Background: an optimization exercise with open tools, aiming at small area and a short achievable clock period. Do not read the settings as production practice.
Where RTL was checked, it was by simulation tests only, not by an equivalence proof against the original.
The series may have gaps, and a smaller design here may also do less where the tests do not look.
For runs 1 and 4 to 6, only the layout was checked, not whether the RTL still works.

## flow/design.v in outline (module list and top-level ports)
// module krv_core: 66 lines
// module mul33_array: 2060 lines
// module mul_fa: 4 lines
// module mul_ha: 4 lines
// module core: 162 lines
// module npc_sel: 47 lines
// module core_body: 2247 lines
module krv_core (
	input  wire        clk,
	input  wire        rstn,
	input  wire        kplic_int,
	input  wire        core_timer_int,
	output wire        wfi,
	output wire        instr_itcm_access,
	output wire [31:0] instr_itcm_addr,
	input  wire [31:0] instr_itcm_read_data,
	input  wire        instr_itcm_read_data_valid,
	output wire        data_dtcm_access,
	input  wire        data_dtcm_ready,
	output wire        data_dtcm_rd0_wr1,
	output wire [3:0]  data_dtcm_byte_strobe,
	output wire [31:0] data_dtcm_write_data,
	output wire [31:0] data_dtcm_addr,
	input  wire [31:0] data_dtcm_read_data,
	input  wire        data_dtcm_read_data_valid,
	output wire        IAHB_access,
	output wire [31:0] IAHB_addr,
	input  wire [31:0] IAHB_read_data,
	input  wire        IAHB_read_data_valid,
	output wire        DAHB_access,
	output wire        DAHB_rd0_wr1,
	output wire [2:0]  DAHB_size,
	output wire [31:0] DAHB_write_data,
	output wire [31:0] DAHB_addr,
	input  wire        DAHB_trans_buffer_full,
	input  wire [31:0] DAHB_read_data,
	input  wire        DAHB_read_data_valid
);
  // ...
==> flow/flow/run.sh <==
#!/bin/bash
# Layout flow: the standard ORFS flow, with the timing repair steps asked
# to keep a larger setup margin (so they keep improving paths that already
# meet the clock) and plain buffers on the ports.  Every tool's output goes
# to standard.log in this folder.
set -euo pipefail
bash standard.sh SETUP_SLACK_MARGIN=13.5 "BUFFER_PORTS_ARGS=-buffer_cell sky130_fd_sc_hd__buf_2" finish > standard.log 2>&1
==> flow/standard.sh <==
#!/bin/bash
# synth_recipe.tcl (not shown) runs the flow's synth.tcl, then flattens the netlist and writes it again
# the make line also repeats each setting of config.mk as NAME=value (left out here)
make -C /OpenROAD-flow-scripts/flow DESIGN_CONFIG=/design/flow/config.mk WORK_HOME=/design/flow/orfs CLKGATE_MAP_FILE= SYNTH_SCRIPT=/design/flow/synth_recipe.tcl "${@:-finish}"
==> flow/config.mk <==
export PLATFORM = sky130hd
export DESIGN_NAME = krv_core
export DESIGN_NICKNAME = krv_core
export VERILOG_FILES = /design/flow/design.v
export SDC_FILE = /design/flow/constraint.sdc
export NUM_CORES = 8
export LEC_CHECK = 0
export CAP_MARGIN = 35
export CORE_MARGIN = 2
export CORE_UTILIZATION = 32
export PLACE_DENSITY = 0.55
export SLEW_MARGIN = 35
export SYNTH_HIERARCHICAL = 1
==> flow/constraint.sdc <==
create_clock -name core_clock -period 25.0 [get_ports {clk}]
set_input_delay 5.0000 -clock core_clock [delete_from_list [all_inputs] [get_ports {clk}]]
set_output_delay 5.0000 -clock core_clock [all_outputs]
set_load 0.01 [all_outputs]
**Run 1: clock nets**

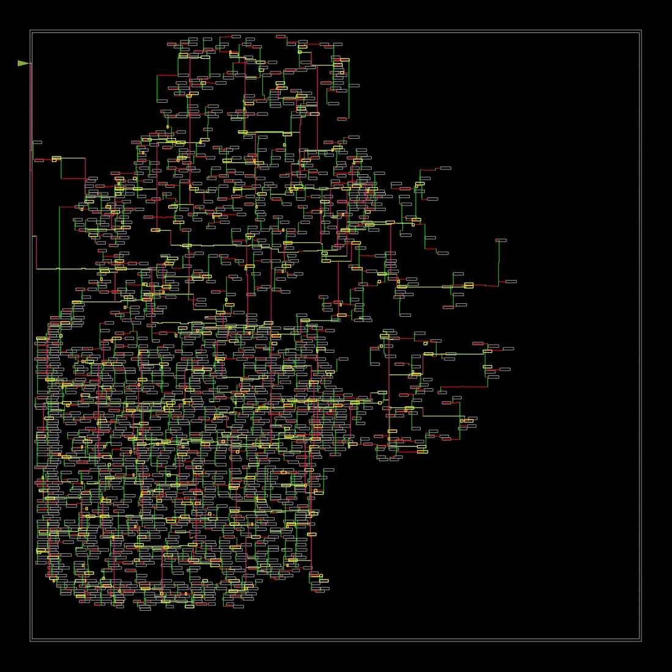
clkbuf count: 245
Worst-Skew Late Latency: 0.95 ns

**Run 1: placed cells, one color a class**

The bar under the picture is 200 um long. Fill, decap, tap and diode cells in gray.
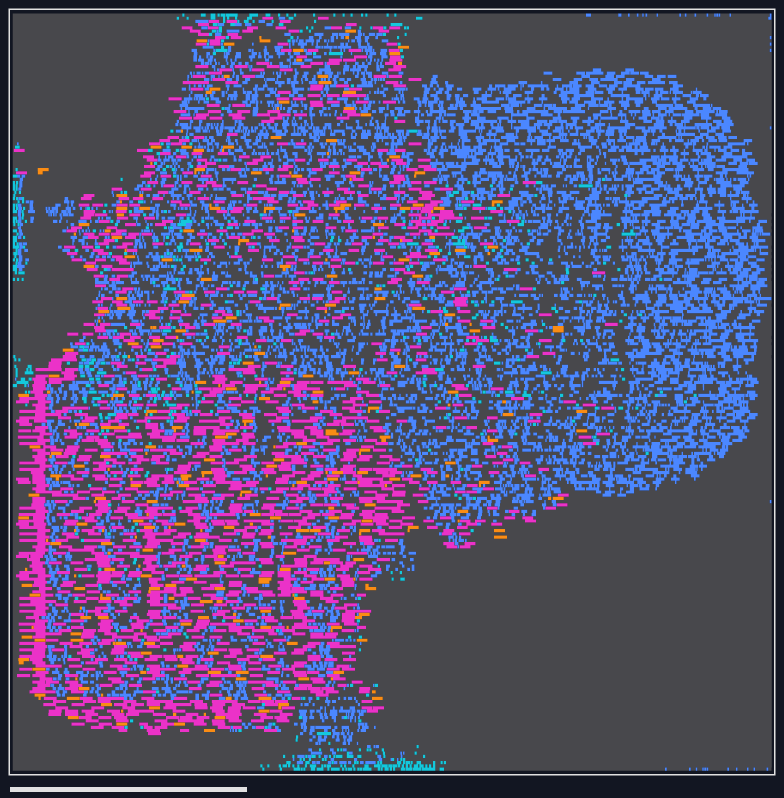
Blue is all other logic, cells 10138. Magenta is flops, cells 1725. Cyan is other buffers and delay cells, cells 793. Orange is clock drivers and dummy loads, cells 351.
Row Count: 235
final core area utilization: 0.3592
core box area: 409300 um^2

**Run 1: register map, names as in the netlist**

The bar under the picture is 200 um long.
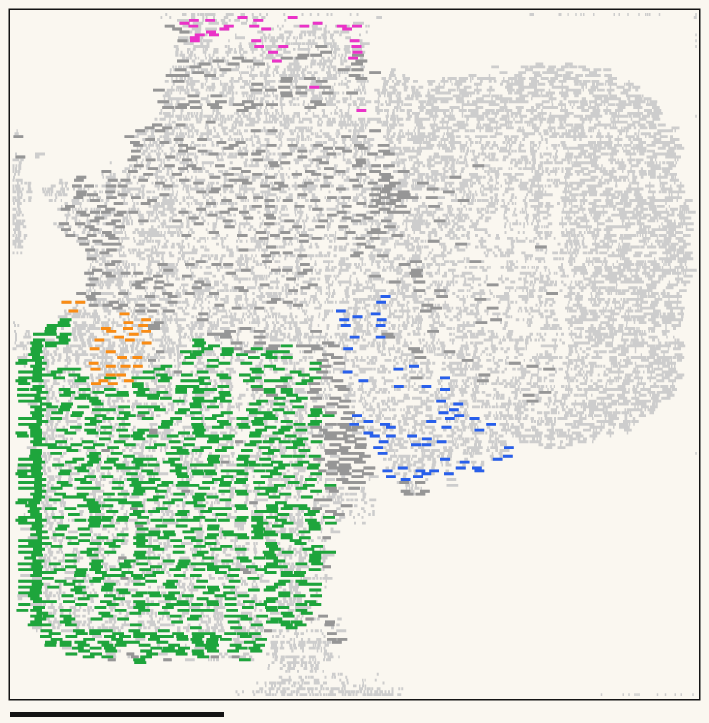
Blue is `u_core.u_body.u_alu__u_div_u__hold_r`, placed flops 64, where center. Green is `u_core.u_body.u_dec__u_gprs__gpr_q`, placed flops 992. Magenta is `u_core.u_body.u_fetch__pc`, placed flops 32. Orange is `u_core.u_body.u_dec__u_gprs__gpr_valid`, placed flops 31, where west.
Reg area: 49250 um^2
Seq/total area: 0.3350

==> impl_results.md, run 1 <==
- Tot GR Track Use: 0.3309
- CTS Buf Count: 195
- Minimum clock period: 11.79 ns
- Worst-path maximum fanout: 8
- Placed insts: 18060
- Die Area: 415800 um^2
- Clock sink count: 1725
- DP HPWL: 476300 um
- Slew Limit Headroom: 0.2520
- Critical Path AT: 6.79 ns
- Worst-margin pin slew: 1.110 ns
- Via Count: 122000
- Post-synthesis cell count: 12950
- Hold path depth: 0
- Grt total ovfl: 0
- Required @ worst endpoint: 20.00 ns
- Layout cells sized above 1: 0.1251
- Largest net degree at the start of global routing: 123
- Number of flip-flops in the largest register: 992
- Tcrit/Tclk final: 0.4718
- Clk_skew: 0.1141 ns
- Clk root buf: clkbuf_16
- Crit. End Element: output port
- First-pass GRT wire length: 965400 um
- NumNets Final: 14350
- Status: finished clean
- CTS Buffer Depth: 4
- Antenna viol nets, final: 0
- IO Port Bufs: 306
- Die width: 644.8 um
- Hold Path Class: register to register
- Worst reg2reg path depth: 27
- Cell Area, Placed: 139400 um^2
- Pre-Repair DR Iteration Count: 11
- Peak Freq: 84.78 MHz
- GPL Wtd Cong: 1.082
- Max_cap viols: 0
- CTS tree: yes
- IO Pins: 344
- Clock slew at reported path FFs: 0.06 ns
- DR vias/cell: 6.589
- Mean area per synthesized cell: 10.15 um^2
- H-tree depth: 4
- Initial Util: 0.3211
- Drt drc: 0
- Wire length per cell: 38.52 um
- Worst Setup Path Type: primary input to output port
- Final count of negative-setup-slack endpoints: 0
- Initial antenna violation count: 62
- Final wirelength: 712900 um
- Final hold violations: 0
- Footprint of the multi-input gates: 77270 um^2
- WHS: 0.3466 ns
- Post-route insts no fill: 18510
- Synth Cell Area: 131400 um^2
- Startpoint types: primary input
- Via count of the first global-routing pass: 116100
- # fillers: 41070
- Post-route cell area: 147000 um^2
- Yosys warning count: 8
- Die Ht: 644.8 um
- Area Overhead vs Synth: 11.89%
- Setup TNS: 0 ns
- DRT iter0 DRCs: 22410
- Max-slew violation count: 0
- RSZ-0062 raised after global routing: yes
[run 1: layout make-up]
type / count / area share
multi-input cells: 9796 / 0.5256
flip-flops and latches: 1725 / 0.3350
well taps: 5451 / 0.04639
repair buffers: 793 / 0.03967
clock buffers: 245 / 0.03571
inverters: 340 / 0.008808
clock inverters: 106 / 0.007897
diodes: 52 / 0.0008851
repair inverters: 2 / 0.00006808
[run 1: metrics by stage]
step	utilization	worst slack [ns]
finish	0.3592	13.21
global route	0.3590	13.18
CTS	0.3579	13.19
detailed placement	0.3405	12.47
global placement	0.3395	12.47
floorplan	-	13.72
[run 1: repair_timing]
| item | in CTS | in global routing |
|---|---|---|
| pin swaps | 5 | 4 |
| hold buffers | 0 | 0 |
| cloned | 8 | 1 |
| gates resized for setup | 76 | 29 |
| setup buffers | 25 | 7 |
| setup endpoints to repair | 15 | 25 |
[run 1: layout by cell type, fill, tap and decap left out, drive strengths merged, types with 83 or more instances in the layout]
| master | n |
|---|---|
| mux2i | 186 |
| clkbuf | 248 |
| buf | 786 |
| a222oi | 115 |
| nand3 | 316 |
| a221oi | 331 |
| ha | 394 |
| xnor2 | 323 |
| nor4 | 92 |
| o211ai | 152 |
| a21oi | 646 |
| nand4 | 192 |
| and2 | 193 |
| o21ai | 570 |
| fa | 967 |
| nand2 | 1783 |
| a22oi | 493 |
| edfxtp | 1228 |
| o31ai | 83 |
| nor3 | 231 |
| xor2 | 165 |
| nor2 | 764 |
| and3 | 131 |
| a22o | 410 |
| a21o | 112 |
| dfrtp | 419 |
| inv | 339 |
[run 1: layer usage]
metal  global-route usage  vias up  share of wire
met2               0.4763    10770           0.41
met1               0.4006    60520           0.35
met5             0.006129        -        0.00046
li1                     -    47670              -
met4               0.2584       42          0.099
met3               0.1186     2963           0.14
[run 1: worst max-delay path, cell delays in order]
cell and delay, ns:
buf_16 0.10, buf_12 0.12, a22oi_4 0.31, mux2i_2 0.31, o22ai_4 0.10, buf_12 0.16
buf_12 0.15, mux2_4 0.36, buf_6 0.14
==> run 2: too many edits to list; what changed since run 1 <==
flow/design.v: 4591 -> 4591 lines; modules unchanged: 6
  mul33_array: edited, 2060 -> 2060 lines
--- a/flow/flow/run.sh
+++ b/flow/flow/run.sh
@@ -5,3 +5,3 @@
 # to standard.log in this folder.
 set -euo pipefail
-bash standard.sh SETUP_SLACK_MARGIN=13.5 "BUFFER_PORTS_ARGS=-buffer_cell sky130_fd_sc_hd__buf_2" finish > standard.log 2>&1
+bash standard.sh SETUP_SLACK_MARGIN=14.5 "BUFFER_PORTS_ARGS=-buffer_cell sky130_fd_sc_hd__buf_2" finish > standard.log 2>&1
--- a/flow/config.mk
+++ b/flow/config.mk
@@ -9,4 +9,6 @@
 export CORE_MARGIN = 2
 export CORE_UTILIZATION = 32
+export CTS_CLUSTER_DIAMETER = 90
+export CTS_CLUSTER_SIZE = 25
 export PLACE_DENSITY = 0.55
 export SLEW_MARGIN = 35
**Run 2: met1 routing**

The bar under the picture is 200 um long. Supply wires on this layer in gray. Cells faint in the background.
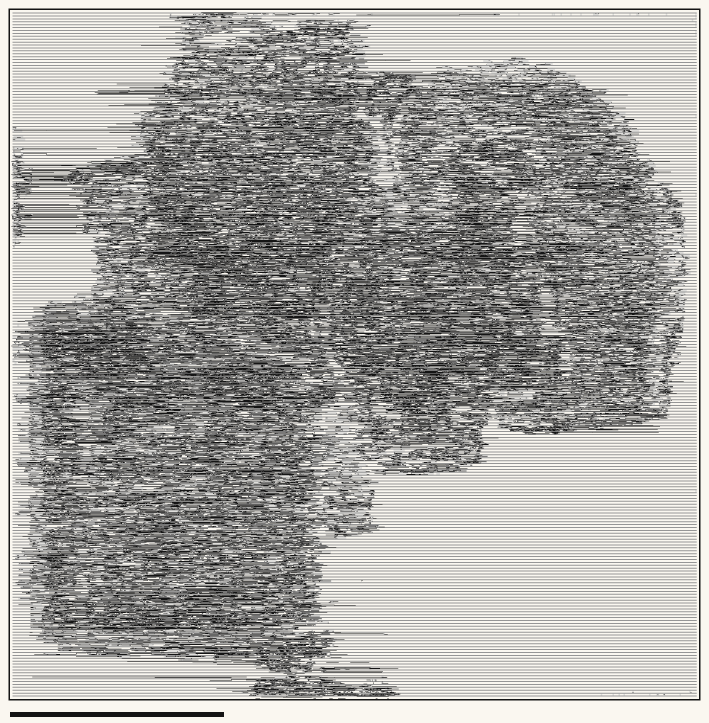
The longest straight run is 201 um. The layer holds 35% of the routed length. 13178 nets have wire on it. The wires run mostly horizontal. The layer carries 248 mm of wire.
met1 GRT Util: 0.3938
final wirelength: 705400 um
Via Count: 121300

**Run 2: placed cells, one color a class**

The bar under the picture is 200 um long. Fill, decap, tap and diode cells in gray.
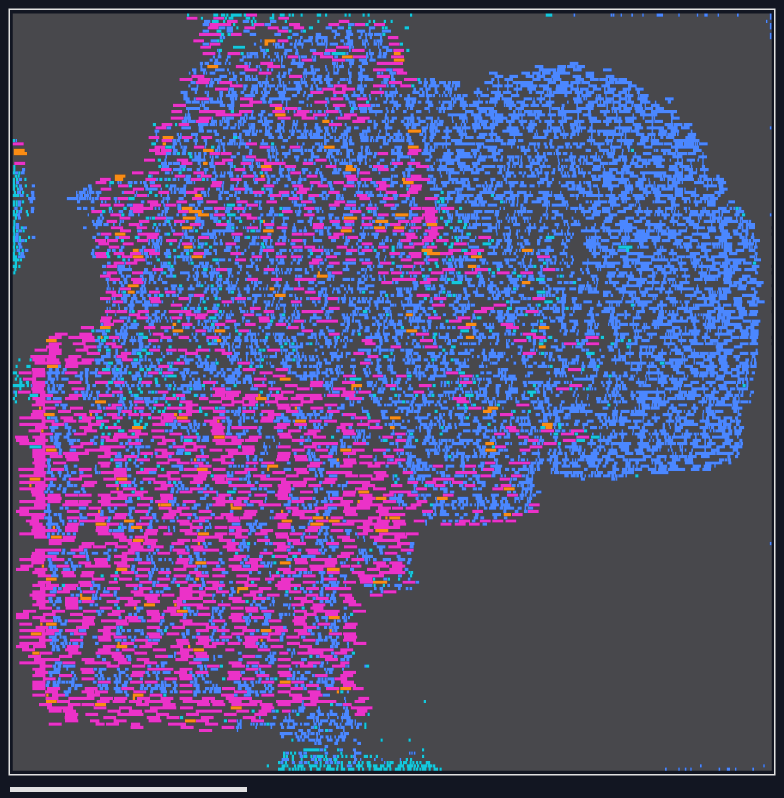
Orange is clock drivers and dummy loads, cells 176. Blue is all other logic, cells 10135. Magenta is flops, cells 1725. Cyan is other buffers and delay cells, cells 773.

==> impl_results.md, run 2 <==
- Minimum clock period: 11.90 ns
- Via count of the first global-routing pass: 114500
- Die Ht: 644.8 um
- Hold path depth: 0
- # fillers: 41410
- Worst reg2reg path depth: 29
- RSZ-0062 raised after global routing: yes
- Row Count: 235
- CP cell instances: buf_16 -> buf_12 -> a22oi_4 -> buf_4 -> nor3_2 -> o22ai_4 -> buf_12 -> buf_16 -> mux2_4 -> buf_6
- Max-slew violation count: 0
- Critical Path AT: 6.90 ns
- Tcrit/Tclk final: 0.4760
- H-tree depth: 3
- Hold Path Class: register to register
- Yosys warning count: 8
- CP delay by family, top: buffers and inverters
- Layout cells sized above 1: 0.1148
- Grt peak-use layer: met2
- Mean area per synthesized cell: 10.15 um^2
- Antenna viol nets, final: 0
- Number of flip-flops in the largest register: 992
- Wire length per cell: 38.53 um
- Clk root buf: clkbuf_16
- Initial Util: 0.3211
- Tot GR Track Use: 0.3267
- Commonest cells after routing, fill and taps aside: nand2_1 (1778), edfxtp_1 (1228), fa_1 (967)
- Slowest library cell on the worst path: a22oi_4
- Required @ worst endpoint: 20.00 ns
- WP depth: 10
- Slew Limit Headroom: 0.1866
- DRT iter0 DRCs: 22780
- Core box area: 409300 um^2
- Area Overhead vs Synth: 9.435%
- Peak Freq: 84.03 MHz
- Initial antenna violation count: 67
- Clock slew at reported path FFs: 0.11 ns
- Pre-Repair DR Iteration Count: 14
- Leading cell type in the layout, fill and taps excluded: nand2_1
- First-pass GRT wire length: 954000 um
- Worst-path maximum fanout: 8
- CTS tree: yes
- Startpoint types: primary input
- Worst Setup Path Type: primary input to output port
- Drt drc: 0
- Die Area: 415800 um^2
- GPL Wtd Cong: 1.058
- Met2 global-route usage: 0.4713
- Die width: 644.8 um
- Status: finished clean
- Hold buffers post-CTS: 0
- Grt total ovfl: 0
- DR vias/cell: 6.626
- CTS Buffer Depth: 3
- Post-route insts no fill: 18310
- Final count of negative-setup-slack endpoints: 0
- Setup TNS: 0 ns
- Final hold violations: 0
- IO Pins: 344
- CP max stage delay: 0.42 ns
- Max_cap viols: 0
- Worst-margin pin slew: 1.220 ns
==> run 2: repair_timing <==
item                       4_1_cts  5_1_grt
cloned                           4        1
gates resized for setup         78       39
setup endpoints to repair       32       96
hold endpoints to repair         0        0
pin swaps                        3        4
setup buffers                   12        4
==> run 2: area by class of cell <==
class / instances / area [um^2] / area share
multi-input cells: 9795 / 77380 / 0.5381
flip-flops and latches: 1725 / 49260 / 0.3426
well taps: 5451 / 6820 / 0.04743
repair buffers: 773 / 5612 / 0.03902
clock buffers: 132 / 2569 / 0.01786
inverters: 340 / 1290 / 0.008971
clock inverters: 44 / 745.7 / 0.005186
diodes: 49 / 122.6 / 0.0008527
==> run 2: metal layers <==
layer  vias up  part of all wire
li1      47310                 -
met1     60290              0.35
met2     10740              0.41
met3      2928              0.14
met4        48             0.095
met5         -            0.0014
==> run 2: metrics by stage <==
stage	setup slack, ns	utilization	hold WS (ns)	area, um^2
3_3_place_gp	12.49	0.3394	0.3385	138900
3_5_place_dp	12.46	0.3402	0.3419	139200
5_1_grt	13.07	0.3511	0.3743	143700
4_1_cts	13.24	0.3497	0.3666	143100
2_1_floorplan	13.77	-	0.3312	131600
6_report	13.10	0.3513	0.3664	143800
==> run 2 -> run 3 <==
--- a/flow/flow/run.sh
+++ b/flow/flow/run.sh
@@ -6,2 +6,2 @@
 set -euo pipefail
-bash standard.sh SETUP_SLACK_MARGIN=14.5 "BUFFER_PORTS_ARGS=-buffer_cell sky130_fd_sc_hd__buf_2" finish > standard.log 2>&1
+bash standard.sh SETUP_SLACK_MARGIN=13.5 "BUFFER_PORTS_ARGS=-buffer_cell sky130_fd_sc_hd__buf_2" finish > standard.log 2>&1
**Run 3: placed cells, one color a class**

The bar under the picture is 200 um long. Fill, decap, tap and diode cells in gray.
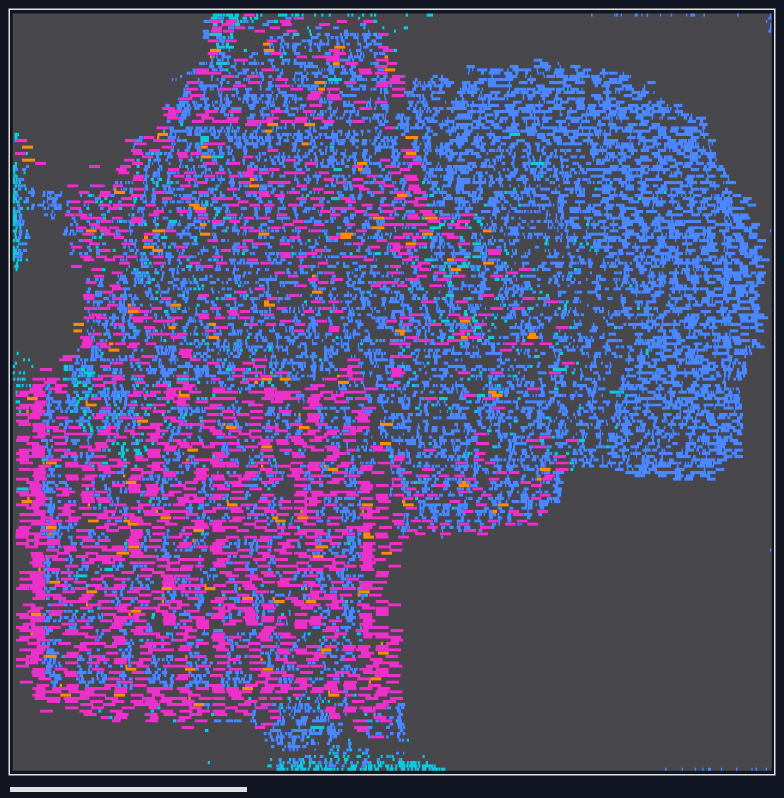
Cyan is other buffers and delay cells, cells 779. Magenta is flops, cells 1725. Blue is all other logic, cells 10135. Orange is clock drivers and dummy loads, cells 178.
final core area utilization: 0.3519
post-route cell area: 144000 um^2
Seq/total area: 0.3420

==> impl_results.md, run 3 <==
- # fillers: 41110
- Drt drc: 0
- WP depth: 8
- RSZ-0062 raised after global routing: yes
- Crit. End Element: output port
- Setup ws final: 13.33 ns
- Synth Cell Area: 131400 um^2
- Worst-margin pin slew: 1.109 ns
- Setup TNS: 0 ns
- Status: finished clean
- Final hold violations: 0
- Number of flip-flops in the largest register: 992
- Via Count: 121400
- CP max stage delay: 0.36 ns
- Grt total ovfl: 0
- Hold Path Class: register to register
- Leading cell type in the layout, fill and taps excluded: nand2_1
- DP HPWL: 476600 um
- IO Pins: 344
- Final count of negative-setup-slack endpoints: 0
- First-pass GRT wire length: 961300 um
- Layout cells sized above 1: 0.1143
- WP buf/inv: 4
- DR vias/cell: 6.628
- Area Overhead vs Synth: 9.600%
- Pre-Repair DR Iteration Count: 14
- Slowest library cell on the worst path: a22oi_4
- Worst-path maximum fanout: 6
- NumNets Final: 14230
- Die width: 644.8 um
- Antenna viol nets, final: 0
- CP delay by family, top: multiplexers
- CP cell instances: buf_16 -> a22oi_4 -> mux2i_2 -> o22ai_4 -> buf_12 -> buf_12 -> mux2_4 -> buf_6
- Wire length per cell: 38.87 um
- GPL Wtd Cong: 1.052
- Commonest cells after routing, fill and taps aside: nand2_1 (1778), edfxtp_1 (1228), fa_1 (967)
- Startpoint types: primary input
- Die Area: 415800 um^2
- IO Port Bufs: 306
- DRT iter0 DRCs: 22790
- Required @ worst endpoint: 20.00 ns
- Slew Limit Headroom: 0.2556
- Hold path depth: 0
- Mean area per synthesized cell: 10.15 um^2
- Max_cap viols: 0
- Worst-Skew Late Latency: 0.91 ns
- Largest net degree at the start of global routing: 150
- CTS Buf Count: 94
- CTS Buffer Depth: 3
- Die Ht: 644.8 um
- Tot GR Track Use: 0.3304
- Clk_skew: 0.1335 ns
- Footprint of the multi-input gates: 77420 um^2
- Worst reg2reg path depth: 23
- Post-synthesis cell count: 12950
- Clk root buf: clkbuf_16
- Yosys warning count: 8
- Clock sink count: 1725
- H-tree depth: 3
- Core box area: 409300 um^2
- Max-slew violation count: 0
- Via count of the first global-routing pass: 113800
- CTS tree: yes
- Minimum clock period: 11.67 ns
- Final wirelength: 712100 um
- Place WS: 12.16 ns
- Clock slew at reported path FFs: 0.11 ns
- Reg area: 49250 um^2
- Tcrit/Tclk final: 0.4669
- Worst Setup Path Type: primary input to output port
- Critical Path AT: 6.67 ns
- Most frequent CP cell: buf_12
- Row Count: 235
- Initial Util: 0.3211
- Hold buffers post-CTS: 0
**Run 3: register map, names as in the netlist**

The bar under the picture is 200 um long.
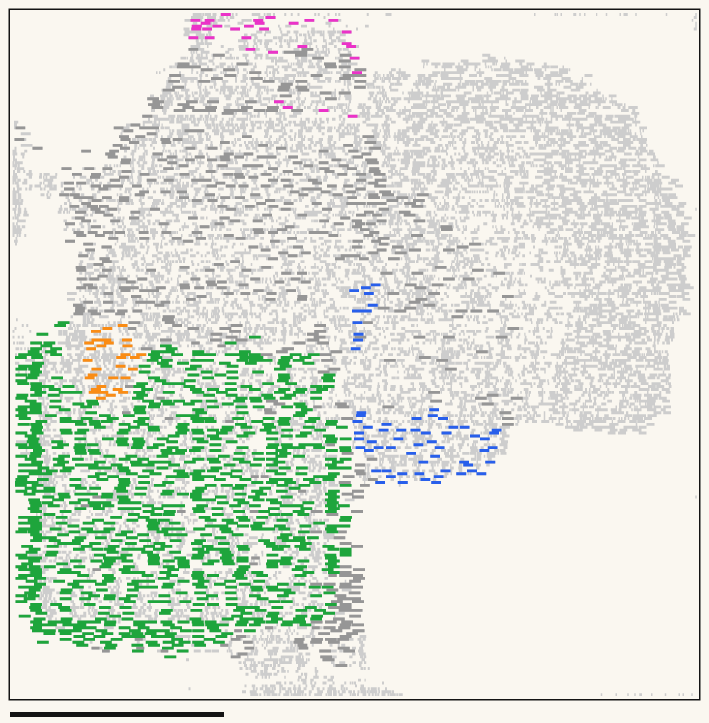
Blue is `u_core.u_body.u_alu__u_div_u__hold_r`, placed flops 64. Green is `u_core.u_body.u_dec__u_gprs__gpr_q`, placed flops 992. Orange is `u_core.u_body.u_dec__u_gprs__gpr_valid`, placed flops 31, where west. Magenta is `u_core.u_body.u_fetch__pc`, placed flops 32.
Another 606 sequential cells are not colored.

-- run 3: changes by cell type in the layout (fill, tap and decap cells not counted), sizes merged --
cell	delta
buf	+3
inv	+1
clkbuf	+5
clkinv	-2
diode	+2
bufbuf	+1
-- run 3: repair_timing --
item | in CTS | in global routing
endpoints found under the hold margin | 0 | 0
pin swaps | 4 | 3
gates cloned | 5 | 2
gates resized for setup | 88 | 47
setup buffers | 20 | 8
setup endpoints to repair | 15 | 15
-- run 3: per-stage QoR --
step / std cells / instance area (um^2) / hold slack, ns
final: 18320 / 144000 / 0.3708
after global routing: 18270 / 143900 / 0.3712
after CTS: 18250 / 143400 / 0.3793
after detailed placement: 18050 / 139400 / 0.3590
after global placement: 18040 / 139000 / 0.3366
after floorplan: 12980 / 131500 / 0.3312
-- run 3: metal layers --
metal | up-vias | GRT usage | share of wire
met5 | - | 0.006129 | 0.00077
met4 | 42 | 0.2533 | 0.097
met3 | 2733 | 0.1139 | 0.14
met2 | 10710 | 0.4709 | 0.41
met1 | 60610 | 0.4084 | 0.36
li1 | 47320 | - | -
-- run 3: worst reg2reg max path, cell delays in order, from the launching register on --
cell,delay (ns)
edfxtp_1,0.41
buf_4,0.40
buf_4,0.59
nand2_1,0.19
fa_1,0.51
fa_1,0.50
fa_1,0.42
fa_1,0.52
fa_1,0.44
fa_1,0.42
fa_1,0.52
fa_1,0.45
ha_1,0.43
nand2_1,0.11
nor3_1,0.80
a41oi_2,0.46
o21ai_1,0.44
xnor2_1,0.31
a221oi_1,0.46
o221ai_1,0.45
a31oi_1,0.78
o21ai_0,0.50
nand2_1,0.55
inv_1,0.37
-- run 3: final cells by class --
| class | instances | area share |
|---|---|---|
| clock buffers | 135 | 0.01747 |
| flip-flops and latches | 1725 | 0.3420 |
| multi-input cells | 9795 | 0.5376 |
| clock inverters | 43 | 0.004961 |
| well taps | 5451 | 0.04736 |
| repair buffers | 779 | 0.04075 |
| diodes | 51 | 0.0008861 |
| inverters | 340 | 0.009027 |
**Run 3: routed clock nets over the placement**

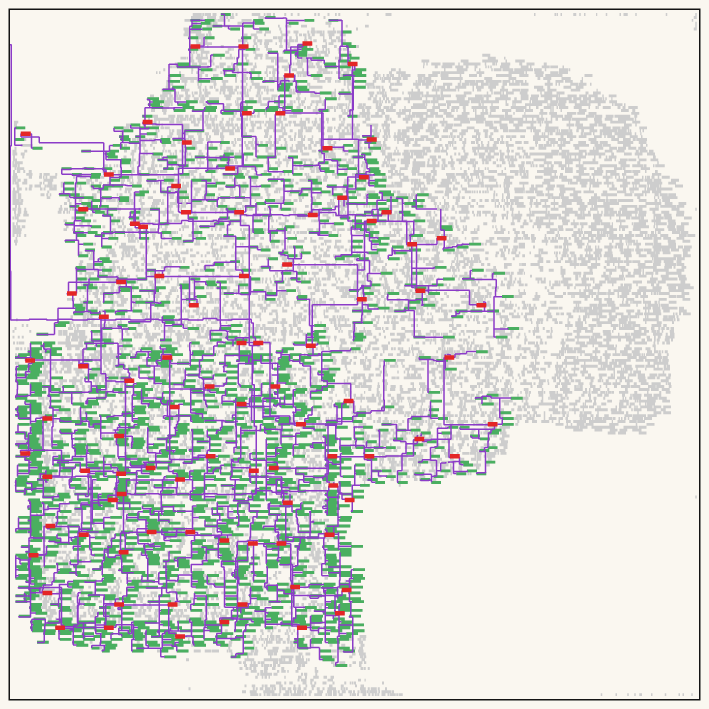

==> run 3 -> run 4 <==
--- a/flow/design.v
+++ b/flow/design.v
@@ -2433,3 +2433,2 @@
 wire 					mem_U_ex;
-wire [32 - 1 : 0] 		store_data_ex;
 wire 					only_src2_used_ex;
@@ -2789,4 +2788,2 @@
 assign store_ex = u_dec__store_ex;
-reg [32 - 1 : 0] u_dec__store_data_ex;
-assign store_data_ex = u_dec__store_data_ex;
 reg  u_dec__mem_H_ex;
@@ -3029,3 +3026,3 @@
 					 (u_dec__alu_use_imm ? u_dec__imm_dec : 32'h0));
-wire u_dec__src2_use_reg = ~u_dec__is_jump_link & ~u_dec__mcsr_rd & u_dec__alu_use_rs2;
+wire u_dec__src2_use_reg = ~u_dec__is_jump_link & ~u_dec__mcsr_rd & (u_dec__alu_use_rs2 | u_dec__S_type);
 wire [32 - 1 : 0] u_dec__src_data2_dec = u_dec__src2_use_reg ? u_dec__gprs_data2_mux : u_dec__src2_nonreg;
@@ -3057,3 +3054,2 @@
 		u_dec__src_data2_ex <= u_dec__src_data2_dec;
-		u_dec__store_data_ex <= u_dec__gprs_data2_mux;
 	end
@@ -3217,2 +3213,3 @@
 wire [32 - 1 : 0] u_dec__imm_i = {{21{u_dec__valid_instr[31]}}, u_dec__valid_instr[30:20]};
+wire [32 - 1 : 0] u_dec__imm_s = {{21{u_dec__valid_instr[31]}}, u_dec__valid_instr[30:25], u_dec__valid_instr[11:7]};
 assign u_dec__jal_target = u_dec__pc_dec + (u_dec__pd_dec[0] ? u_dec__imm_j : u_dec__imm_b);
@@ -3223,3 +3220,3 @@
 		u_dec__br_target_ex <= u_dec__jal_target;
-		u_dec__imm_ex <= u_dec__imm_i;
+		u_dec__imm_ex <= u_dec__S_type ? u_dec__imm_s : u_dec__imm_i;
 	end
@@ -3457,3 +3454,3 @@
 wire  u_alu__mem_U_ex = mem_U_ex;
-wire [32 - 1 : 0] u_alu__store_data_ex = store_data_ex;
+wire [32 - 1 : 0] u_alu__imm_ex = imm_ex;
 wire [5 : 0] u_alu__rd_ex = rd_ex;
@@ -3480,3 +3477,4 @@
 wire [31:0] u_alu__s2 = u_alu__src_data2_ex;
-wire [32:0] u_alu__sum33 = {1'b0, u_alu__s1} + {1'b0, u_alu__s2 ^ {32{u_alu__alu_sub_ex}}} + {32'h0, u_alu__alu_sub_ex};
+wire [31:0] u_alu__add_b = u_alu__store_ex ? u_alu__imm_ex : u_alu__s2;
+wire [32:0] u_alu__sum33 = {1'b0, u_alu__s1} + {1'b0, u_alu__add_b ^ {32{u_alu__alu_sub_ex}}} + {32'h0, u_alu__alu_sub_ex};
 wire [31:0] u_alu__adder_result = (u_alu__alu_add_ex | u_alu__alu_sub_ex) ? u_alu__sum33[31:0] : 32'h0;
@@ -3673,3 +3671,3 @@
 		u_alu__alu_result_mem <= u_alu__alu_result_ex;
-		u_alu__store_data_mem <= u_alu__store_data_ex;
+		u_alu__store_data_mem <= u_alu__s2;
 	end
**Run 4: routed clock nets over the placement**

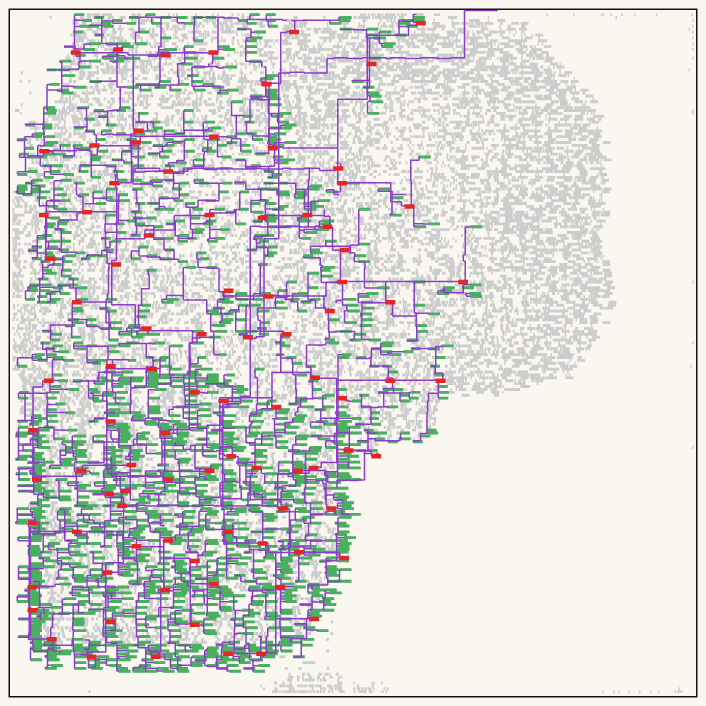
Red is cells driving clock nets, count 92. Green is flip-flops, count 1693. Purple is clock wires, length 22.5 mm.
There are 93 routed clock nets.
clk_skew: 0.1118 ns

==> impl_results.md, run 4 <==
- Setup TNS: 0 ns
- Final count of negative-setup-slack endpoints: 0
- Synth Cell Area: 130300 um^2
- Crit. End Element: output port
- Required @ worst endpoint: 20.00 ns
- CTS Buf Count: 92
- Die width: 642.2 um
- Post-synthesis cell count: 12980
- Layout cells sized above 1: 0.1197
- IO Pins: 344
- Worst reg2reg path depth: 28
- Hold Path Class: register to register
- H-tree depth: 3
- Tcrit/Tclk final: 0.4800
- Clock sink count: 1693
- Worst-path maximum fanout: 19
- Minimum clock period: 12.00 ns
- CTS tree: yes
- Tot GR Track Use: 0.3312
- NumNets Final: 14380
- Die Area: 412400 um^2
- Hold buffers post-CTS: 0
- DP HPWL: 475300 um
- Top Layer Used: met5
- CTS Buffer Depth: 3
- Drt drc: 0
- IO Port Bufs: 306
- Post-route cell area: 143800 um^2
- Via Count: 121900
- Placed insts: 18120
- Worst-margin pin slew: 1.149 ns
- Final hold violations: 0
- Met3 Wirelength: 102300 um
- Max_cap viols: 0
- Initial Util: 0.3212
- Die Ht: 642.2 um
- First-pass GRT wire length: 962000 um
- Largest net degree at the start of global routing: 79
- Commonest cells after routing, fill and taps aside: nand2_1 (1916), edfxtp_1 (1196), fa_1 (966)
- Number of flip-flops in the largest register: 992
- Via count of the first global-routing pass: 114900
- Grt total ovfl: 0
- Yosys warning count: 8
- Leading cell type in the layout, fill and taps excluded: nand2_1
- RSZ-0062 raised after global routing: yes
- Row Count: 234
- Max-slew violation count: 0
- Antenna viol nets, final: 0
- Hold path depth: 0
- Mean area per synthesized cell: 10.04 um^2
- DRT iter0 DRCs: 23100
- Metal2 WL: 288000 um
- Status: finished clean
- Pre-Repair DR Iteration Count: 10
- Worst-Skew Late Latency: 0.90 ns
- Core box area: 405800 um^2
- Clock slew at reported path FFs: 0.10 ns
- Startpoint types: register
- Post-route insts no fill: 18420
**Run 4: register map, names as in the netlist**

The bar under the picture is 200 um long.
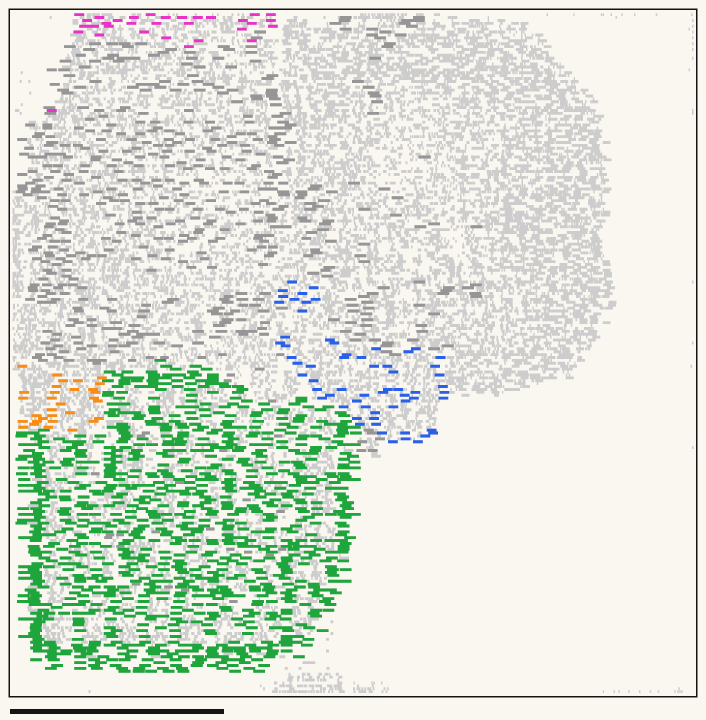
Magenta is `u_core.u_body.u_fetch__pc`, placed flops 32, where north-west. Green is `u_core.u_body.u_dec__u_gprs__gpr_q`, placed flops 992. Orange is `u_core.u_body.u_dec__u_gprs__gpr_valid`, placed flops 31, where west. Blue is `u_core.u_body.u_alu__u_div_u__hold_r`, placed flops 64, where center.

-- run 4: per-stage QoR --
step                      utilization  setup WS [ns]  hold slack, ns
final                          0.3543          13.00          0.3671
after global routing           0.3542          12.89          0.3894
after CTS                      0.3530          13.03          0.3692
after detailed placement       0.3415          12.53          0.3372
after global placement         0.3405          12.25          0.3332
after floorplan                     -          13.65          0.3312
-- run 4: final cells by class --
class | instances | area (um^2)
Timing Repair inverter | 2 | 13.76
Clock inverter | 39 | 650.6
Inverter | 334 | 1296
Timing Repair Buffer | 863 | 6817
Tap cell | 5428 | 6792
Multi-Input combinational cell | 9890 | 77350
Clock buffer | 132 | 2472
Sequential cell | 1693 | 48290
Antenna cell | 42 | 105.1
Fill cell | 41250 | 262000
-- run 4: critical path, stage by stage, from the launching register on --
cell and delay (ns):
edfxtp_1 0.33, buf_4 0.36, inv_1 0.17, ha_1 0.43, nor4_1 0.47, nand2_1 0.25
o31ai_4 0.48, mux2i_1 0.27, nand2b_1 0.12, mux2i_4 0.16, and4_1 0.22, buf_6 0.16
nor3b_2 0.16, or4b_4 0.48, or4_1 0.40, or4_1 0.39, or3_1 0.31, or4_1 0.41
o211ai_1 0.18, mux2_4 0.28, buf_6 0.12
-- run 4: layer usage --
layer	GRT usage	vias up
li1	-	47370
met2	0.4702	10980
met3	0.1139	2624
met1	0.4149	60920
met4	0.2454	40
met5	0	-
-- run 4: timing repair --
item,in CTS,in global routing
resized for setup,126,21
pin swaps,15,11
endpoints found under the setup margin,15,15
gates cloned,18,1
buffers inserted,52,15
**Run 4: placed cells, one color a class**

The bar under the picture is 200 um long. Fill, decap, tap and diode cells in gray.
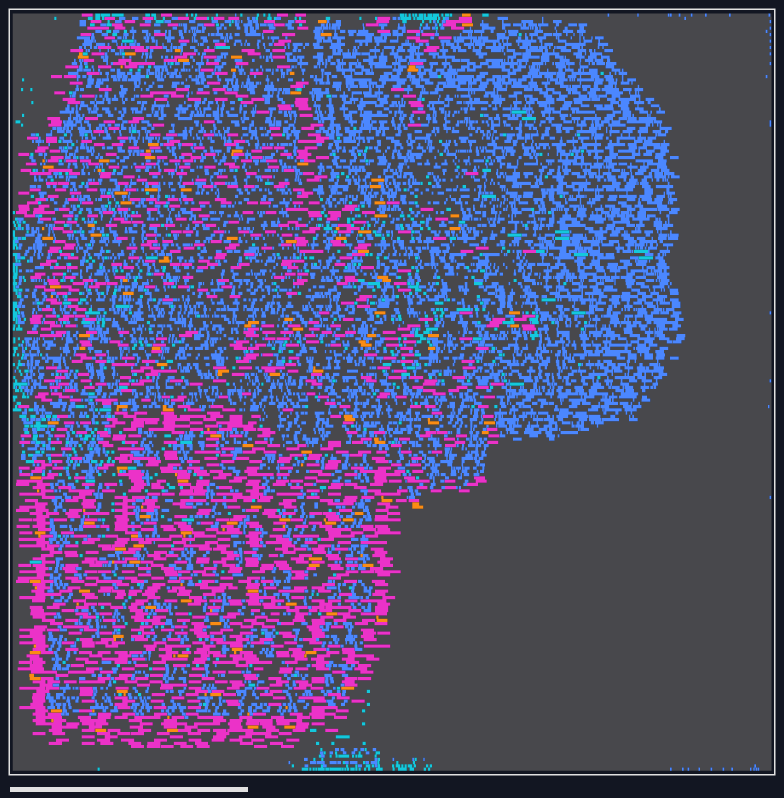

==> run 4 -> run 5 <==
--- a/flow/design.v
+++ b/flow/design.v
@@ -2436,2 +2436,3 @@
 wire [32 - 1 : 0] 		jal_target;
+wire [32 - 1 : 0] 		jalr_target;
 wire [32 - 1 : 0]		data_mem;
@@ -2557,4 +2558,3 @@
 assign pd_dec = u_fetch__pd_dec;
-wire [32 - 1 : 0] u_fetch__src_data1_ex = src_data1_ex;
-wire [32 - 1 : 0] u_fetch__imm_ex = imm_ex;
+wire [32 - 1 : 0] u_fetch__jalr_target = jalr_target;
 wire [32 - 1 : 0] u_fetch__br_target_ex = br_target_ex;
@@ -2671,3 +2671,2 @@
 wire [32 - 1 : 0] u_fetch__br_target   = u_fetch__br_target_ex;
-wire [32 - 1 : 0] u_fetch__jalr_target = u_fetch__src_data1_ex + u_fetch__imm_ex;
 wire [32 - 1 : 0] u_fetch__pc_inc      = u_fetch__pc + 32'h4;
@@ -3455,2 +3454,5 @@
 wire [32 - 1 : 0] u_alu__imm_ex = imm_ex;
+wire  u_alu__jalr_ex = jalr_ex;
+wire [32 - 1 : 0] u_alu__jalr_target;
+assign jalr_target = u_alu__jalr_target;
 wire [5 : 0] u_alu__rd_ex = rd_ex;
@@ -3477,5 +3479,6 @@
 wire [31:0] u_alu__s2 = u_alu__src_data2_ex;
-wire [31:0] u_alu__add_b = u_alu__store_ex ? u_alu__imm_ex : u_alu__s2;
+wire [31:0] u_alu__add_b = (u_alu__store_ex | u_alu__jalr_ex) ? u_alu__imm_ex : u_alu__s2;
 wire [32:0] u_alu__sum33 = {1'b0, u_alu__s1} + {1'b0, u_alu__add_b ^ {32{u_alu__alu_sub_ex}}} + {32'h0, u_alu__alu_sub_ex};
 wire [31:0] u_alu__adder_result = (u_alu__alu_add_ex | u_alu__alu_sub_ex) ? u_alu__sum33[31:0] : 32'h0;
+assign u_alu__jalr_target = u_alu__sum33[31:0];
 wire u_alu__ult = u_alu__s1 < u_alu__s2;
--- a/flow/config.mk
+++ b/flow/config.mk
@@ -7,2 +7,3 @@
 export LEC_CHECK = 0
+export ABC_AREA = 1
 export CAP_MARGIN = 35
**Run 5: placed cells, one color a class**

The bar under the picture is 200 um long. Fill, decap, tap and diode cells in gray.
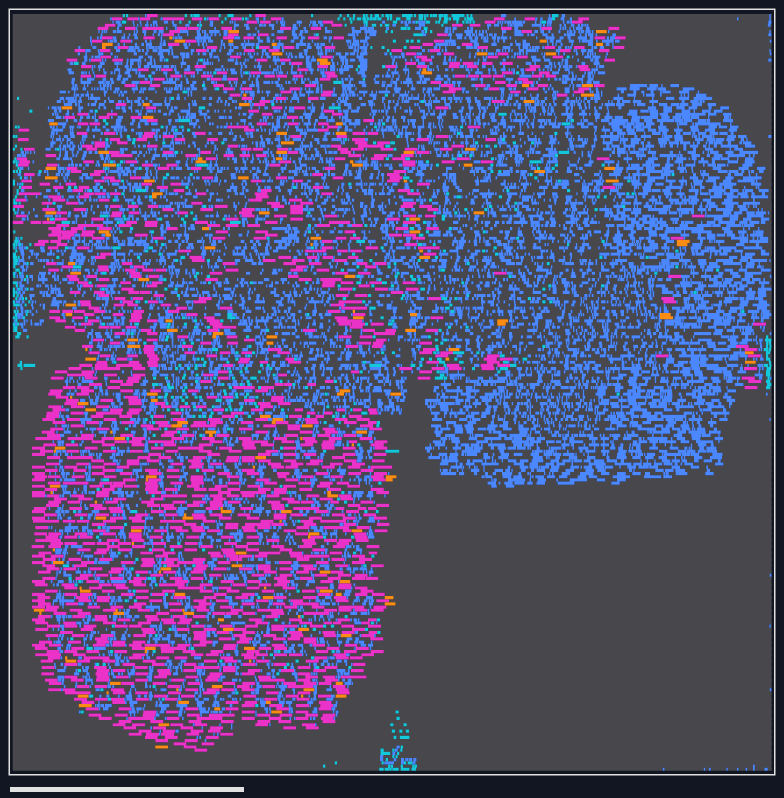
Orange is clock drivers and dummy loads, cells 192. Magenta is flops, cells 1693. Blue is all other logic, cells 13722. Cyan is other buffers and delay cells, cells 875.
core box area: 420200 um^2
Seq/total area: 0.3224

**Run 5: met1 routing**

The bar under the picture is 200 um long. Supply wires on this layer in gray. Cells faint in the background.
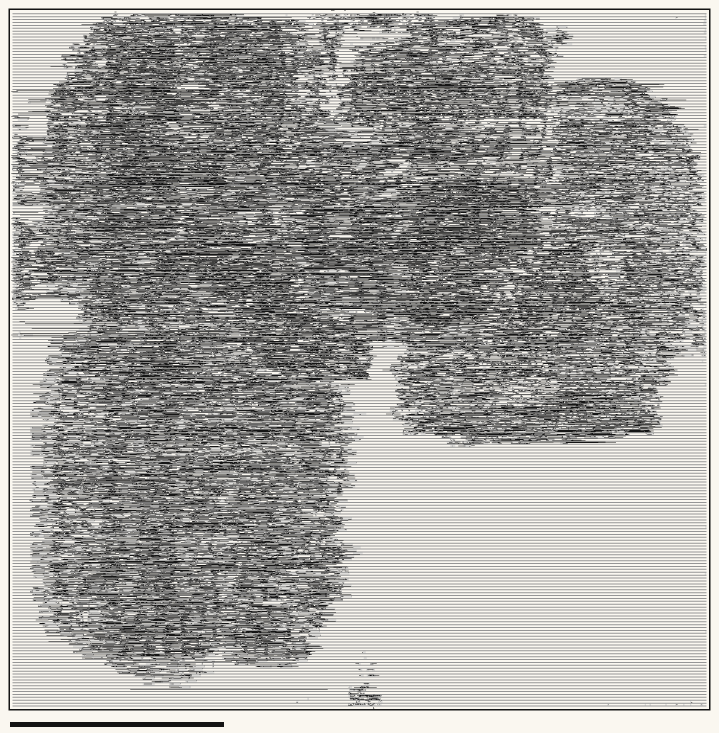
16619 nets have wire on it. The layer carries 270 mm of wire.
Via Count: 133400
met1 GRT Util: 0.4195
final wirelength: 745900 um

==> impl_results.md, run 5 <==
- Leading cell type in the layout, fill and taps excluded: nand2_1
- Tcrit/Tclk final: 0.4638
- DR vias/cell: 6.012
- Die Area: 427200 um^2
- Worst-path maximum fanout: 28
- Initial Util: 0.3214
- Area Overhead vs Synth: 10.88%
- Hold path depth: 0
- Clock slew at reported path FFs: 0.10 ns
- Tot GR Track Use: 0.3371
- H-tree depth: 3
- Grt total ovfl: 0
- RSZ-0062 raised after global routing: no
- Synth Cell Area: 135000 um^2
- Layout cells sized above 1: 0.09234
- Pre-Repair DR Iteration Count: 7
- Yosys warning count: 8
- Number of flip-flops in the largest register: 992
- Crit. End Element: output port
- Metal2 WL: 305700 um
- Final count of negative-setup-slack endpoints: 0
- Clk root buf: clkbuf_16
- Commonest cells after routing, fill and taps aside: nand2_1 (4511), inv_1 (1953), edfxtp_1 (1196)
- Largest net degree at the start of global routing: 135
- CTS Buffer Depth: 4
- Met3 Wirelength: 103300 um
- Mean area per synthesized cell: 8.254 um^2
- DRT met1 WL: 269600 um
- IO Port Bufs: 306
- IO Pins: 344
- Required @ worst endpoint: 20.00 ns
- Top Layer Used: met5
- Wire length per cell: 33.63 um
- Row Count: 238
- Worst Setup Path Type: register to output port
- DP HPWL: 542700 um
- Hold Path Class: register to register
- Setup TNS: 0 ns
- CTS tree: yes
- # fillers: 43820
- Peak Freq: 86.25 MHz
- Die width: 653.6 um
- Initial antenna violation count: 82
- Max_cap viols: 0
- Max-slew violation count: 0
- Startpoint types: register
- CTS Buf Count: 105
- Status: finished clean
- First-pass GRT wire length: 1010000 um
- Post-synthesis cell count: 16360
- Antenna viol nets, final: 0
- Minimum clock period: 11.59 ns
- DRT iter0 DRCs: 22370
- Slew Limit Headroom: 0.2527
- Die Ht: 653.6 um
- NumNets Final: 17860
- Worst reg2reg path depth: 31
- Via count of the first global-routing pass: 123800
- Post-route insts no fill: 22180
- Final core area utilization: 0.3563
- Clock sink count: 1693
- Placed insts: 21880
- Worst-Skew Late Latency: 1.02 ns
- Final hold violations: 0
- Clk_skew: 0.1309 ns
- Hold buffers post-CTS: 0
- Critical Path AT: 6.59 ns
- GPL Wtd Cong: 1.086
- Worst-margin pin slew: 1.093 ns
- Drt drc: 0
-- run 5: cell count changes in the layout (fill, tap and decap cells not counted), moves of 199 or more --
cell / delta
o21ai_0: +472
nand3_1: +422
a22o_1: -361
nand2_1: +2595
inv_1: +1634
xnor2_1: -247
a22oi_1: -434
and2_1: -199
-- run 5: area by class of cell --
cell class	instances	area (um^2)	share of cell area
timing repair buffer	875	6300	0.04208
inverter	2026	7661	0.05117
clock buffer	140	2843	0.01899
sequential	1693	48270	0.3224
timing repair inverter	3	18.77	0.0001254
multi-input combinational	11690	76560	0.5113
tap	5640	7057	0.04713
clock inverter	52	864.6	0.005775
antenna	60	150.1	0.001003
-- run 5: worst max-delay path, stage by stage, from the launching register on --
cell and delay, ns:
dfrtp_1 0.57, nor2_4 0.21, inv_1 0.37, nor2_1 0.26, inv_1 0.15, nor3_1 0.63
buf_4 0.29, inv_1 0.19, nor2_2 0.12, buf_4 0.28, clkinv_1 0.53, buf_4 0.49
a21oi_1 0.64, o21ai_0 0.22, a31oi_1 0.29, nand2_1 0.09, nand2_1 0.08, buf_2 0.13
-- run 5: metal layers --
layer	up-vias	GRT usage
met5	-	0.003396
met4	36	0.2459
met3	2363	0.1163
li1	54810	-
met2	10540	0.4825
met1	65610	0.4195
-- run 5: repair_timing --
item | CTS | global route
cloned | 9 | 7
pin swaps | 8 | 13
setup buffers | 14 | 17
hold endpoints to repair | 0 | 0
resized for setup | 80 | 80
endpoints found under the setup margin | 15 | 15
-- run 5: stage by stage --
step	hold WS [ns]	worst slack, ns	cell area, um^2
CTS	0.3707	13.50	148800
floorplan	0.3312	14.12	135200
finish	0.3666	13.41	149700
detailed placement	0.3471	12.32	144600
global route	0.3881	13.49	149600
global placement	0.3484	12.34	144100
==> run 5 -> run 6 <==
--- a/flow/design.v
+++ b/flow/design.v
@@ -2204,4 +2204,4 @@
 .core_timer_int		(core_timer_int),
-.instr_itcm_access		(instr_itcm_access),
-.instr_itcm_addr		(instr_itcm_addr),
+.instr_itcm_access		(),
+.instr_itcm_addr		(),
 .instr_itcm_read_data		(instr_itcm_read_data),
@@ -2296,2 +2296,39 @@
 );
+wire [32 - 1 : 0] port_next_pc;
+npc_sel u_npc_port (
+.move_target			(move_target),
+.pc				(pc),
+.z_move				(z_move),
+.z_pc				(z_pc),
+.move_e			(move_e),
+.move_a1			(move_a1),
+.move_a0			(move_a0),
+.move_b1			(move_b1),
+.move_b0			(move_b0),
+.stall_v0			(dec_stall_v0),
+.stall_v1			(dec_stall_v1),
+.ex_stall			(ex_stall),
+.load_mem			(load_mem),
+.store_mem			(store_mem),
+.addr_dtcm			(addr_dtcm),
+.addr_dtcm_r			(addr_dtcm_r),
+.daddr_AHB_r			(daddr_AHB_r),
+.addr_itcm_r			(addr_itcm_r),
+.iaddr_AHB_r			(iaddr_AHB_r),
+.data_dtcm_read_data_valid	(data_dtcm_read_data_valid),
+.DAHB_read_data_valid		(DAHB_read_data_valid),
+.data_dtcm_ready		(data_dtcm_ready),
+.DAHB_trans_buffer_full		(DAHB_trans_buffer_full),
+.instr_itcm_read_data_valid	(instr_itcm_read_data_valid),
+.IAHB_read_data_valid		(IAHB_read_data_valid),
+.mem_wb_data_valid		(),
+.instr_read_data_valid		(),
+.dec_stall			(),
+.mem_ready			(),
+.ex_ready			(),
+.dec_ready			(),
+.next_pc			(port_next_pc),
+.next_pc_itcm			(instr_itcm_access)
+);
+assign instr_itcm_addr = {18'h0, port_next_pc[13:0]};
 endmodule
--- a/flow/config.mk
+++ b/flow/config.mk
@@ -7,3 +7,2 @@
 export LEC_CHECK = 0
-export ABC_AREA = 1
 export CAP_MARGIN = 35
**Run 6: met1 routing**

The bar under the picture is 200 um long. Supply wires on this layer in gray. Cells faint in the background.
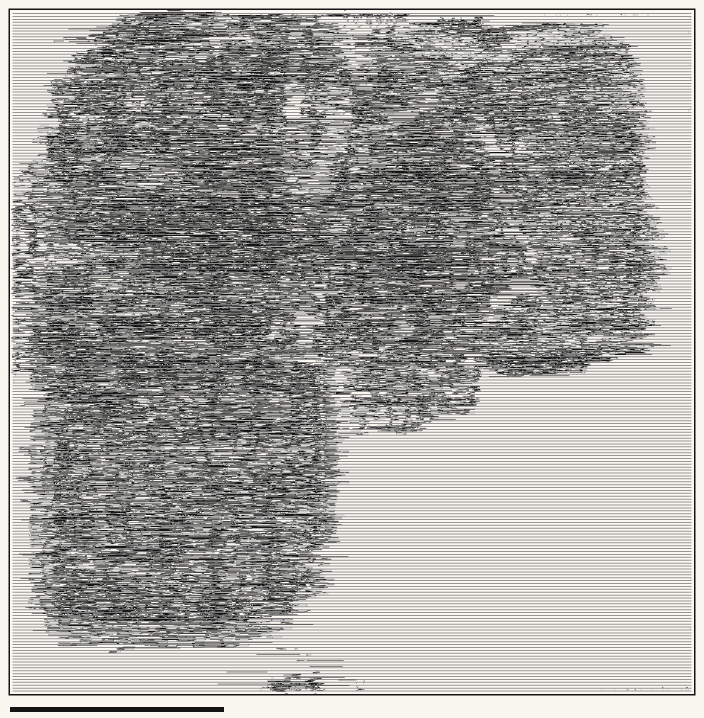
The wires run mostly horizontal. The layer holds 35% of the routed length. 13003 nets have wire on it.

**Run 6: routed clock nets over the placement**

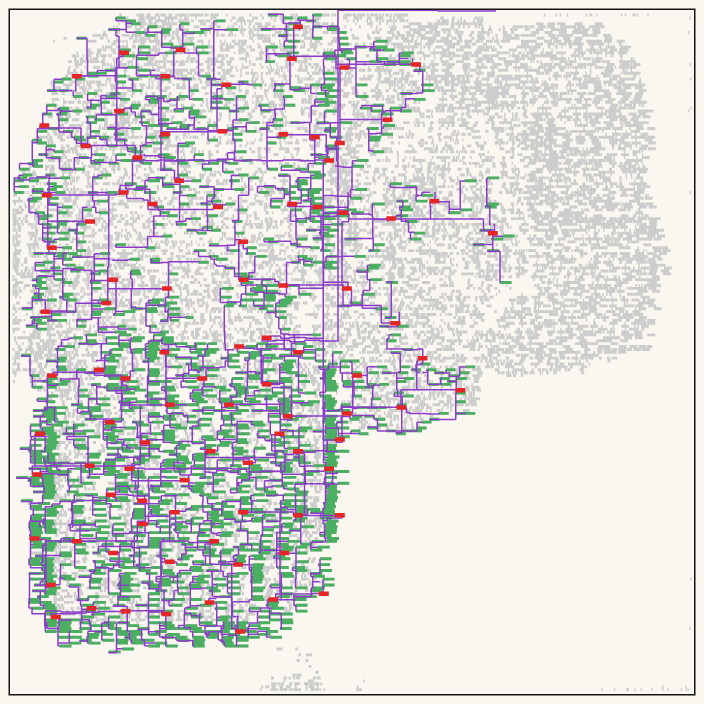
Purple is clock wires, length 22.1 mm. Green is flip-flops, count 1693. Red is cells driving clock nets, count 95.
There are 96 routed clock nets.

==> impl_results.md, run 6 <==
- Row Count: 233
- CTS Buf Count: 95
- Hold path depth: 0
- Startpoint types: register
- Slew Limit Headroom: 0.2482
- First-pass GRT wire length: 968800 um
- Setup ws final: 13.06 ns
- CP cell instances: buf_12 -> clkinvlp_4 -> ha_4 -> or4_4 -> nor2_4 -> nand2_2 -> nor4_4 -> nor4b_4 -> a32oi_2 -> a31o_1 -> and2_4 -> a2111oi_4 -> buf_6 -> buf_16 -> nand3b_1 -> buf_12 -> or3_1 -> or4_1 -> or4_1 -> or4_1 -> o211ai_1 -> buf_4 -> mux2_4 -> buf_6
- WP buf/inv: 7
- CTS Buffer Depth: 3
- Commonest cells after routing, fill and taps aside: nand2_1 (1773), edfxtp_1 (1196), fa_1 (965)
- DRT iter0 DRCs: 24410
- Place WS: 12.16 ns
- Grt total ovfl: 0
- Worst-margin pin slew: 1.116 ns
- Number of flip-flops in the largest register: 992
- # fillers: 40350
- Via count of the first global-routing pass: 113400
- Core box area: 402600 um^2
- Initial antenna violation count: 87
- Wire length per cell: 39.67 um
- Hold Path Class: register to register
- Final count of negative-setup-slack endpoints: 0
- Yosys warning count: 8
- Hold buffers post-CTS: 0
- Final hold violations: 0
- IO Pins: 344
- Leading cell type in the layout, fill and taps excluded: nand2_1
- Post-synthesis cell count: 12750
- Peak Freq: 83.75 MHz
- CP max stage delay: 0.55 ns
- Antenna viol nets, final: 0
- Tot GR Track Use: 0.3408
- Via Count: 121800
- Slowest library cell on the worst path: or4_4
- Die width: 639.9 um
- Largest net degree at the start of global routing: 73
- Clock slew at reported path FFs: 0.10 ns
- Status: finished clean
- RSZ-0062 raised after global routing: yes
- Max_cap viols: 0
- Most frequent CP cell: or4_1
- Layout cells sized above 1: 0.1306
- Crit. End Element: output port
- Die Area: 409400 um^2
- Drt drc: 0
- NumNets Final: 14120
- Tcrit/Tclk final: 0.4776
- GPL Wtd Cong: 1.056
- Initial Util: 0.3214
- Worst-path maximum fanout: 3
- DR vias/cell: 6.692
- IO Port Bufs: 306
- Worst reg2reg path depth: 26
- Clock sink count: 1693
- Die Ht: 639.9 um
- Worst-Skew Late Latency: 0.88 ns
- Max-slew violation count: 0
- Final wirelength: 722400 um
- WP depth: 24
- Cell Area, Placed: 137600 um^2
- Post-route cell area: 143800 um^2
- Required @ worst endpoint: 20.00 ns
- Synth Cell Area: 129400 um^2
- Area Overhead vs Synth: 11.16%
- DP HPWL: 482700 um
- Clk root buf: clkbuf_16
## run 6: metal layers
layer	global-route usage	wire, um	vias to the layer above
met2	0.4787	291300	11440
met5	0.002363	400	-
met4	0.2641	70720	35
met3	0.1296	106300	2837
met1	0.4185	253600	60820
li1	-	-	46720
## run 6: what timing repair did
action	CTS	global route
pin swaps	13	15
hold endpoints to repair	0	0
cloned	26	2
setup buffers	71	19
resized for setup	160	64
setup endpoints to repair	15	15
## run 6: layout make-up
cell class	count	area (um^2)	share of cell area
clock buffers	131	2565	0.01783
diodes	69	172.7	0.001201
inverters	346	1330	0.009248
flip-flops and latches	1693	48300	0.3359
clock inverters	45	787.0	0.005472
repair buffers	896	7383	0.05134
well taps	5405	6763	0.04702
multi-input cells	9624	76510	0.5320
## run 6: through the flow
| stage | hold WS (ns) | cells | util |
|---|---|---|---|
| 2_1_floorplan | 0.3312 | 12790 | - |
| 3_3_place_gp | 0.3338 | 17830 | 0.3405 |
| 3_5_place_dp | 0.3419 | 17840 | 0.3418 |
| 4_1_cts | 0.3639 | 18110 | 0.3552 |
| 5_1_grt | 0.3669 | 18150 | 0.3568 |
| 6_report | 0.3610 | 18210 | 0.3572 |
==> run 6 -> run 7 <==
--- a/flow/design.v
+++ b/flow/design.v
@@ -2381,2 +2381,34 @@
 endmodule
+module npc_tgt (
+input wire trap,
+input wire branch_taken_ex,
+input wire jalr_ex,
+input wire jal_raw,
+input wire mret_raw,
+input wire [32 - 1 : 0] vector_addr,
+input wire vector_in_itcm,
+input wire [32 - 1 : 0] br_target_ex,
+input wire [32 - 1 : 0] jalr_target,
+input wire [32 - 1 : 0] jal_target,
+input wire [32 - 1 : 0] mepc,
+input wire [32 - 1 : 0] pc_inc,
+input wire [32 - 1 : 0] pc,
+output wire [32 - 1 : 0] move_target,
+output wire z_move,
+output wire z_pc
+);
+wire early_jump = trap | branch_taken_ex | jalr_ex;
+wire [32 - 1 : 0] early_target = trap ? vector_addr : (branch_taken_ex ? br_target_ex : jalr_target);
+wire [32 - 1 : 0] seq_target = jal_raw ? jal_target : (mret_raw ? mepc : pc_inc);
+wire z_br   = ~(|br_target_ex[31:14]);
+wire z_jalr = ~(|jalr_target[31:14]);
+wire z_jal  = ~(|jal_target[31:14]);
+wire z_mepc = ~(|mepc[31:14]);
+wire z_inc  = ~(|pc_inc[31:14]);
+assign z_pc = ~(|pc[31:14]);
+wire z_early = trap ? vector_in_itcm : (branch_taken_ex ? z_br : z_jalr);
+wire z_seq = jal_raw ? z_jal : (mret_raw ? z_mepc : z_inc);
+assign move_target = early_jump ? early_target : seq_target;
+assign z_move = early_jump ? z_early : z_seq;
+endmodule
 module core_body (
@@ -2707,18 +2739,22 @@
 end
-wire [32 - 1 : 0] u_fetch__br_target   = u_fetch__br_target_ex;
 wire [32 - 1 : 0] u_fetch__pc_inc      = u_fetch__pc + 32'h4;
 assign u_fetch__early_jump = u_fetch__trap | u_fetch__branch_taken_ex | u_fetch__jalr_ex;
-wire [32 - 1 : 0] u_fetch__early_target = u_fetch__trap ? u_fetch__vector_addr : (u_fetch__branch_taken_ex ? u_fetch__br_target : u_fetch__jalr_target);
-wire [32 - 1 : 0] u_fetch__seq_target = u_fetch__jal_raw ? u_fetch__jal_target : (u_fetch__mret_raw ? u_fetch__mepc : u_fetch__pc_inc);
-assign u_fetch__move_target = u_fetch__early_jump ? u_fetch__early_target : u_fetch__seq_target;
-wire u_fetch__z_vec  = u_fetch__vector_in_itcm;
-wire u_fetch__z_br   = ~(|u_fetch__br_target[31:14]);
-wire u_fetch__z_jalr = ~(|u_fetch__jalr_target[31:14]);
-wire u_fetch__z_jal  = ~(|u_fetch__jal_target[31:14]);
-wire u_fetch__z_mepc = ~(|u_fetch__mepc[31:14]);
-wire u_fetch__z_inc  = ~(|u_fetch__pc_inc[31:14]);
-assign u_fetch__z_pc   = ~(|u_fetch__pc[31:14]);
-wire u_fetch__z_early = u_fetch__trap ? u_fetch__z_vec : (u_fetch__branch_taken_ex ? u_fetch__z_br : u_fetch__z_jalr);
-wire u_fetch__z_seq = u_fetch__jal_raw ? u_fetch__z_jal : (u_fetch__mret_raw ? u_fetch__z_mepc : u_fetch__z_inc);
-assign u_fetch__z_move = u_fetch__early_jump ? u_fetch__z_early : u_fetch__z_seq;
+npc_tgt u_npc_tgt (
+.trap			(u_fetch__trap),
+.branch_taken_ex	(u_fetch__branch_taken_ex),
+.jalr_ex		(u_fetch__jalr_ex),
+.jal_raw		(u_fetch__jal_raw),
+.mret_raw		(u_fetch__mret_raw),
+.vector_addr		(u_fetch__vector_addr),
+.vector_in_itcm		(u_fetch__vector_in_itcm),
+.br_target_ex		(u_fetch__br_target_ex),
+.jalr_target		(u_fetch__jalr_target),
+.jal_target		(u_fetch__jal_target),
+.mepc			(u_fetch__mepc),
+.pc_inc			(u_fetch__pc_inc),
+.pc			(u_fetch__pc),
+.move_target		(u_fetch__move_target),
+.z_move			(u_fetch__z_move),
+.z_pc			(u_fetch__z_pc)
+);
 always @ (posedge u_fetch__cpu_clk or negedge u_fetch__cpu_rstn)
**Run 7: clock nets**

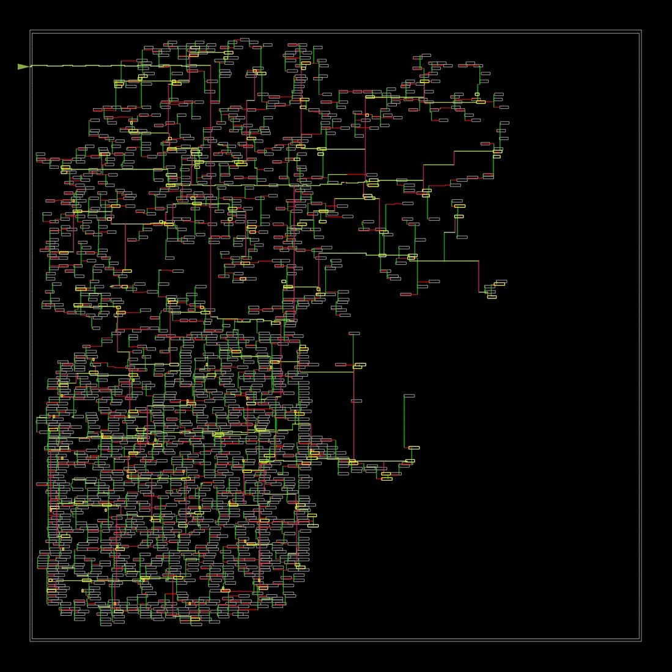
Seq cells: 1693
clkbuf count: 140
CTS Buf Count: 100
clk_skew: 0.1128 ns

**Run 7: placed cells, one color a class**

The bar under the picture is 200 um long. Fill, decap, tap and diode cells in gray.
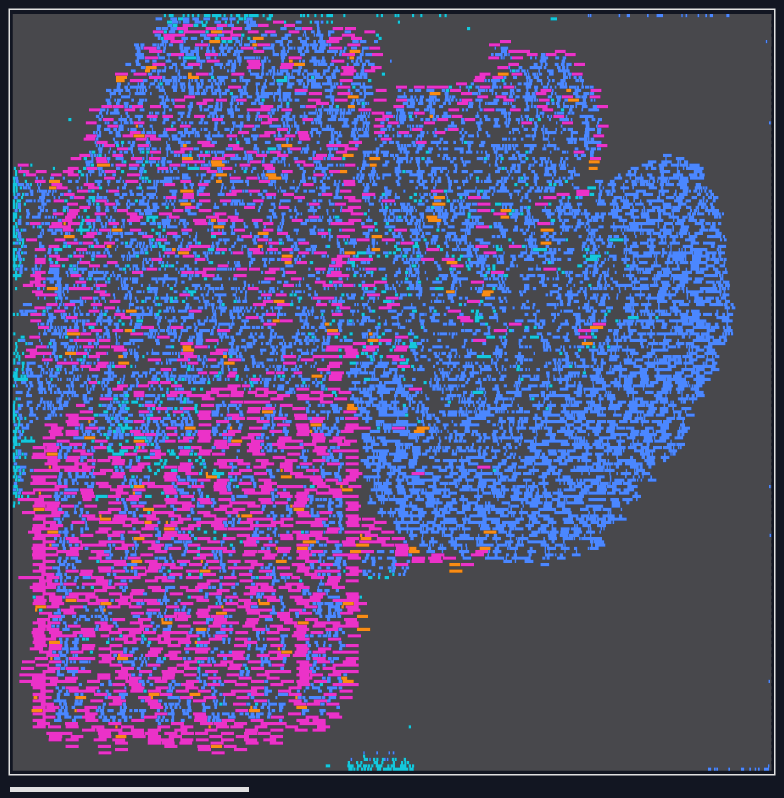
Orange is clock drivers and dummy loads, cells 189. Cyan is other buffers and delay cells, cells 852. Magenta is flops, cells 1693. Blue is all other logic, cells 10000.

==> impl_results.md, run 7 <==
- Antenna viol nets, final: 0
- Cell Area, Placed: 137800 um^2
- Setup TNS: 0 ns
- CP max stage delay: 0.32 ns
- Max_cap viols: 0
- H-tree depth: 3
- Clk root buf: clkbuf_16
- Worst reg2reg path depth: 27
- Tot GR Track Use: 0.3321
- CTS tree: yes
- Die width: 639.9 um
- Minimum clock period: 11.57 ns
- IO Pins: 344
- Critical Path AT: 6.57 ns
- Placed insts: 17880
- IO Port Bufs: 306
- Tcrit/Tclk final: 0.4629
- Number of flip-flops in the largest register: 992
- Crit. End Element: output port
- Area Overhead vs Synth: 10.75%
- Final count of negative-setup-slack endpoints: 0
- Clock slew at reported path FFs: 0.09 ns
- DRT iter0 DRCs: 21590
- Max-slew violation count: 0
- Hold Path Class: register to register
- Initial Util: 0.3214
- Largest net degree at the start of global routing: 158
- Mean area per synthesized cell: 10.14 um^2
- Final hold violations: 0
- Final wirelength: 704200 um
- Initial antenna violation count: 71
- Startpoint types: primary input
- Worst-margin pin slew: 1.165 ns
- Via count of the first global-routing pass: 112900
- Die Area: 409500 um^2
- NumNets Final: 14110
- Commonest cells after routing, fill and taps aside: nand2_1 (1854), edfxtp_1 (1196), fa_1 (964)
- Layout cells sized above 1: 0.1281
- Post-route insts no fill: 18190
- Post-synthesis cell count: 12760
- DR vias/cell: 6.591
- Leading cell type in the layout, fill and taps excluded: nand2_1
- DP HPWL: 482100 um
- Core box area: 402600 um^2
- GPL Wtd Cong: 1.056
- Row Count: 233
- Via Count: 119900
- Worst Setup Path Type: primary input to output port
- Grt total ovfl: 0
- CTS Buffer Depth: 3
- Peak Freq: 86.42 MHz
- Drt drc: 0
- Wire length per cell: 38.72 um
- Post-route cell area: 143300 um^2
- Die Ht: 639.9 um
- Worst-Skew Late Latency: 0.89 ns
- Hold path depth: 0
- Yosys warning count: 8
- Slew Limit Headroom: 0.2207
- Setup ws final: 13.43 ns
- Status: finished clean
- Synth Cell Area: 129400 um^2
- CP cell instances: buf_16 -> a22oi_4 -> mux2i_2 -> o22ai_4 -> buf_12 -> buf_12 -> mux2_4 -> buf_6
- Worst-path maximum fanout: 8
- Slowest library cell on the worst path: mux2_4
- Place WS: 12.20 ns
- Clock sink count: 1693
- First-pass GRT wire length: 950100 um
- Pre-Repair DR Iteration Count: 10
- Most frequent CP cell: buf_12
- Required @ worst endpoint: 20.00 ns
- RSZ-0062 raised after global routing: yes
## run 7: area by class of cell
type / instances / area [um^2]
fillers: 40420 / 259300
inverters: 333 / 1272
clock inverters: 49 / 898.4
flip-flops and latches: 1693 / 48290
diodes: 49 / 122.6
repair inverters: 1 / 5.005
repair buffers: 852 / 6367
clock buffers: 140 / 2694
well taps: 5405 / 6763
multi-input cells: 9666 / 76900
## run 7: stage by stage
step / hold slack, ns / util
CTS: 0.3582 / 0.3532
detailed placement: 0.3379 / 0.3424
global route: 0.3759 / 0.3557
finish: 0.3564 / 0.3560
floorplan: 0.3312 / -
global placement: 0.3340 / 0.3409
## run 7: repair_timing
item / 4_1_cts / 5_1_grt
resized for setup: 105 / 79
hold buffers: 0 / 0
pin swaps: 10 / 41
endpoints found under the setup margin: 15 / 15
setup buffers: 14 / 40
cloned: 7 / 4
## run 7: per-layer routing
metal / GRT usage / vias to the layer above / part of all wire
met1: 0.4089 / 60190 / 0.36
met2: 0.4837 / 10340 / 0.42
li1: - / 46720 / -
met5: 0.004254 / - / 0.00067
met3: 0.1128 / 2587 / 0.14
met4: 0.2388 / 40 / 0.089
## run 7: worst max-delay path, delay by kind of cell
kind            cells  cell delay (ns)
mux                 2             0.62
buf+inv             4             0.53
compound gates      2             0.39
==> run 7 -> run 8 <==
--- a/flow/design.v
+++ b/flow/design.v
@@ -3674,35 +3674,28 @@
 wire u_alu__u_div_u__step_ge = ~u_alu__u_div_u__step_diff[32];
-always @ (posedge u_alu__u_div_u__cpu_clk or negedge u_alu__u_div_u__cpu_rstn)
+always @ (posedge u_alu__u_div_u__cpu_clk)
 begin
-	if(!u_alu__u_div_u__cpu_rstn)
+	if(u_alu__u_div_u__start_rising && (!u_alu__u_div_u__single_cycle_div))
 	begin
-		u_alu__u_div_u__hold_r <= {u_alu__u_div_u__D_DATA_WIDTH{1'b0}};
+		u_alu__u_div_u__hold_r[32 : 1] <= u_alu__u_div_u__div_src_data1[32 - 1 : 0];
 	end
-	else
+	else if(u_alu__u_div_u__start)
 	begin
-		if(u_alu__u_div_u__start_rising && (!u_alu__u_div_u__single_cycle_div))
-		begin
-			u_alu__u_div_u__hold_r[32 : 1] <= u_alu__u_div_u__div_src_data1[32 - 1 : 0];
-		end
-		else if(u_alu__u_div_u__start)
+		if(!u_alu__u_div_u__cnt_is_32)
 		begin
-			if(!u_alu__u_div_u__cnt_is_32)
+			if(u_alu__u_div_u__step_ge)
 			begin
-				if(u_alu__u_div_u__step_ge)
-				begin
-					u_alu__u_div_u__hold_r[0] <= 1'b1;
-					u_alu__u_div_u__hold_r[u_alu__u_div_u__D_DATA_WIDTH - 1 : 32 + 1] <= u_alu__u_div_u__step_diff[32 - 2 : 0];
-					u_alu__u_div_u__hold_r[32 : 1] <= u_alu__u_div_u__hold_r[32 - 1 : 0];
-				end
-				else
-				begin
-					u_alu__u_div_u__hold_r[0] <= 1'b0;
-					u_alu__u_div_u__hold_r[u_alu__u_div_u__D_DATA_WIDTH - 1 : 1] <= u_alu__u_div_u__hold_r[u_alu__u_div_u__D_DATA_WIDTH - 2 : 0];
-				end
+				u_alu__u_div_u__hold_r[0] <= 1'b1;
+				u_alu__u_div_u__hold_r[u_alu__u_div_u__D_DATA_WIDTH - 1 : 32 + 1] <= u_alu__u_div_u__step_diff[32 - 2 : 0];
+				u_alu__u_div_u__hold_r[32 : 1] <= u_alu__u_div_u__hold_r[32 - 1 : 0];
+			end
+			else
+			begin
+				u_alu__u_div_u__hold_r[0] <= 1'b0;
+				u_alu__u_div_u__hold_r[u_alu__u_div_u__D_DATA_WIDTH - 1 : 1] <= u_alu__u_div_u__hold_r[u_alu__u_div_u__D_DATA_WIDTH - 2 : 0];
 			end
 		end
-		else
-		begin
-			u_alu__u_div_u__hold_r <= 0;
-		end
+	end
+	else
+	begin
+		u_alu__u_div_u__hold_r <= 0;
 	end
**Run 8: met1 routing**

The bar under the picture is 200 um long. Supply wires on this layer in gray. Cells faint in the background.
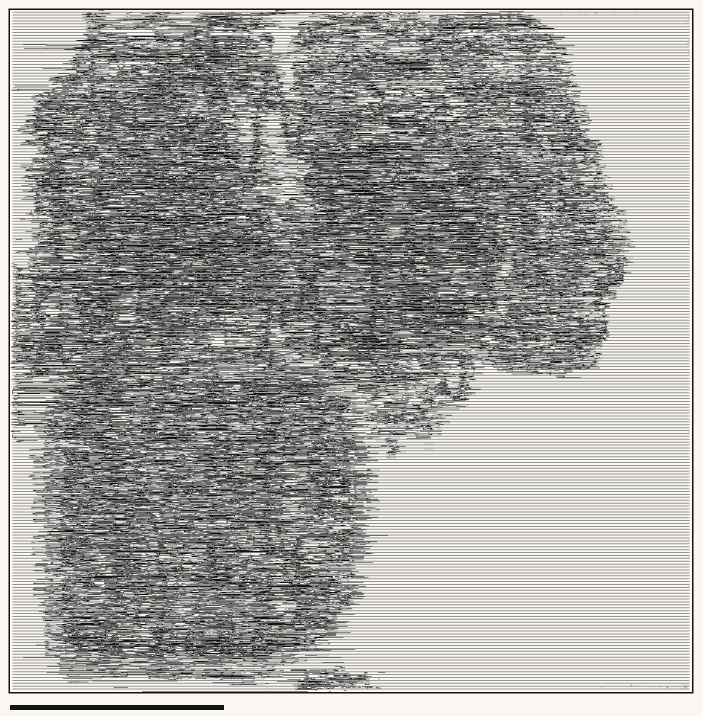
The longest straight run is 155 um. 12963 nets have wire on it. The wires run mostly horizontal. The layer holds 36% of the routed length.

==> impl_results.md, run 8 <==
- Cell Area, Placed: 137200 um^2
- Required @ worst endpoint: 25.44 ns
- Post-synthesis cell count: 12630
- Hold Path Class: register to register
- Status: finished clean
- Clock sink count: 1693
- Worst Setup Path Type: register to register
- Post-route insts no fill: 17970
- Slowest library cell on the worst path: o32ai_1
- WP buf/inv: 3
- IO Pins: 344
- RSZ-0062 raised after global routing: yes
- Antenna viol nets, final: 0
- CP max stage delay: 0.99 ns
- Clk root buf: clkbuf_16
- Die width: 638.5 um
- Commonest cells after routing, fill and taps aside: nand2_1 (1767), edfxtp_1 (1260), fa_1 (966)
- Area Overhead vs Synth: 10.45%
- Via Count: 120600
- Final count of negative-setup-slack endpoints: 0
- Hold buffers post-CTS: 0
- CTS tree: yes
- First-pass GRT wire length: 961100 um
- Startpoint types: register
- Slew Limit Headroom: 0.2302
- # fillers: 40380
- Worst-Skew Late Latency: 0.89 ns
- H-tree depth: 3
- Tcrit/Tclk final: 0.4647
- DP HPWL: 483400 um
- NumNets Final: 14020
- Clk_skew: 0.09834 ns
- Leading cell type in the layout, fill and taps excluded: nand2_1
- DRT iter0 DRCs: 22960
- Peak Freq: 86.08 MHz
- Placed insts: 17660
- Final wirelength: 715100 um
- Clock slew at reported path FFs: 0.11 ns
- Wire length per cell: 39.81 um
- Grt total ovfl: 0
- CTS Buffer Depth: 3
- Tot GR Track Use: 0.3376
- CP delay by family, top: adder cells
- Worst-margin pin slew: 1.151 ns
**Run 8: placed cells, one color a class**

The bar under the picture is 200 um long. Fill, decap, tap and diode cells in gray.
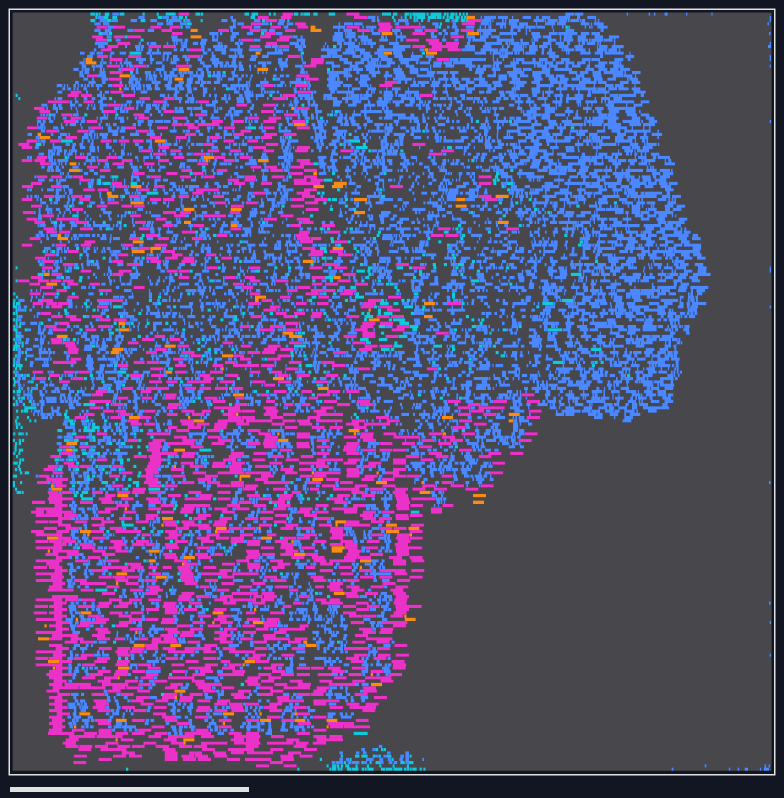
Blue is all other logic, cells 9906. Magenta is flops, cells 1693. Cyan is other buffers and delay cells, cells 857. Orange is clock drivers and dummy loads, cells 176.
Seq/total area: 0.3417
post-route cell area: 142300 um^2
Row Count: 233
final core area utilization: 0.3542
core box area: 401700 um^2

-- run 8: cell types whose count changed in the layout (fill, tap and decap cells not counted), moves of 29 or more --
cell      delta
nand2_1     -87
a21oi_1     +84
dfrtp_1     -65
edfxtp_1    +64
nor2_1      +62
nand3_1     -37
o21ai_0     -34
mux2_2      -29
-- run 8: final cells by class --
type                    count  area, um^2  area share
multi-input cells        9572       75870      0.5331
flip-flops and latches   1693       48630      0.3417
repair buffers            857        6618     0.04650
well taps                5287        6615     0.04648
clock buffers             135        2495     0.01753
inverters                 334        1285    0.009029
clock inverters            41       683.2    0.004800
diodes                     47       117.6   0.0008265
-- run 8: through the flow --
stage	hold WS (ns)	worst slack, ns
4_1_cts	0.3600	13.47
3_5_place_dp	0.3363	13.15
5_1_grt	0.3746	13.41
2_1_floorplan	0.3312	13.56
6_report	0.3603	13.38
3_3_place_gp	0.3314	12.45
-- run 8: per-layer routing --
metal | GRT usage | vias up | share of wire
met5 | 0 | - | 0.00046
met4 | 0.2454 | 52 | 0.091
met3 | 0.1188 | 2812 | 0.15
met2 | 0.4774 | 11160 | 0.41
met1 | 0.4245 | 60200 | 0.36
li1 | - | 46370 | -
-- run 8: what timing repair did --
item / CTS / global route
pin swaps: 10 / 20
resized for setup: 103 / 101
gates cloned: 4 / 5
setup buffers: 29 / 34
setup endpoints to repair: 15 / 15
==> run 8 -> run 9 <==
--- a/flow/config.mk
+++ b/flow/config.mk
@@ -12,3 +12,3 @@
 export CTS_CLUSTER_SIZE = 25
-export PLACE_DENSITY = 0.55
+export PLACE_DENSITY = 0.65
 export SLEW_MARGIN = 35
==> impl_results.md, run 9 <==
- Die width: 638.5 um
- DP HPWL: 454800 um
- Worst Setup Path Type: register to output port
- Crit. End Element: output port
- Worst-margin pin slew: 1.154 ns
- Area Overhead vs Synth: 10.26%
- CTS Buffer Depth: 3
- Required @ worst endpoint: 20.00 ns
- Grt total ovfl: 0
- Max-slew violation count: 0
- Final hold violations: 0
- Final wirelength: 684000 um
- Worst reg2reg path depth: 27
- Largest net degree at the start of global routing: 133
- Clk root buf: clkbuf_16
- Status: finished clean
- CTS tree: yes
- Peak Freq: 86.76 MHz
- Startpoint types: register
- Wire length per cell: 38.11 um
- Die Ht: 638.5 um
- Initial antenna violation count: 72
- Post-route cell area: 142100 um^2
- DRT iter0 DRCs: 25890
- Setup TNS: 0 ns
- Worst-Skew Late Latency: 0.88 ns
- Yosys warning count: 8
- IO Pins: 344
- Worst-path maximum fanout: 8
- # fillers: 40130
- Hold buffers post-CTS: 0
- Minimum clock period: 11.53 ns
- CTS Buf Count: 93
- Tot GR Track Use: 0.3213
- H-tree depth: 3
-- run 9: repair_timing --
action	4_1_cts	5_1_grt
setup endpoints to repair	15	15
pin swaps	11	28
resized for setup	98	103
cloned	3	5
setup buffers	25	37
-- run 9: through the flow --
step	util	hold slack, ns	cells	setup slack, ns
3_5_place_dp	0.3406	0.3386	17640	12.89
5_1_grt	0.3533	0.3742	17910	13.29
2_1_floorplan	-	0.3312	12670	13.56
3_3_place_gp	0.3397	0.3356	17630	12.40
4_1_cts	0.3504	0.3567	17840	13.46
6_report	0.3536	0.3514	17950	13.47
-- run 9: worst max-delay path, stage by stage, from the launching register on --
cell	delay, ns
edfxtp_1	0.83
inv_1	0.22
ha_1	0.39
nor3_1	0.32
nand2_1	0.11
or3_1	0.47
o21ai_0	0.32
mux2i_1	0.24
o211ai_1	0.24
nor2b_2	0.19
buf_6	0.19
nand2_1	0.12
o21ai_2	0.12
nand2_1	0.07
or4_4	0.46
nor3_4	0.26
mux2i_4	0.11
o22ai_4	0.20
buf_12	0.18
buf_16	0.13
mux2_2	0.32
buf_2	0.14
-- run 9: final cells by class --
cell class                      count  area, um^2  share of cell area
Multi-Input combinational cell   9572       75840              0.5339
Sequential cell                  1693       48630              0.3423
Tap cell                         5287        6615             0.04657
Timing Repair Buffer              838        6339             0.04462
Clock buffer                      138        2496             0.01757
Inverter                          334        1291            0.009089
Clock inverter                     37       721.9            0.005082
Antenna cell                       50       125.1           0.0008808
-- run 9: metal layers --
metal / GRT usage / vias to the layer above / routed length [um]
li1: - / 46300 / -
met5: 0.001772 / - / 442
met2: 0.4525 / 12240 / 274200
met4: 0.2523 / 58 / 69020
met3: 0.1295 / 3314 / 108400
met1: 0.3879 / 59550 / 232000
**Run 9: placed cells, one color a class**

The bar under the picture is 200 um long. Fill, decap, tap and diode cells in gray.
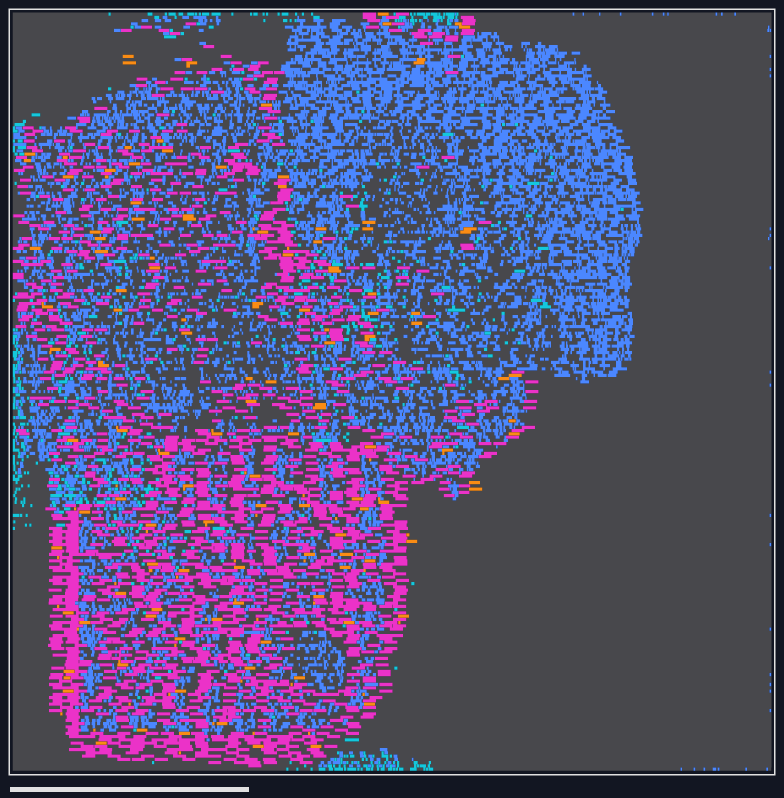
Blue is all other logic, cells 9906. Orange is clock drivers and dummy loads, cells 175. Magenta is flops, cells 1693. Cyan is other buffers and delay cells, cells 838.

**Run 9: met1 routing**

The bar under the picture is 200 um long. Supply wires on this layer in gray. Cells faint in the background.
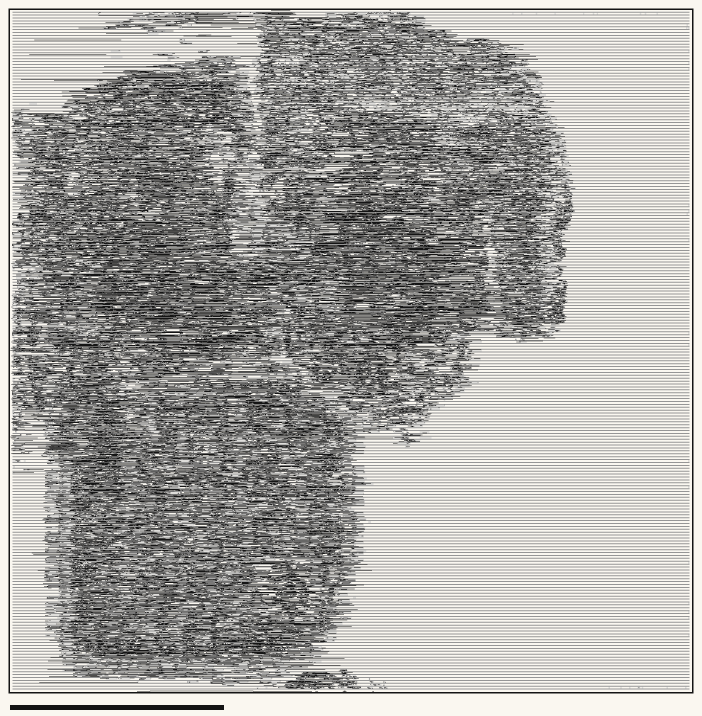
The longest straight run is 108 um. The wires run mostly horizontal. The layer holds 34% of the routed length. The layer carries 232 mm of wire. 12947 nets have wire on it.

==> run 9 -> run 10 <==
--- a/flow/flow/run.sh
+++ b/flow/flow/run.sh
@@ -6,2 +6,2 @@
 set -euo pipefail
-bash standard.sh SETUP_SLACK_MARGIN=13.5 "BUFFER_PORTS_ARGS=-buffer_cell sky130_fd_sc_hd__buf_2" finish > standard.log 2>&1
+bash standard.sh SETUP_SLACK_MARGIN=14.0 "BUFFER_PORTS_ARGS=-buffer_cell sky130_fd_sc_hd__buf_2" finish > standard.log 2>&1
--- a/flow/config.mk
+++ b/flow/config.mk
@@ -10,4 +10,4 @@
 export CORE_UTILIZATION = 32
-export CTS_CLUSTER_DIAMETER = 90
-export CTS_CLUSTER_SIZE = 25
+export CTS_CLUSTER_DIAMETER = 85
+export CTS_CLUSTER_SIZE = 22
 export PLACE_DENSITY = 0.65
**Run 10: clock nets**

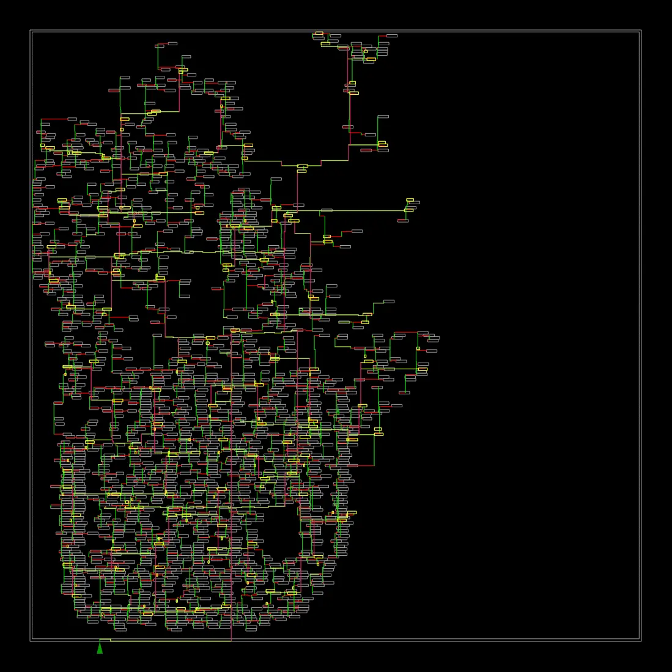
clock sink count: 1693

==> impl_results.md, run 10 <==
- # fillers: 40260
- Initial Util: 0.3207
- Core box area: 401700 um^2
- Top Layer Used: met5
- Place WS: 12.95 ns
- Yosys warning count: 8
- Worst-margin pin slew: 1.192 ns
- Max-slew violation count: 0
- DRT met1 WL: 231100 um
- Post-route insts no fill: 17970
- Leading cell type in the layout, fill and taps excluded: nand2_1
- GPL Wtd Cong: 1.081
- Hold buffers post-CTS: 0
- Setup ws final: 13.51 ns
- Via count of the first global-routing pass: 115000
- CTS Buf Count: 100
- Final count of negative-setup-slack endpoints: 0
- Critical Path AT: 6.49 ns
- WHS: 0.3631 ns
- Crit. End Element: output port
- DR vias/cell: 6.804
- First-pass GRT wire length: 934000 um
- Clk root buf: clkbuf_16
- Tot GR Track Use: 0.3256
- Final core area utilization: 0.3545
- Area Overhead vs Synth: 10.54%
- Post-route cell area: 142400 um^2
- Status: finished clean
- Worst reg2reg path depth: 26
- Row Count: 233
- Slew Limit Headroom: 0.2052
- IO Port Bufs: 306
- Number of flip-flops in the largest register: 992
- CTS tree: yes
- Metal2 WL: 275900 um
- Final wirelength: 691800 um
- Post-synthesis cell count: 12630
- Final hold violations: 0
- Startpoint types: primary input
- Hold path depth: 0
- DRT iter0 DRCs: 25440
- Drt drc: 0
- Die Ht: 638.5 um
- Max_cap viols: 0
- Largest net degree at the start of global routing: 136
- Worst-path maximum fanout: 8
- Hold Path Class: register to register
- Met3 Wirelength: 111100 um
**Run 10: routed clock nets over the placement**

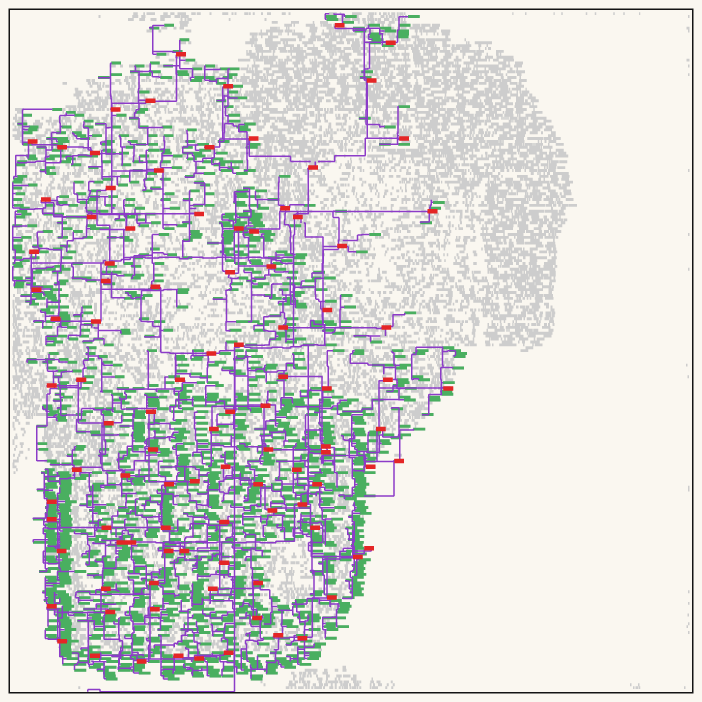
Purple is clock wires, length 21.2 mm. Green is flip-flops, count 1693. Red is cells driving clock nets, count 100.
There are 101 routed clock nets.
Worst-Skew Late Latency: 0.89 ns
clk_skew: 0.1121 ns

[run 10: cell type report]
type	instances	area (um^2)	area share
diodes	50	125.1	0.0008785
inverters	334	1294	0.009084
multi-input cells	9571	75920	0.5331
well taps	5287	6615	0.04645
flip-flops and latches	1693	48630	0.3414
repair buffers	841	6529	0.04584
clock buffers	155	2740	0.01924
clock inverters	35	569.3	0.003997
[run 10: critical path, cell delays in order]
cell,delay [ns]
buf_16,0.11
a22oi_4,0.22
mux2i_2,0.29
o22ai_4,0.10
buf_12,0.17
buf_12,0.16
mux2_4,0.31
buf_6,0.12
[run 10: routing by layer]
layer  GRT usage  vias up
li1            -    46300
met1      0.3908    60090
met2      0.4570    12380
met3      0.1299     3422
met4      0.2671       52
met5    0.002954        -
[run 10: timing repair]
| item | CTS | global route |
|---|---|---|
| gates resized for setup | 116 | 116 |
| gates cloned | 3 | 7 |
| pin swaps | 13 | 32 |
| setup buffers | 24 | 32 |
| endpoints found under the setup margin | 15 | 32 |
==> run 10 -> run 11 <==
--- a/flow/config.mk
+++ b/flow/config.mk
@@ -10,5 +10,5 @@
 export CORE_UTILIZATION = 32
-export CTS_CLUSTER_DIAMETER = 85
-export CTS_CLUSTER_SIZE = 22
-export PLACE_DENSITY = 0.65
+export CTS_CLUSTER_DIAMETER = 90
+export CTS_CLUSTER_SIZE = 20
+export PLACE_DENSITY = 0.6
 export SLEW_MARGIN = 35
==> impl_results.md, run 11 <==
- Status: finished clean
- DR vias/cell: 6.733
- Antenna viol nets, final: 0
- Yosys warning count: 8
- Pre-Repair DR Iteration Count: 11
- Final count of negative-setup-slack endpoints: 0
- Most frequent CP cell: buf_12
- Setup TNS: 0 ns
- # fillers: 40210
- Tcrit/Tclk final: 0.4641
- Crit. End Element: output port
- Clock slew at reported path FFs: 0.09 ns
- Die Area: 407700 um^2
- Worst reg2reg path depth: 26
- Setup ws final: 13.40 ns
- Startpoint types: primary input
- Slowest library cell on the worst path: mux2_4
- Largest net degree at the start of global routing: 149
- Final hold violations: 0
- Wire length per cell: 38.70 um
- CTS tree: yes
- Commonest cells after routing, fill and taps aside: nand2_1 (1766), edfxtp_1 (1260), fa_1 (965)
- Mean area per synthesized cell: 10.20 um^2
- Grt total ovfl: 0
- NumNets Final: 13990
- Final core area utilization: 0.3533
- Layout cells sized above 1: 0.1227
- First-pass GRT wire length: 939600 um
- Via count of the first global-routing pass: 114100
- Die Ht: 638.5 um
- Worst-path maximum fanout: 6
- DP HPWL: 464900 um
- Minimum clock period: 11.60 ns
- IO Port Bufs: 306
- WP buf/inv: 5
- Place WS: 12.81 ns
- Hold Path Class: register to register
- CTS Buffer Depth: 3
- Initial antenna violation count: 81
- DRT iter0 DRCs: 24440
- Clk root buf: clkbuf_16
- Clk_skew: 0.1022 ns
- Synth Cell Area: 128800 um^2
- Critical Path AT: 6.60 ns
- Required @ worst endpoint: 20.00 ns
- Peak Freq: 86.18 MHz
- Clock sink count: 1693
- Drt drc: 0
- Area Overhead vs Synth: 10.16%
[run 11: what timing repair did]
item                                    in CTS  in global routing
hold buffers                                 0                  0
pin swaps                                    7                 20
gates resized for setup                     77                 74
hold endpoints to repair                     0                  0
endpoints found under the setup margin      15                 15
cloned                                       3                  0
setup buffers                               19                 15
[run 11: routing by layer]
metal,share of wire,up-vias,routed length [um],GRT usage
met5,0.00064,-,445,0.002009
met4,0.097,52,67410,0.2524
met3,0.16,3064,108300,0.1312
met2,0.40,11930,280500,0.4639
met1,0.34,59530,238100,0.3963
li1,-,46300,-,-
[run 11: final cells by class]
cell class	count	share of cell area
Multi-Input combinational cell	9571	0.5342
Sequential cell	1693	0.3426
Tap cell	5287	0.04661
Timing Repair Buffer	819	0.04307
Clock buffer	170	0.02045
Inverter	334	0.009028
Clock inverter	26	0.003059
Antenna cell	53	0.0009345
[run 11: stage by stage]
| step | area (um^2) | instances | hold slack, ns |
|---|---|---|---|
| finish | 141900 | 17950 | 0.3582 |
| global route | 141800 | 17900 | 0.3732 |
| CTS | 141000 | 17870 | 0.3606 |
| detailed placement | 137100 | 17660 | 0.3403 |
| global placement | 136600 | 17640 | 0.3374 |
| floorplan | 129000 | 12670 | 0.3312 |
**Run 11: met1 routing**

The bar under the picture is 200 um long. Supply wires on this layer in gray. Cells faint in the background.
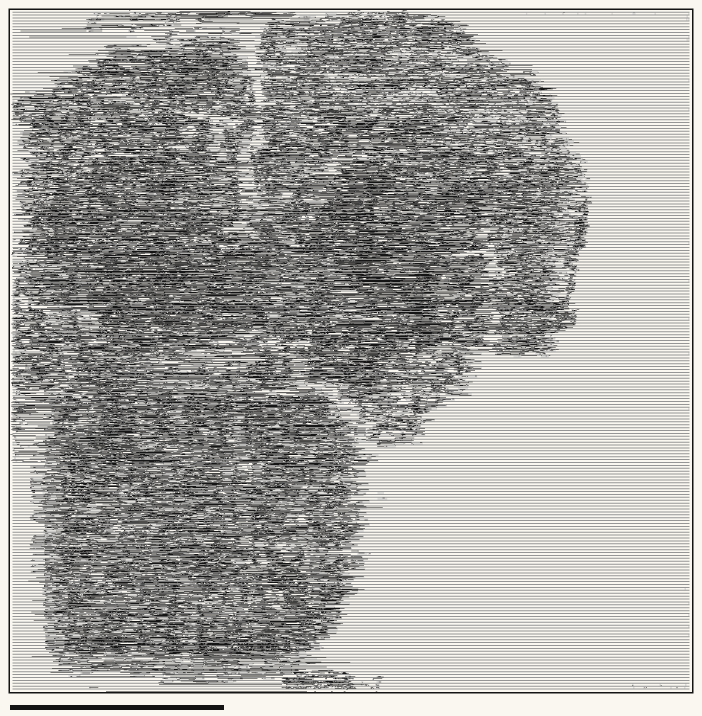
The wires run mostly horizontal. 12985 nets have wire on it. The longest straight run is 188 um. The layer carries 238 mm of wire.
Via Count: 120900
met1 GRT Util: 0.3963
final wirelength: 694700 um

**Run 11: placed cells, one color a class**

The bar under the picture is 200 um long. Fill, decap, tap and diode cells in gray.
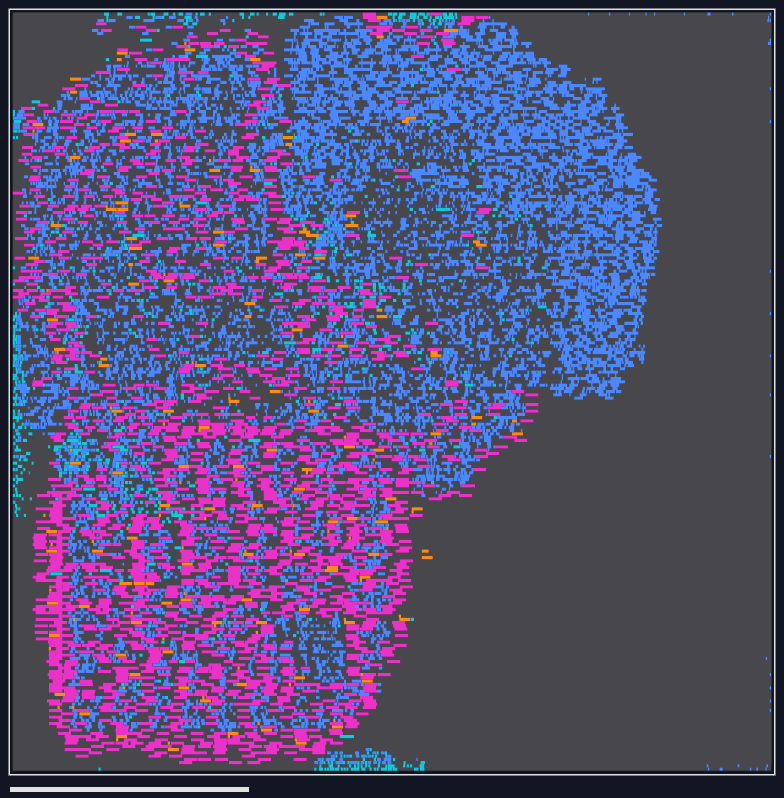
Cyan is other buffers and delay cells, cells 819. Magenta is flops, cells 1693. Orange is clock drivers and dummy loads, cells 196. Blue is all other logic, cells 9905.

==> run 11 -> run 12 <==
--- a/flow/config.mk
+++ b/flow/config.mk
@@ -12,3 +12,3 @@
 export CTS_CLUSTER_SIZE = 20
-export PLACE_DENSITY = 0.6
+export PLACE_DENSITY = 0.55
 export SLEW_MARGIN = 35
**Run 12: routed clock nets over the placement**

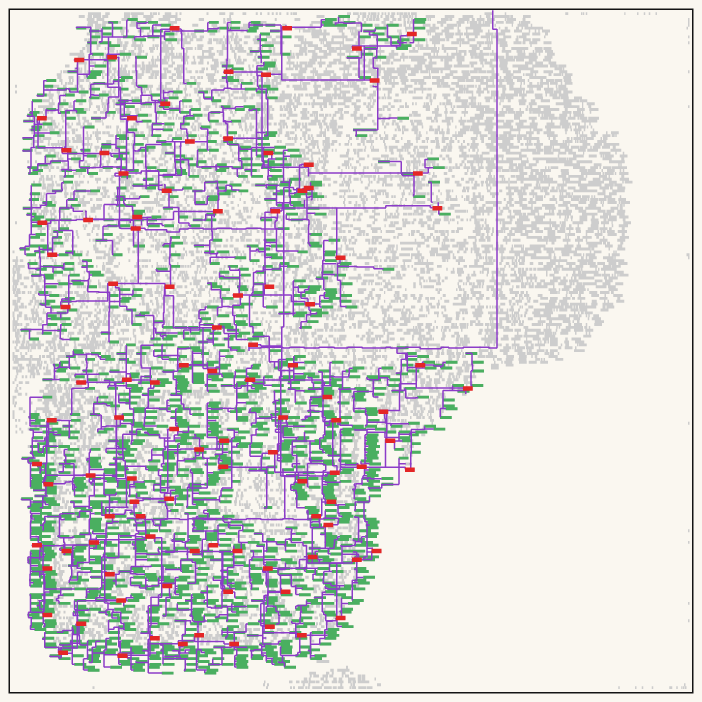
Red is cells driving clock nets, count 104. Green is flip-flops, count 1693. Purple is clock wires, length 22.3 mm.
There are 105 routed clock nets.

**Run 12: met1 routing**

The bar under the picture is 200 um long. Supply wires on this layer in gray. Cells faint in the background.
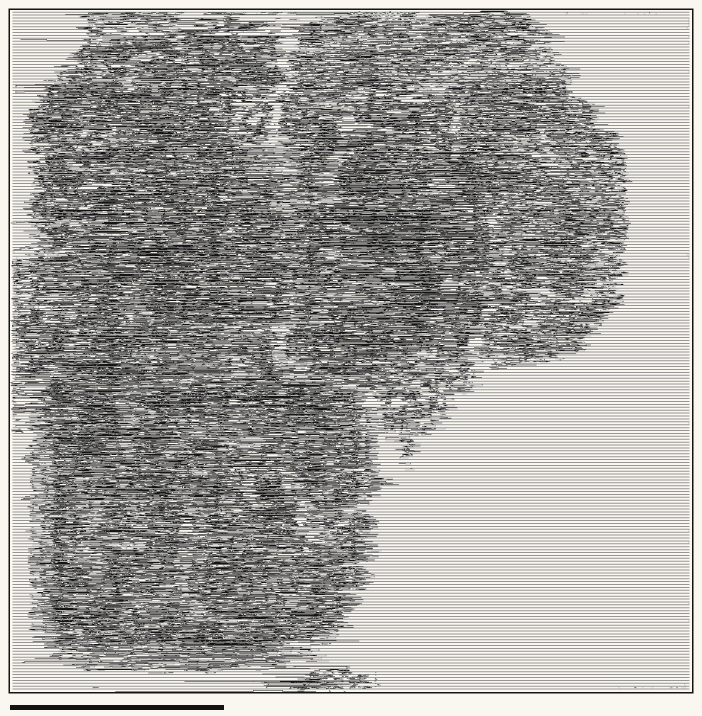
The layer holds 36% of the routed length. The wires run mostly horizontal. 12966 nets have wire on it. The layer carries 254 mm of wire.

==> impl_results.md, run 12 <==
- Status: finished clean
- Number of flip-flops in the largest register: 992
- Layout cells sized above 1: 0.1245
- Required @ worst endpoint: 20.00 ns
- Setup ws final: 13.54 ns
- Hold path depth: 0
- Largest net degree at the start of global routing: 156
- Post-synthesis cell count: 12630
- Wire length per cell: 39.30 um
- DRT met1 WL: 254400 um
- RSZ-0062 raised after global routing: yes
- Die width: 638.5 um
- CTS Buf Count: 104
- Hold Path Class: register to register
- Clk_skew: 0.1502 ns
- Drt drc: 0
- Place WS: 12.87 ns
- Clock slew at reported path FFs: 0.09 ns
- DR vias/cell: 6.689
- CTS tree: yes
- Grt total ovfl: 0
- Via count of the first global-routing pass: 113000
- Final hold violations: 0
- Clk root buf: clkbuf_16
- Leading cell type in the layout, fill and taps excluded: nand2_1
- Worst reg2reg path depth: 28
- Worst-Skew Late Latency: 0.90 ns
- Via Count: 120200
- Startpoint types: primary input
- IO Port Bufs: 306
- Worst-path maximum fanout: 5
- Minimum clock period: 11.46 ns
- CP cell instances: buf_16 -> a22oi_4 -> mux2i_2 -> o22ai_4 -> buf_12 -> buf_16 -> mux2_4 -> buf_6
- NumNets Final: 14010
- Critical Path AT: 6.46 ns
- IO Pins: 344
- Row Count: 233
- Die Area: 407700 um^2
- First-pass GRT wire length: 952800 um
- Initial Util: 0.3207
- Synth Cell Area: 128800 um^2
- Tot GR Track Use: 0.3334
- Die Ht: 638.5 um
- Core box area: 401700 um^2
- Initial antenna violation count: 71
- Slowest library cell on the worst path: mux2_4
- Worst-margin pin slew: 1.128 ns
- Max-slew violation count: 0
- Commonest cells after routing, fill and taps aside: nand2_1 (1765), edfxtp_1 (1260), fa_1 (964)
- Slew Limit Headroom: 0.2478
- Metal2 WL: 285700 um
- Setup TNS: 0 ns
- Tcrit/Tclk final: 0.4584
- Peak Freq: 87.26 MHz
- DP HPWL: 475400 um
- CTS Buffer Depth: 3
- Worst Setup Path Type: primary input to output port
[run 12: critical path: cells and delay by family]
kind | cells | cell delay [ns]
compound gates | 2 | 0.31
mux | 2 | 0.59
buf+inv | 4 | 0.55
[run 12: final cells by class]
type / count / area, um^2
fillers: 40390 / 259600
multi-input cells: 9571 / 75860
flip-flops and latches: 1693 / 48620
well taps: 5287 / 6615
repair buffers: 835 / 6231
clock buffers: 166 / 2887
inverters: 334 / 1280
clock inverters: 31 / 476.7
diodes: 55 / 137.6
[run 12: through the flow]
stage	instances	hold slack, ns
2_1_floorplan	12670	0.3312
3_3_place_gp	17650	0.3361
3_5_place_dp	17660	0.3347
4_1_cts	17870	0.3576
5_1_grt	17930	0.3732
6_report	17970	0.3535
[run 12: layer usage]
metal / vias up / global-route usage
met4: 52 / 0.2461
met1: 60070 / 0.4230
met3: 2738 / 0.1111
met2: 11060 / 0.4701
met5: - / 0.0008271
li1: 46300 / -
[run 12: what timing repair did]
action	CTS	global route
cloned	2	5
endpoints found under the hold margin	0	0
setup endpoints to repair	15	41
hold buffers	0	0
buffers inserted	19	29
pin swaps	10	36
resized for setup	82	119
==> run 12 -> run 13 <==
--- a/flow/config.mk
+++ b/flow/config.mk
@@ -9,3 +9,3 @@
 export CORE_MARGIN = 2
-export CORE_UTILIZATION = 32
+export CORE_UTILIZATION = 40
 export CTS_CLUSTER_DIAMETER = 90
==> impl_results.md, run 13 <==
- Tot GR Track Use: 0.4321
- Worst-path maximum fanout: 5
- Minimum clock period: 11.59 ns
- Via count of the first global-routing pass: 116200
- Startpoint types: primary input
- Pre-Repair DR Iteration Count: 13
- Clock sink count: 1693
- Status: finished clean
- Worst-Skew Late Latency: 0.89 ns
- GPL Wtd Cong: 1.049
- Final core area utilization: 0.4420
- CTS Buffer Depth: 3
- DR vias/cell: 7.157
- Post-route cell area: 141800 um^2
- Layout cells sized above 1: 0.1279
- Initial Util: 0.4015
- Clk_skew: 0.07898 ns
- Core box area: 320900 um^2
- Mean area per synthesized cell: 10.20 um^2
- DP HPWL: 498400 um
- Slew Limit Headroom: 0.2088
- Largest net degree at the start of global routing: 156
- IO Pins: 344
- Area Overhead vs Synth: 10.08%
- Max-slew violation count: 0
- Worst-margin pin slew: 1.176 ns
- Clock slew at reported path FFs: 0.09 ns
- Peak Freq: 86.31 MHz
- Final hold violations: 0
- Setup ws final: 13.41 ns
- Drt drc: 0
- Clk root buf: clkbuf_16
- Final count of negative-setup-slack endpoints: 0
- Number of flip-flops in the largest register: 992
- Required @ worst endpoint: 20.00 ns
- H-tree depth: 3
- CTS tree: yes
- DRT iter0 DRCs: 22670
- Die width: 571.5 um
- Initial antenna violation count: 64
- Worst reg2reg path depth: 28
- Post-synthesis cell count: 12630
- Antenna viol nets, final: 0
- Grt total ovfl: 0
- WP depth: 9
- Yosys warning count: 8
- CP max stage delay: 0.32 ns
- Worst Setup Path Type: primary input to output port
- First-pass GRT wire length: 976400 um
- Cell Area, Placed: 136200 um^2
- Die Area: 326700 um^2
- NumNets Final: 14030
- Setup TNS: 0 ns
- CP delay by family, top: buffers and inverters
- Die Ht: 571.5 um
- CP cell instances: buf_16 -> a22oi_4 -> buf_4 -> nor3_1 -> o22ai_4 -> buf_12 -> buf_16 -> mux2_2 -> buf_2
- Place WS: 12.79 ns
- Row Count: 208
- Tcrit/Tclk final: 0.4635
==> run 13: metrics by stage <==
stage / instances / hold slack [ns]
floorplan: 12670 / 0.3312
global placement: 16670 / 0.3336
detailed placement: 16690 / 0.3347
CTS: 16950 / 0.3551
global route: 16980 / 0.3739
finish: 17020 / 0.3543
==> run 13: worst reg2reg max path, delay by kind of cell, from the launching register on <==
kind            cells  cell delay, ns
buf+inv             1            0.62
compound gates     11            3.72
fa+ha+maj           8            3.85
mux                 1            0.48
xor+xnor            1            0.18
simple gates        6            1.19
flops               1            0.84
==> run 13: per-layer routing <==
layer  part of all wire  wire length, um  vias up  global-route usage
met5            0.00035              257        -                   0
met4              0.089            64630       36              0.3074
met3               0.13            98330     2819              0.1415
met2               0.42           303500    11430              0.6265
met1               0.36           262400    61140              0.5410
li1                   -                -    46360                   -
==> run 13: what timing repair did <==
item | CTS | global route
buffers inserted | 26 | 19
setup endpoints to repair | 15 | 18
pin swaps | 11 | 25
cloned | 3 | 5
resized for setup | 98 | 57
hold buffers | 0 | 0
==> run 13: area by class of cell <==
| type | instances | area, um^2 |
|---|---|---|
| sequential | 1693 | 48610 |
| timing repair buffer | 848 | 6389 |
| clock buffer | 169 | 3154 |
| antenna | 39 | 97.59 |
| tap | 4305 | 5386 |
| fill | 30300 | 179100 |
| multi-input combinational | 9571 | 76020 |
| clock inverter | 56 | 888.4 |
| inverter | 334 | 1267 |
**Run 13: met1 routing**

The bar under the picture is 200 um long. Supply wires on this layer in gray. Cells faint in the background.
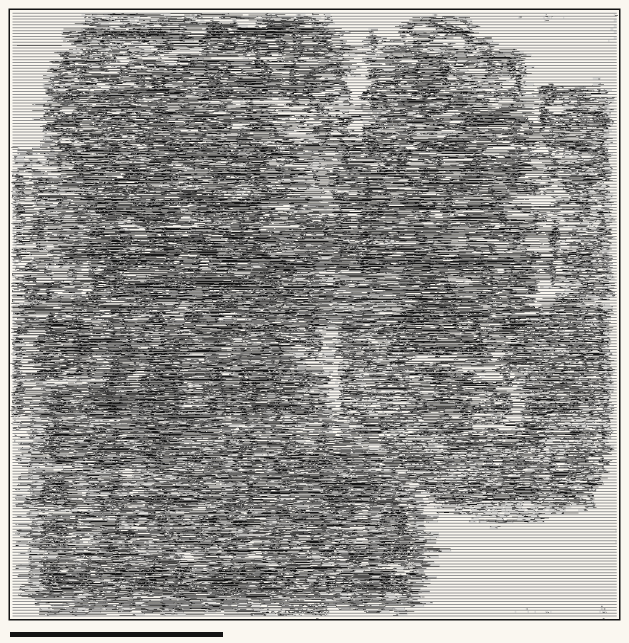
The longest straight run is 163 um. The wires run mostly horizontal.
Via Count: 121800
final wirelength: 729200 um
met1 GRT Util: 0.5410

**Run 13: routed clock nets over the placement**

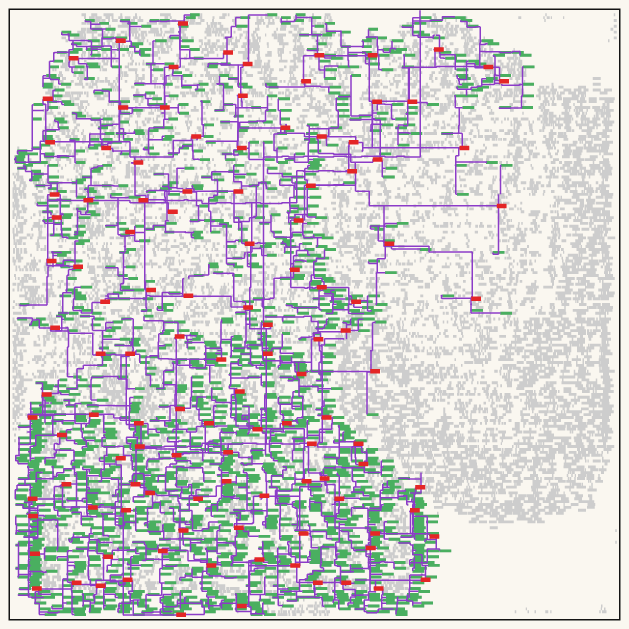
Red is cells driving clock nets, count 118. Purple is clock wires, length 23.5 mm. Green is flip-flops, count 1693.
There are 119 routed clock nets.

==> run 13 -> run 14 <==
--- a/flow/flow/run.sh
+++ b/flow/flow/run.sh
@@ -6,2 +6,2 @@
 set -euo pipefail
-bash standard.sh SETUP_SLACK_MARGIN=14.0 "BUFFER_PORTS_ARGS=-buffer_cell sky130_fd_sc_hd__buf_2" finish > standard.log 2>&1
+bash standard.sh SETUP_SLACK_MARGIN=14.3 "BUFFER_PORTS_ARGS=-buffer_cell sky130_fd_sc_hd__buf_2" finish > standard.log 2>&1
--- a/flow/config.mk
+++ b/flow/config.mk
@@ -9,3 +9,3 @@
 export CORE_MARGIN = 2
-export CORE_UTILIZATION = 40
+export CORE_UTILIZATION = 32
 export CTS_CLUSTER_DIAMETER = 90
==> impl_results.md, run 14 <==
- Wire length per cell: 39.26 um
- Final core area utilization: 0.3536
- Status: finished clean
- Post-route cell area: 142000 um^2
- Reg area: 48620 um^2
- GPL Wtd Cong: 1.035
- Drt drc: 0
- Leading cell type in the layout, fill and taps excluded: nand2_1
- Number of flip-flops in the largest register: 992
- Core box area: 401700 um^2
- Pre-Repair DR Iteration Count: 14
- Commonest cells after routing, fill and taps aside: nand2_1 (1765), edfxtp_1 (1260), fa_1 (964)
- Grt total ovfl: 0
- Synth Cell Area: 128800 um^2
- Largest net degree at the start of global routing: 156
- Worst reg2reg path depth: 27
- DP HPWL: 475400 um
- Via Count: 119800
- Post-synthesis cell count: 12630
- Worst-path maximum fanout: 45
- Via count of the first global-routing pass: 113000
- Die Area: 407700 um^2
- CTS tree: yes
- Top Layer Used: met5
- Tot GR Track Use: 0.3336
- DRT iter0 DRCs: 22760
- Mean area per synthesized cell: 10.20 um^2
- Antenna viol nets, final: 0
- # fillers: 40400
- Critical Path AT: 6.52 ns
- Final count of negative-setup-slack endpoints: 0
- NumNets Final: 14000
- CTS Buf Count: 104
- H-tree depth: 3
- Initial Util: 0.3207
- Row Count: 233
- Crit. End Element: output port
- Worst-margin pin slew: 1.195 ns
- DRT met1 WL: 255300 um
- Required @ worst endpoint: 20.00 ns
- Tcrit/Tclk final: 0.4608
- Die Ht: 638.5 um
- Clk_skew: 0.1488 ns
- Cell Area, Placed: 137000 um^2
- Hold Path Class: register to register
- Setup TNS: 0 ns
- Hold buffers post-CTS: 0
- Footprint of the multi-input gates: 75870 um^2
- Metal2 WL: 284600 um
- Max_cap viols: 0
- Peak Freq: 86.81 MHz
- Hold path depth: 0
- IO Port Bufs: 306
- Worst-Skew Late Latency: 0.94 ns
- Clock sink count: 1693
- Initial antenna violation count: 68
- Startpoint types: register
- CTS Buffer Depth: 3
- Met3 Wirelength: 99670 um
- Final hold violations: 0
- Clk root buf: clkbuf_16
- Die width: 638.5 um
- First-pass GRT wire length: 952900 um
- RSZ-0062 raised after global routing: yes
- Minimum clock period: 11.52 ns
- Yosys warning count: 8
- Max-slew violation count: 0
- Slew Limit Headroom: 0.1997
- Area Overhead vs Synth: 10.24%
- Final wirelength: 705000 um
- IO Pins: 344
- Clock slew at reported path FFs: 0.09 ns
- DR vias/cell: 6.673
- Worst Setup Path Type: register to output port
- Layout cells sized above 1: 0.1243
## run 14: worst max-delay path: stages, from the launching register on
cell      delay [ns]
edfxtp_1        0.36
buf_6           0.62
inv_1           0.22
ha_1            0.40
nor3_1          0.30
nand2_1         0.08
or3_1           0.46
o211ai_1        0.38
a21o_1          0.23
a21oi_2         0.08
nor2b_4         0.14
buf_6           0.16
buf_4           0.15
nand2_1         0.08
o21ai_0         0.16
or4_4           0.56
nor3_4          0.20
mux2i_2         0.11
o22ai_4         0.19
buf_12          0.18
buf_16          0.13
mux2_2          0.34
buf_6           0.12
## run 14: through the flow
step	hold WS [ns]	setup WS (ns)	std cells
after floorplan	0.3312	13.97	12670
after global placement	0.3361	12.42	17650
after detailed placement	0.3347	12.87	17660
after CTS	0.3576	13.50	17870
after global routing	0.3732	13.43	17920
final	0.3532	13.48	17960
## run 14: layout make-up
class                      count  area share
sequential                  1693      0.3423
timing repair buffer         831     0.04350
tap                         5287     0.04657
clock buffer                 166     0.02032
multi-input combinational   9571      0.5341
antenna                       45   0.0007928
clock inverter                31    0.003356
inverter                     334    0.009012
## run 14: repair_timing
item	4_1_cts	5_1_grt
setup endpoints to repair	25	43
gates cloned	2	3
pin swaps	10	35
resized for setup	87	118
buffers inserted	19	28
## run 14: layer usage
layer  global-route usage  vias to the layer above
met5            0.0008271                        -
met4               0.2466                       46
met3               0.1113                     2672
met2               0.4695                    11060
met1               0.4236                    59770
li1                     -                    46280
**Run 14: register map, names as in the netlist**

The bar under the picture is 200 um long.
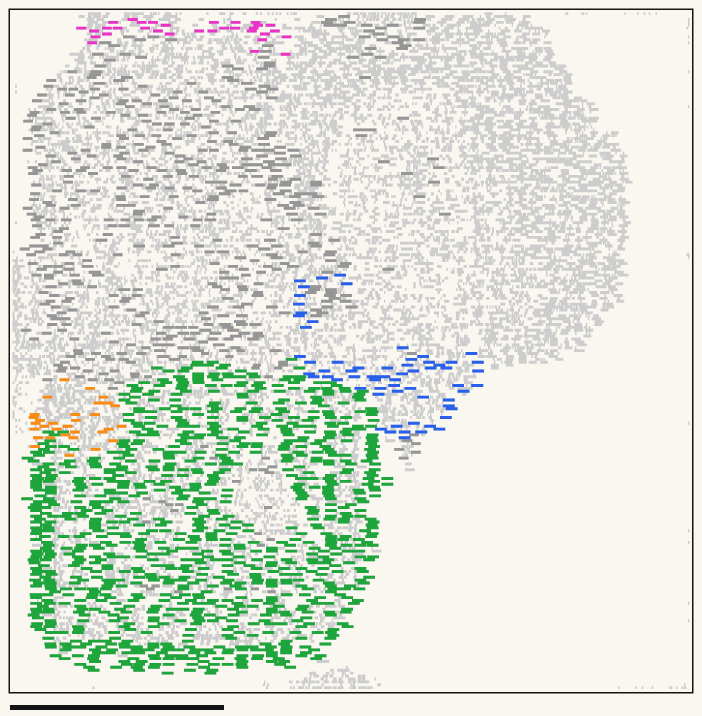
Green is `u_core.u_body.u_dec__u_gprs__gpr_q`, placed flops 992. Magenta is `u_core.u_body.u_fetch__pc`, placed flops 32. Orange is `u_core.u_body.u_dec__u_gprs__gpr_valid`, placed flops 31, where west. Blue is `u_core.u_body.u_alu__u_div_u__hold_r`, placed flops 64, where center.
Another 574 sequential cells are not colored.

**Run 14: routed clock nets over the placement**

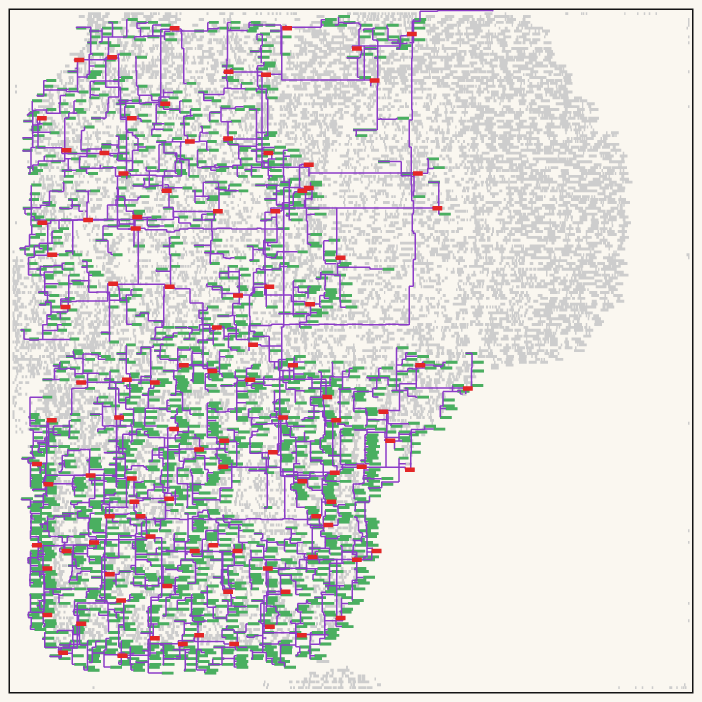
Purple is clock wires, length 22.4 mm. Green is flip-flops, count 1693. Red is cells driving clock nets, count 104.
There are 105 routed clock nets.

==> afterwards: timing with drivers on the ports <==
Ports are ideal in the flow. The routed layouts listed here were re-timed in OpenROAD. Step 1 (the two cells are an assumption about what drives the block):
set clk [get_ports {clk}]
set_driving_cell -lib_cell sky130_fd_sc_hd__clkbuf_16 $clk
set_driving_cell -lib_cell sky130_fd_sc_hd__buf_2 [delete_from_list [all_inputs] $clk]
Step 2 moves the port delays by t, midway between the first and last clock arrival at a register: inputs arrive t later, outputs are due t later. That takes back most of the time a late clock gives input paths. a / b / c = ideal / step 1 / step 2; a / b = the first two.
| run | shift t [ns] | slack for setup (ns) | worst setup path after step 2 | slew at the worst register clock pin (ns) | worst data-port slew with drivers (ns) |
|---|---|---|---|---|---|
| run 1 | 1.000 | 13.205 / 13.128 / 13.145 | input to output | 0.07 / 0.07 | 0.18 |
| run 2 | 0.922 | 13.099 / 13.039 / 13.039 | input to output | 0.11 / 0.11 | 0.12 |
| run 3 | 0.931 | 13.327 / 13.007 / 13.007 | input to output | 0.12 / 0.12 | 0.56 |
| run 4 | 0.968 | 13.001 / 12.876 / 13.056 | input to output | 0.12 / 0.12 | 0.46 |
| run 5 | 1.061 | 13.406 / 13.301 / 13.492 | input to output | 0.11 / 0.11 | 0.05 |
| run 6 | 0.935 | 13.060 / 12.949 / 13.215 | input to output | 0.12 / 0.12 | 0.25 |
| run 7 | 0.953 | 13.428 / 13.338 / 13.338 | input to output | 0.12 / 0.12 | 0.13 |
| run 8 | 0.959 | 13.383 / 13.212 / 13.212 | input to output | 0.12 / 0.12 | 0.47 |
| run 9 | 0.944 | 13.474 / 13.105 / 13.105 | input to output | 0.12 / 0.12 | 0.58 |
| run 10 | 0.935 | 13.514 / 13.228 / 13.228 | input to output | 0.12 / 0.12 | 0.48 |
| run 11 | 0.970 | 13.397 / 13.317 / 13.317 | input to output | 0.10 / 0.10 | 0.12 |
| run 12 | 0.955 | 13.539 / 13.291 / 13.291 | input to output | 0.11 / 0.11 | 0.44 |
| run 13 | 0.956 | 13.413 / 13.329 / 13.329 | input to output | 0.11 / 0.11 | 0.12 |
| run 14 | 0.956 | 13.481 / 13.286 / 13.286 | input to output | 0.10 / 0.10 | 0.43 |
After both steps setup and hold are still met in every run listed. For run 9, which loses most, drivers alone change the setup slack by -0.369 ns; drivers and shift together by -0.369 ns.
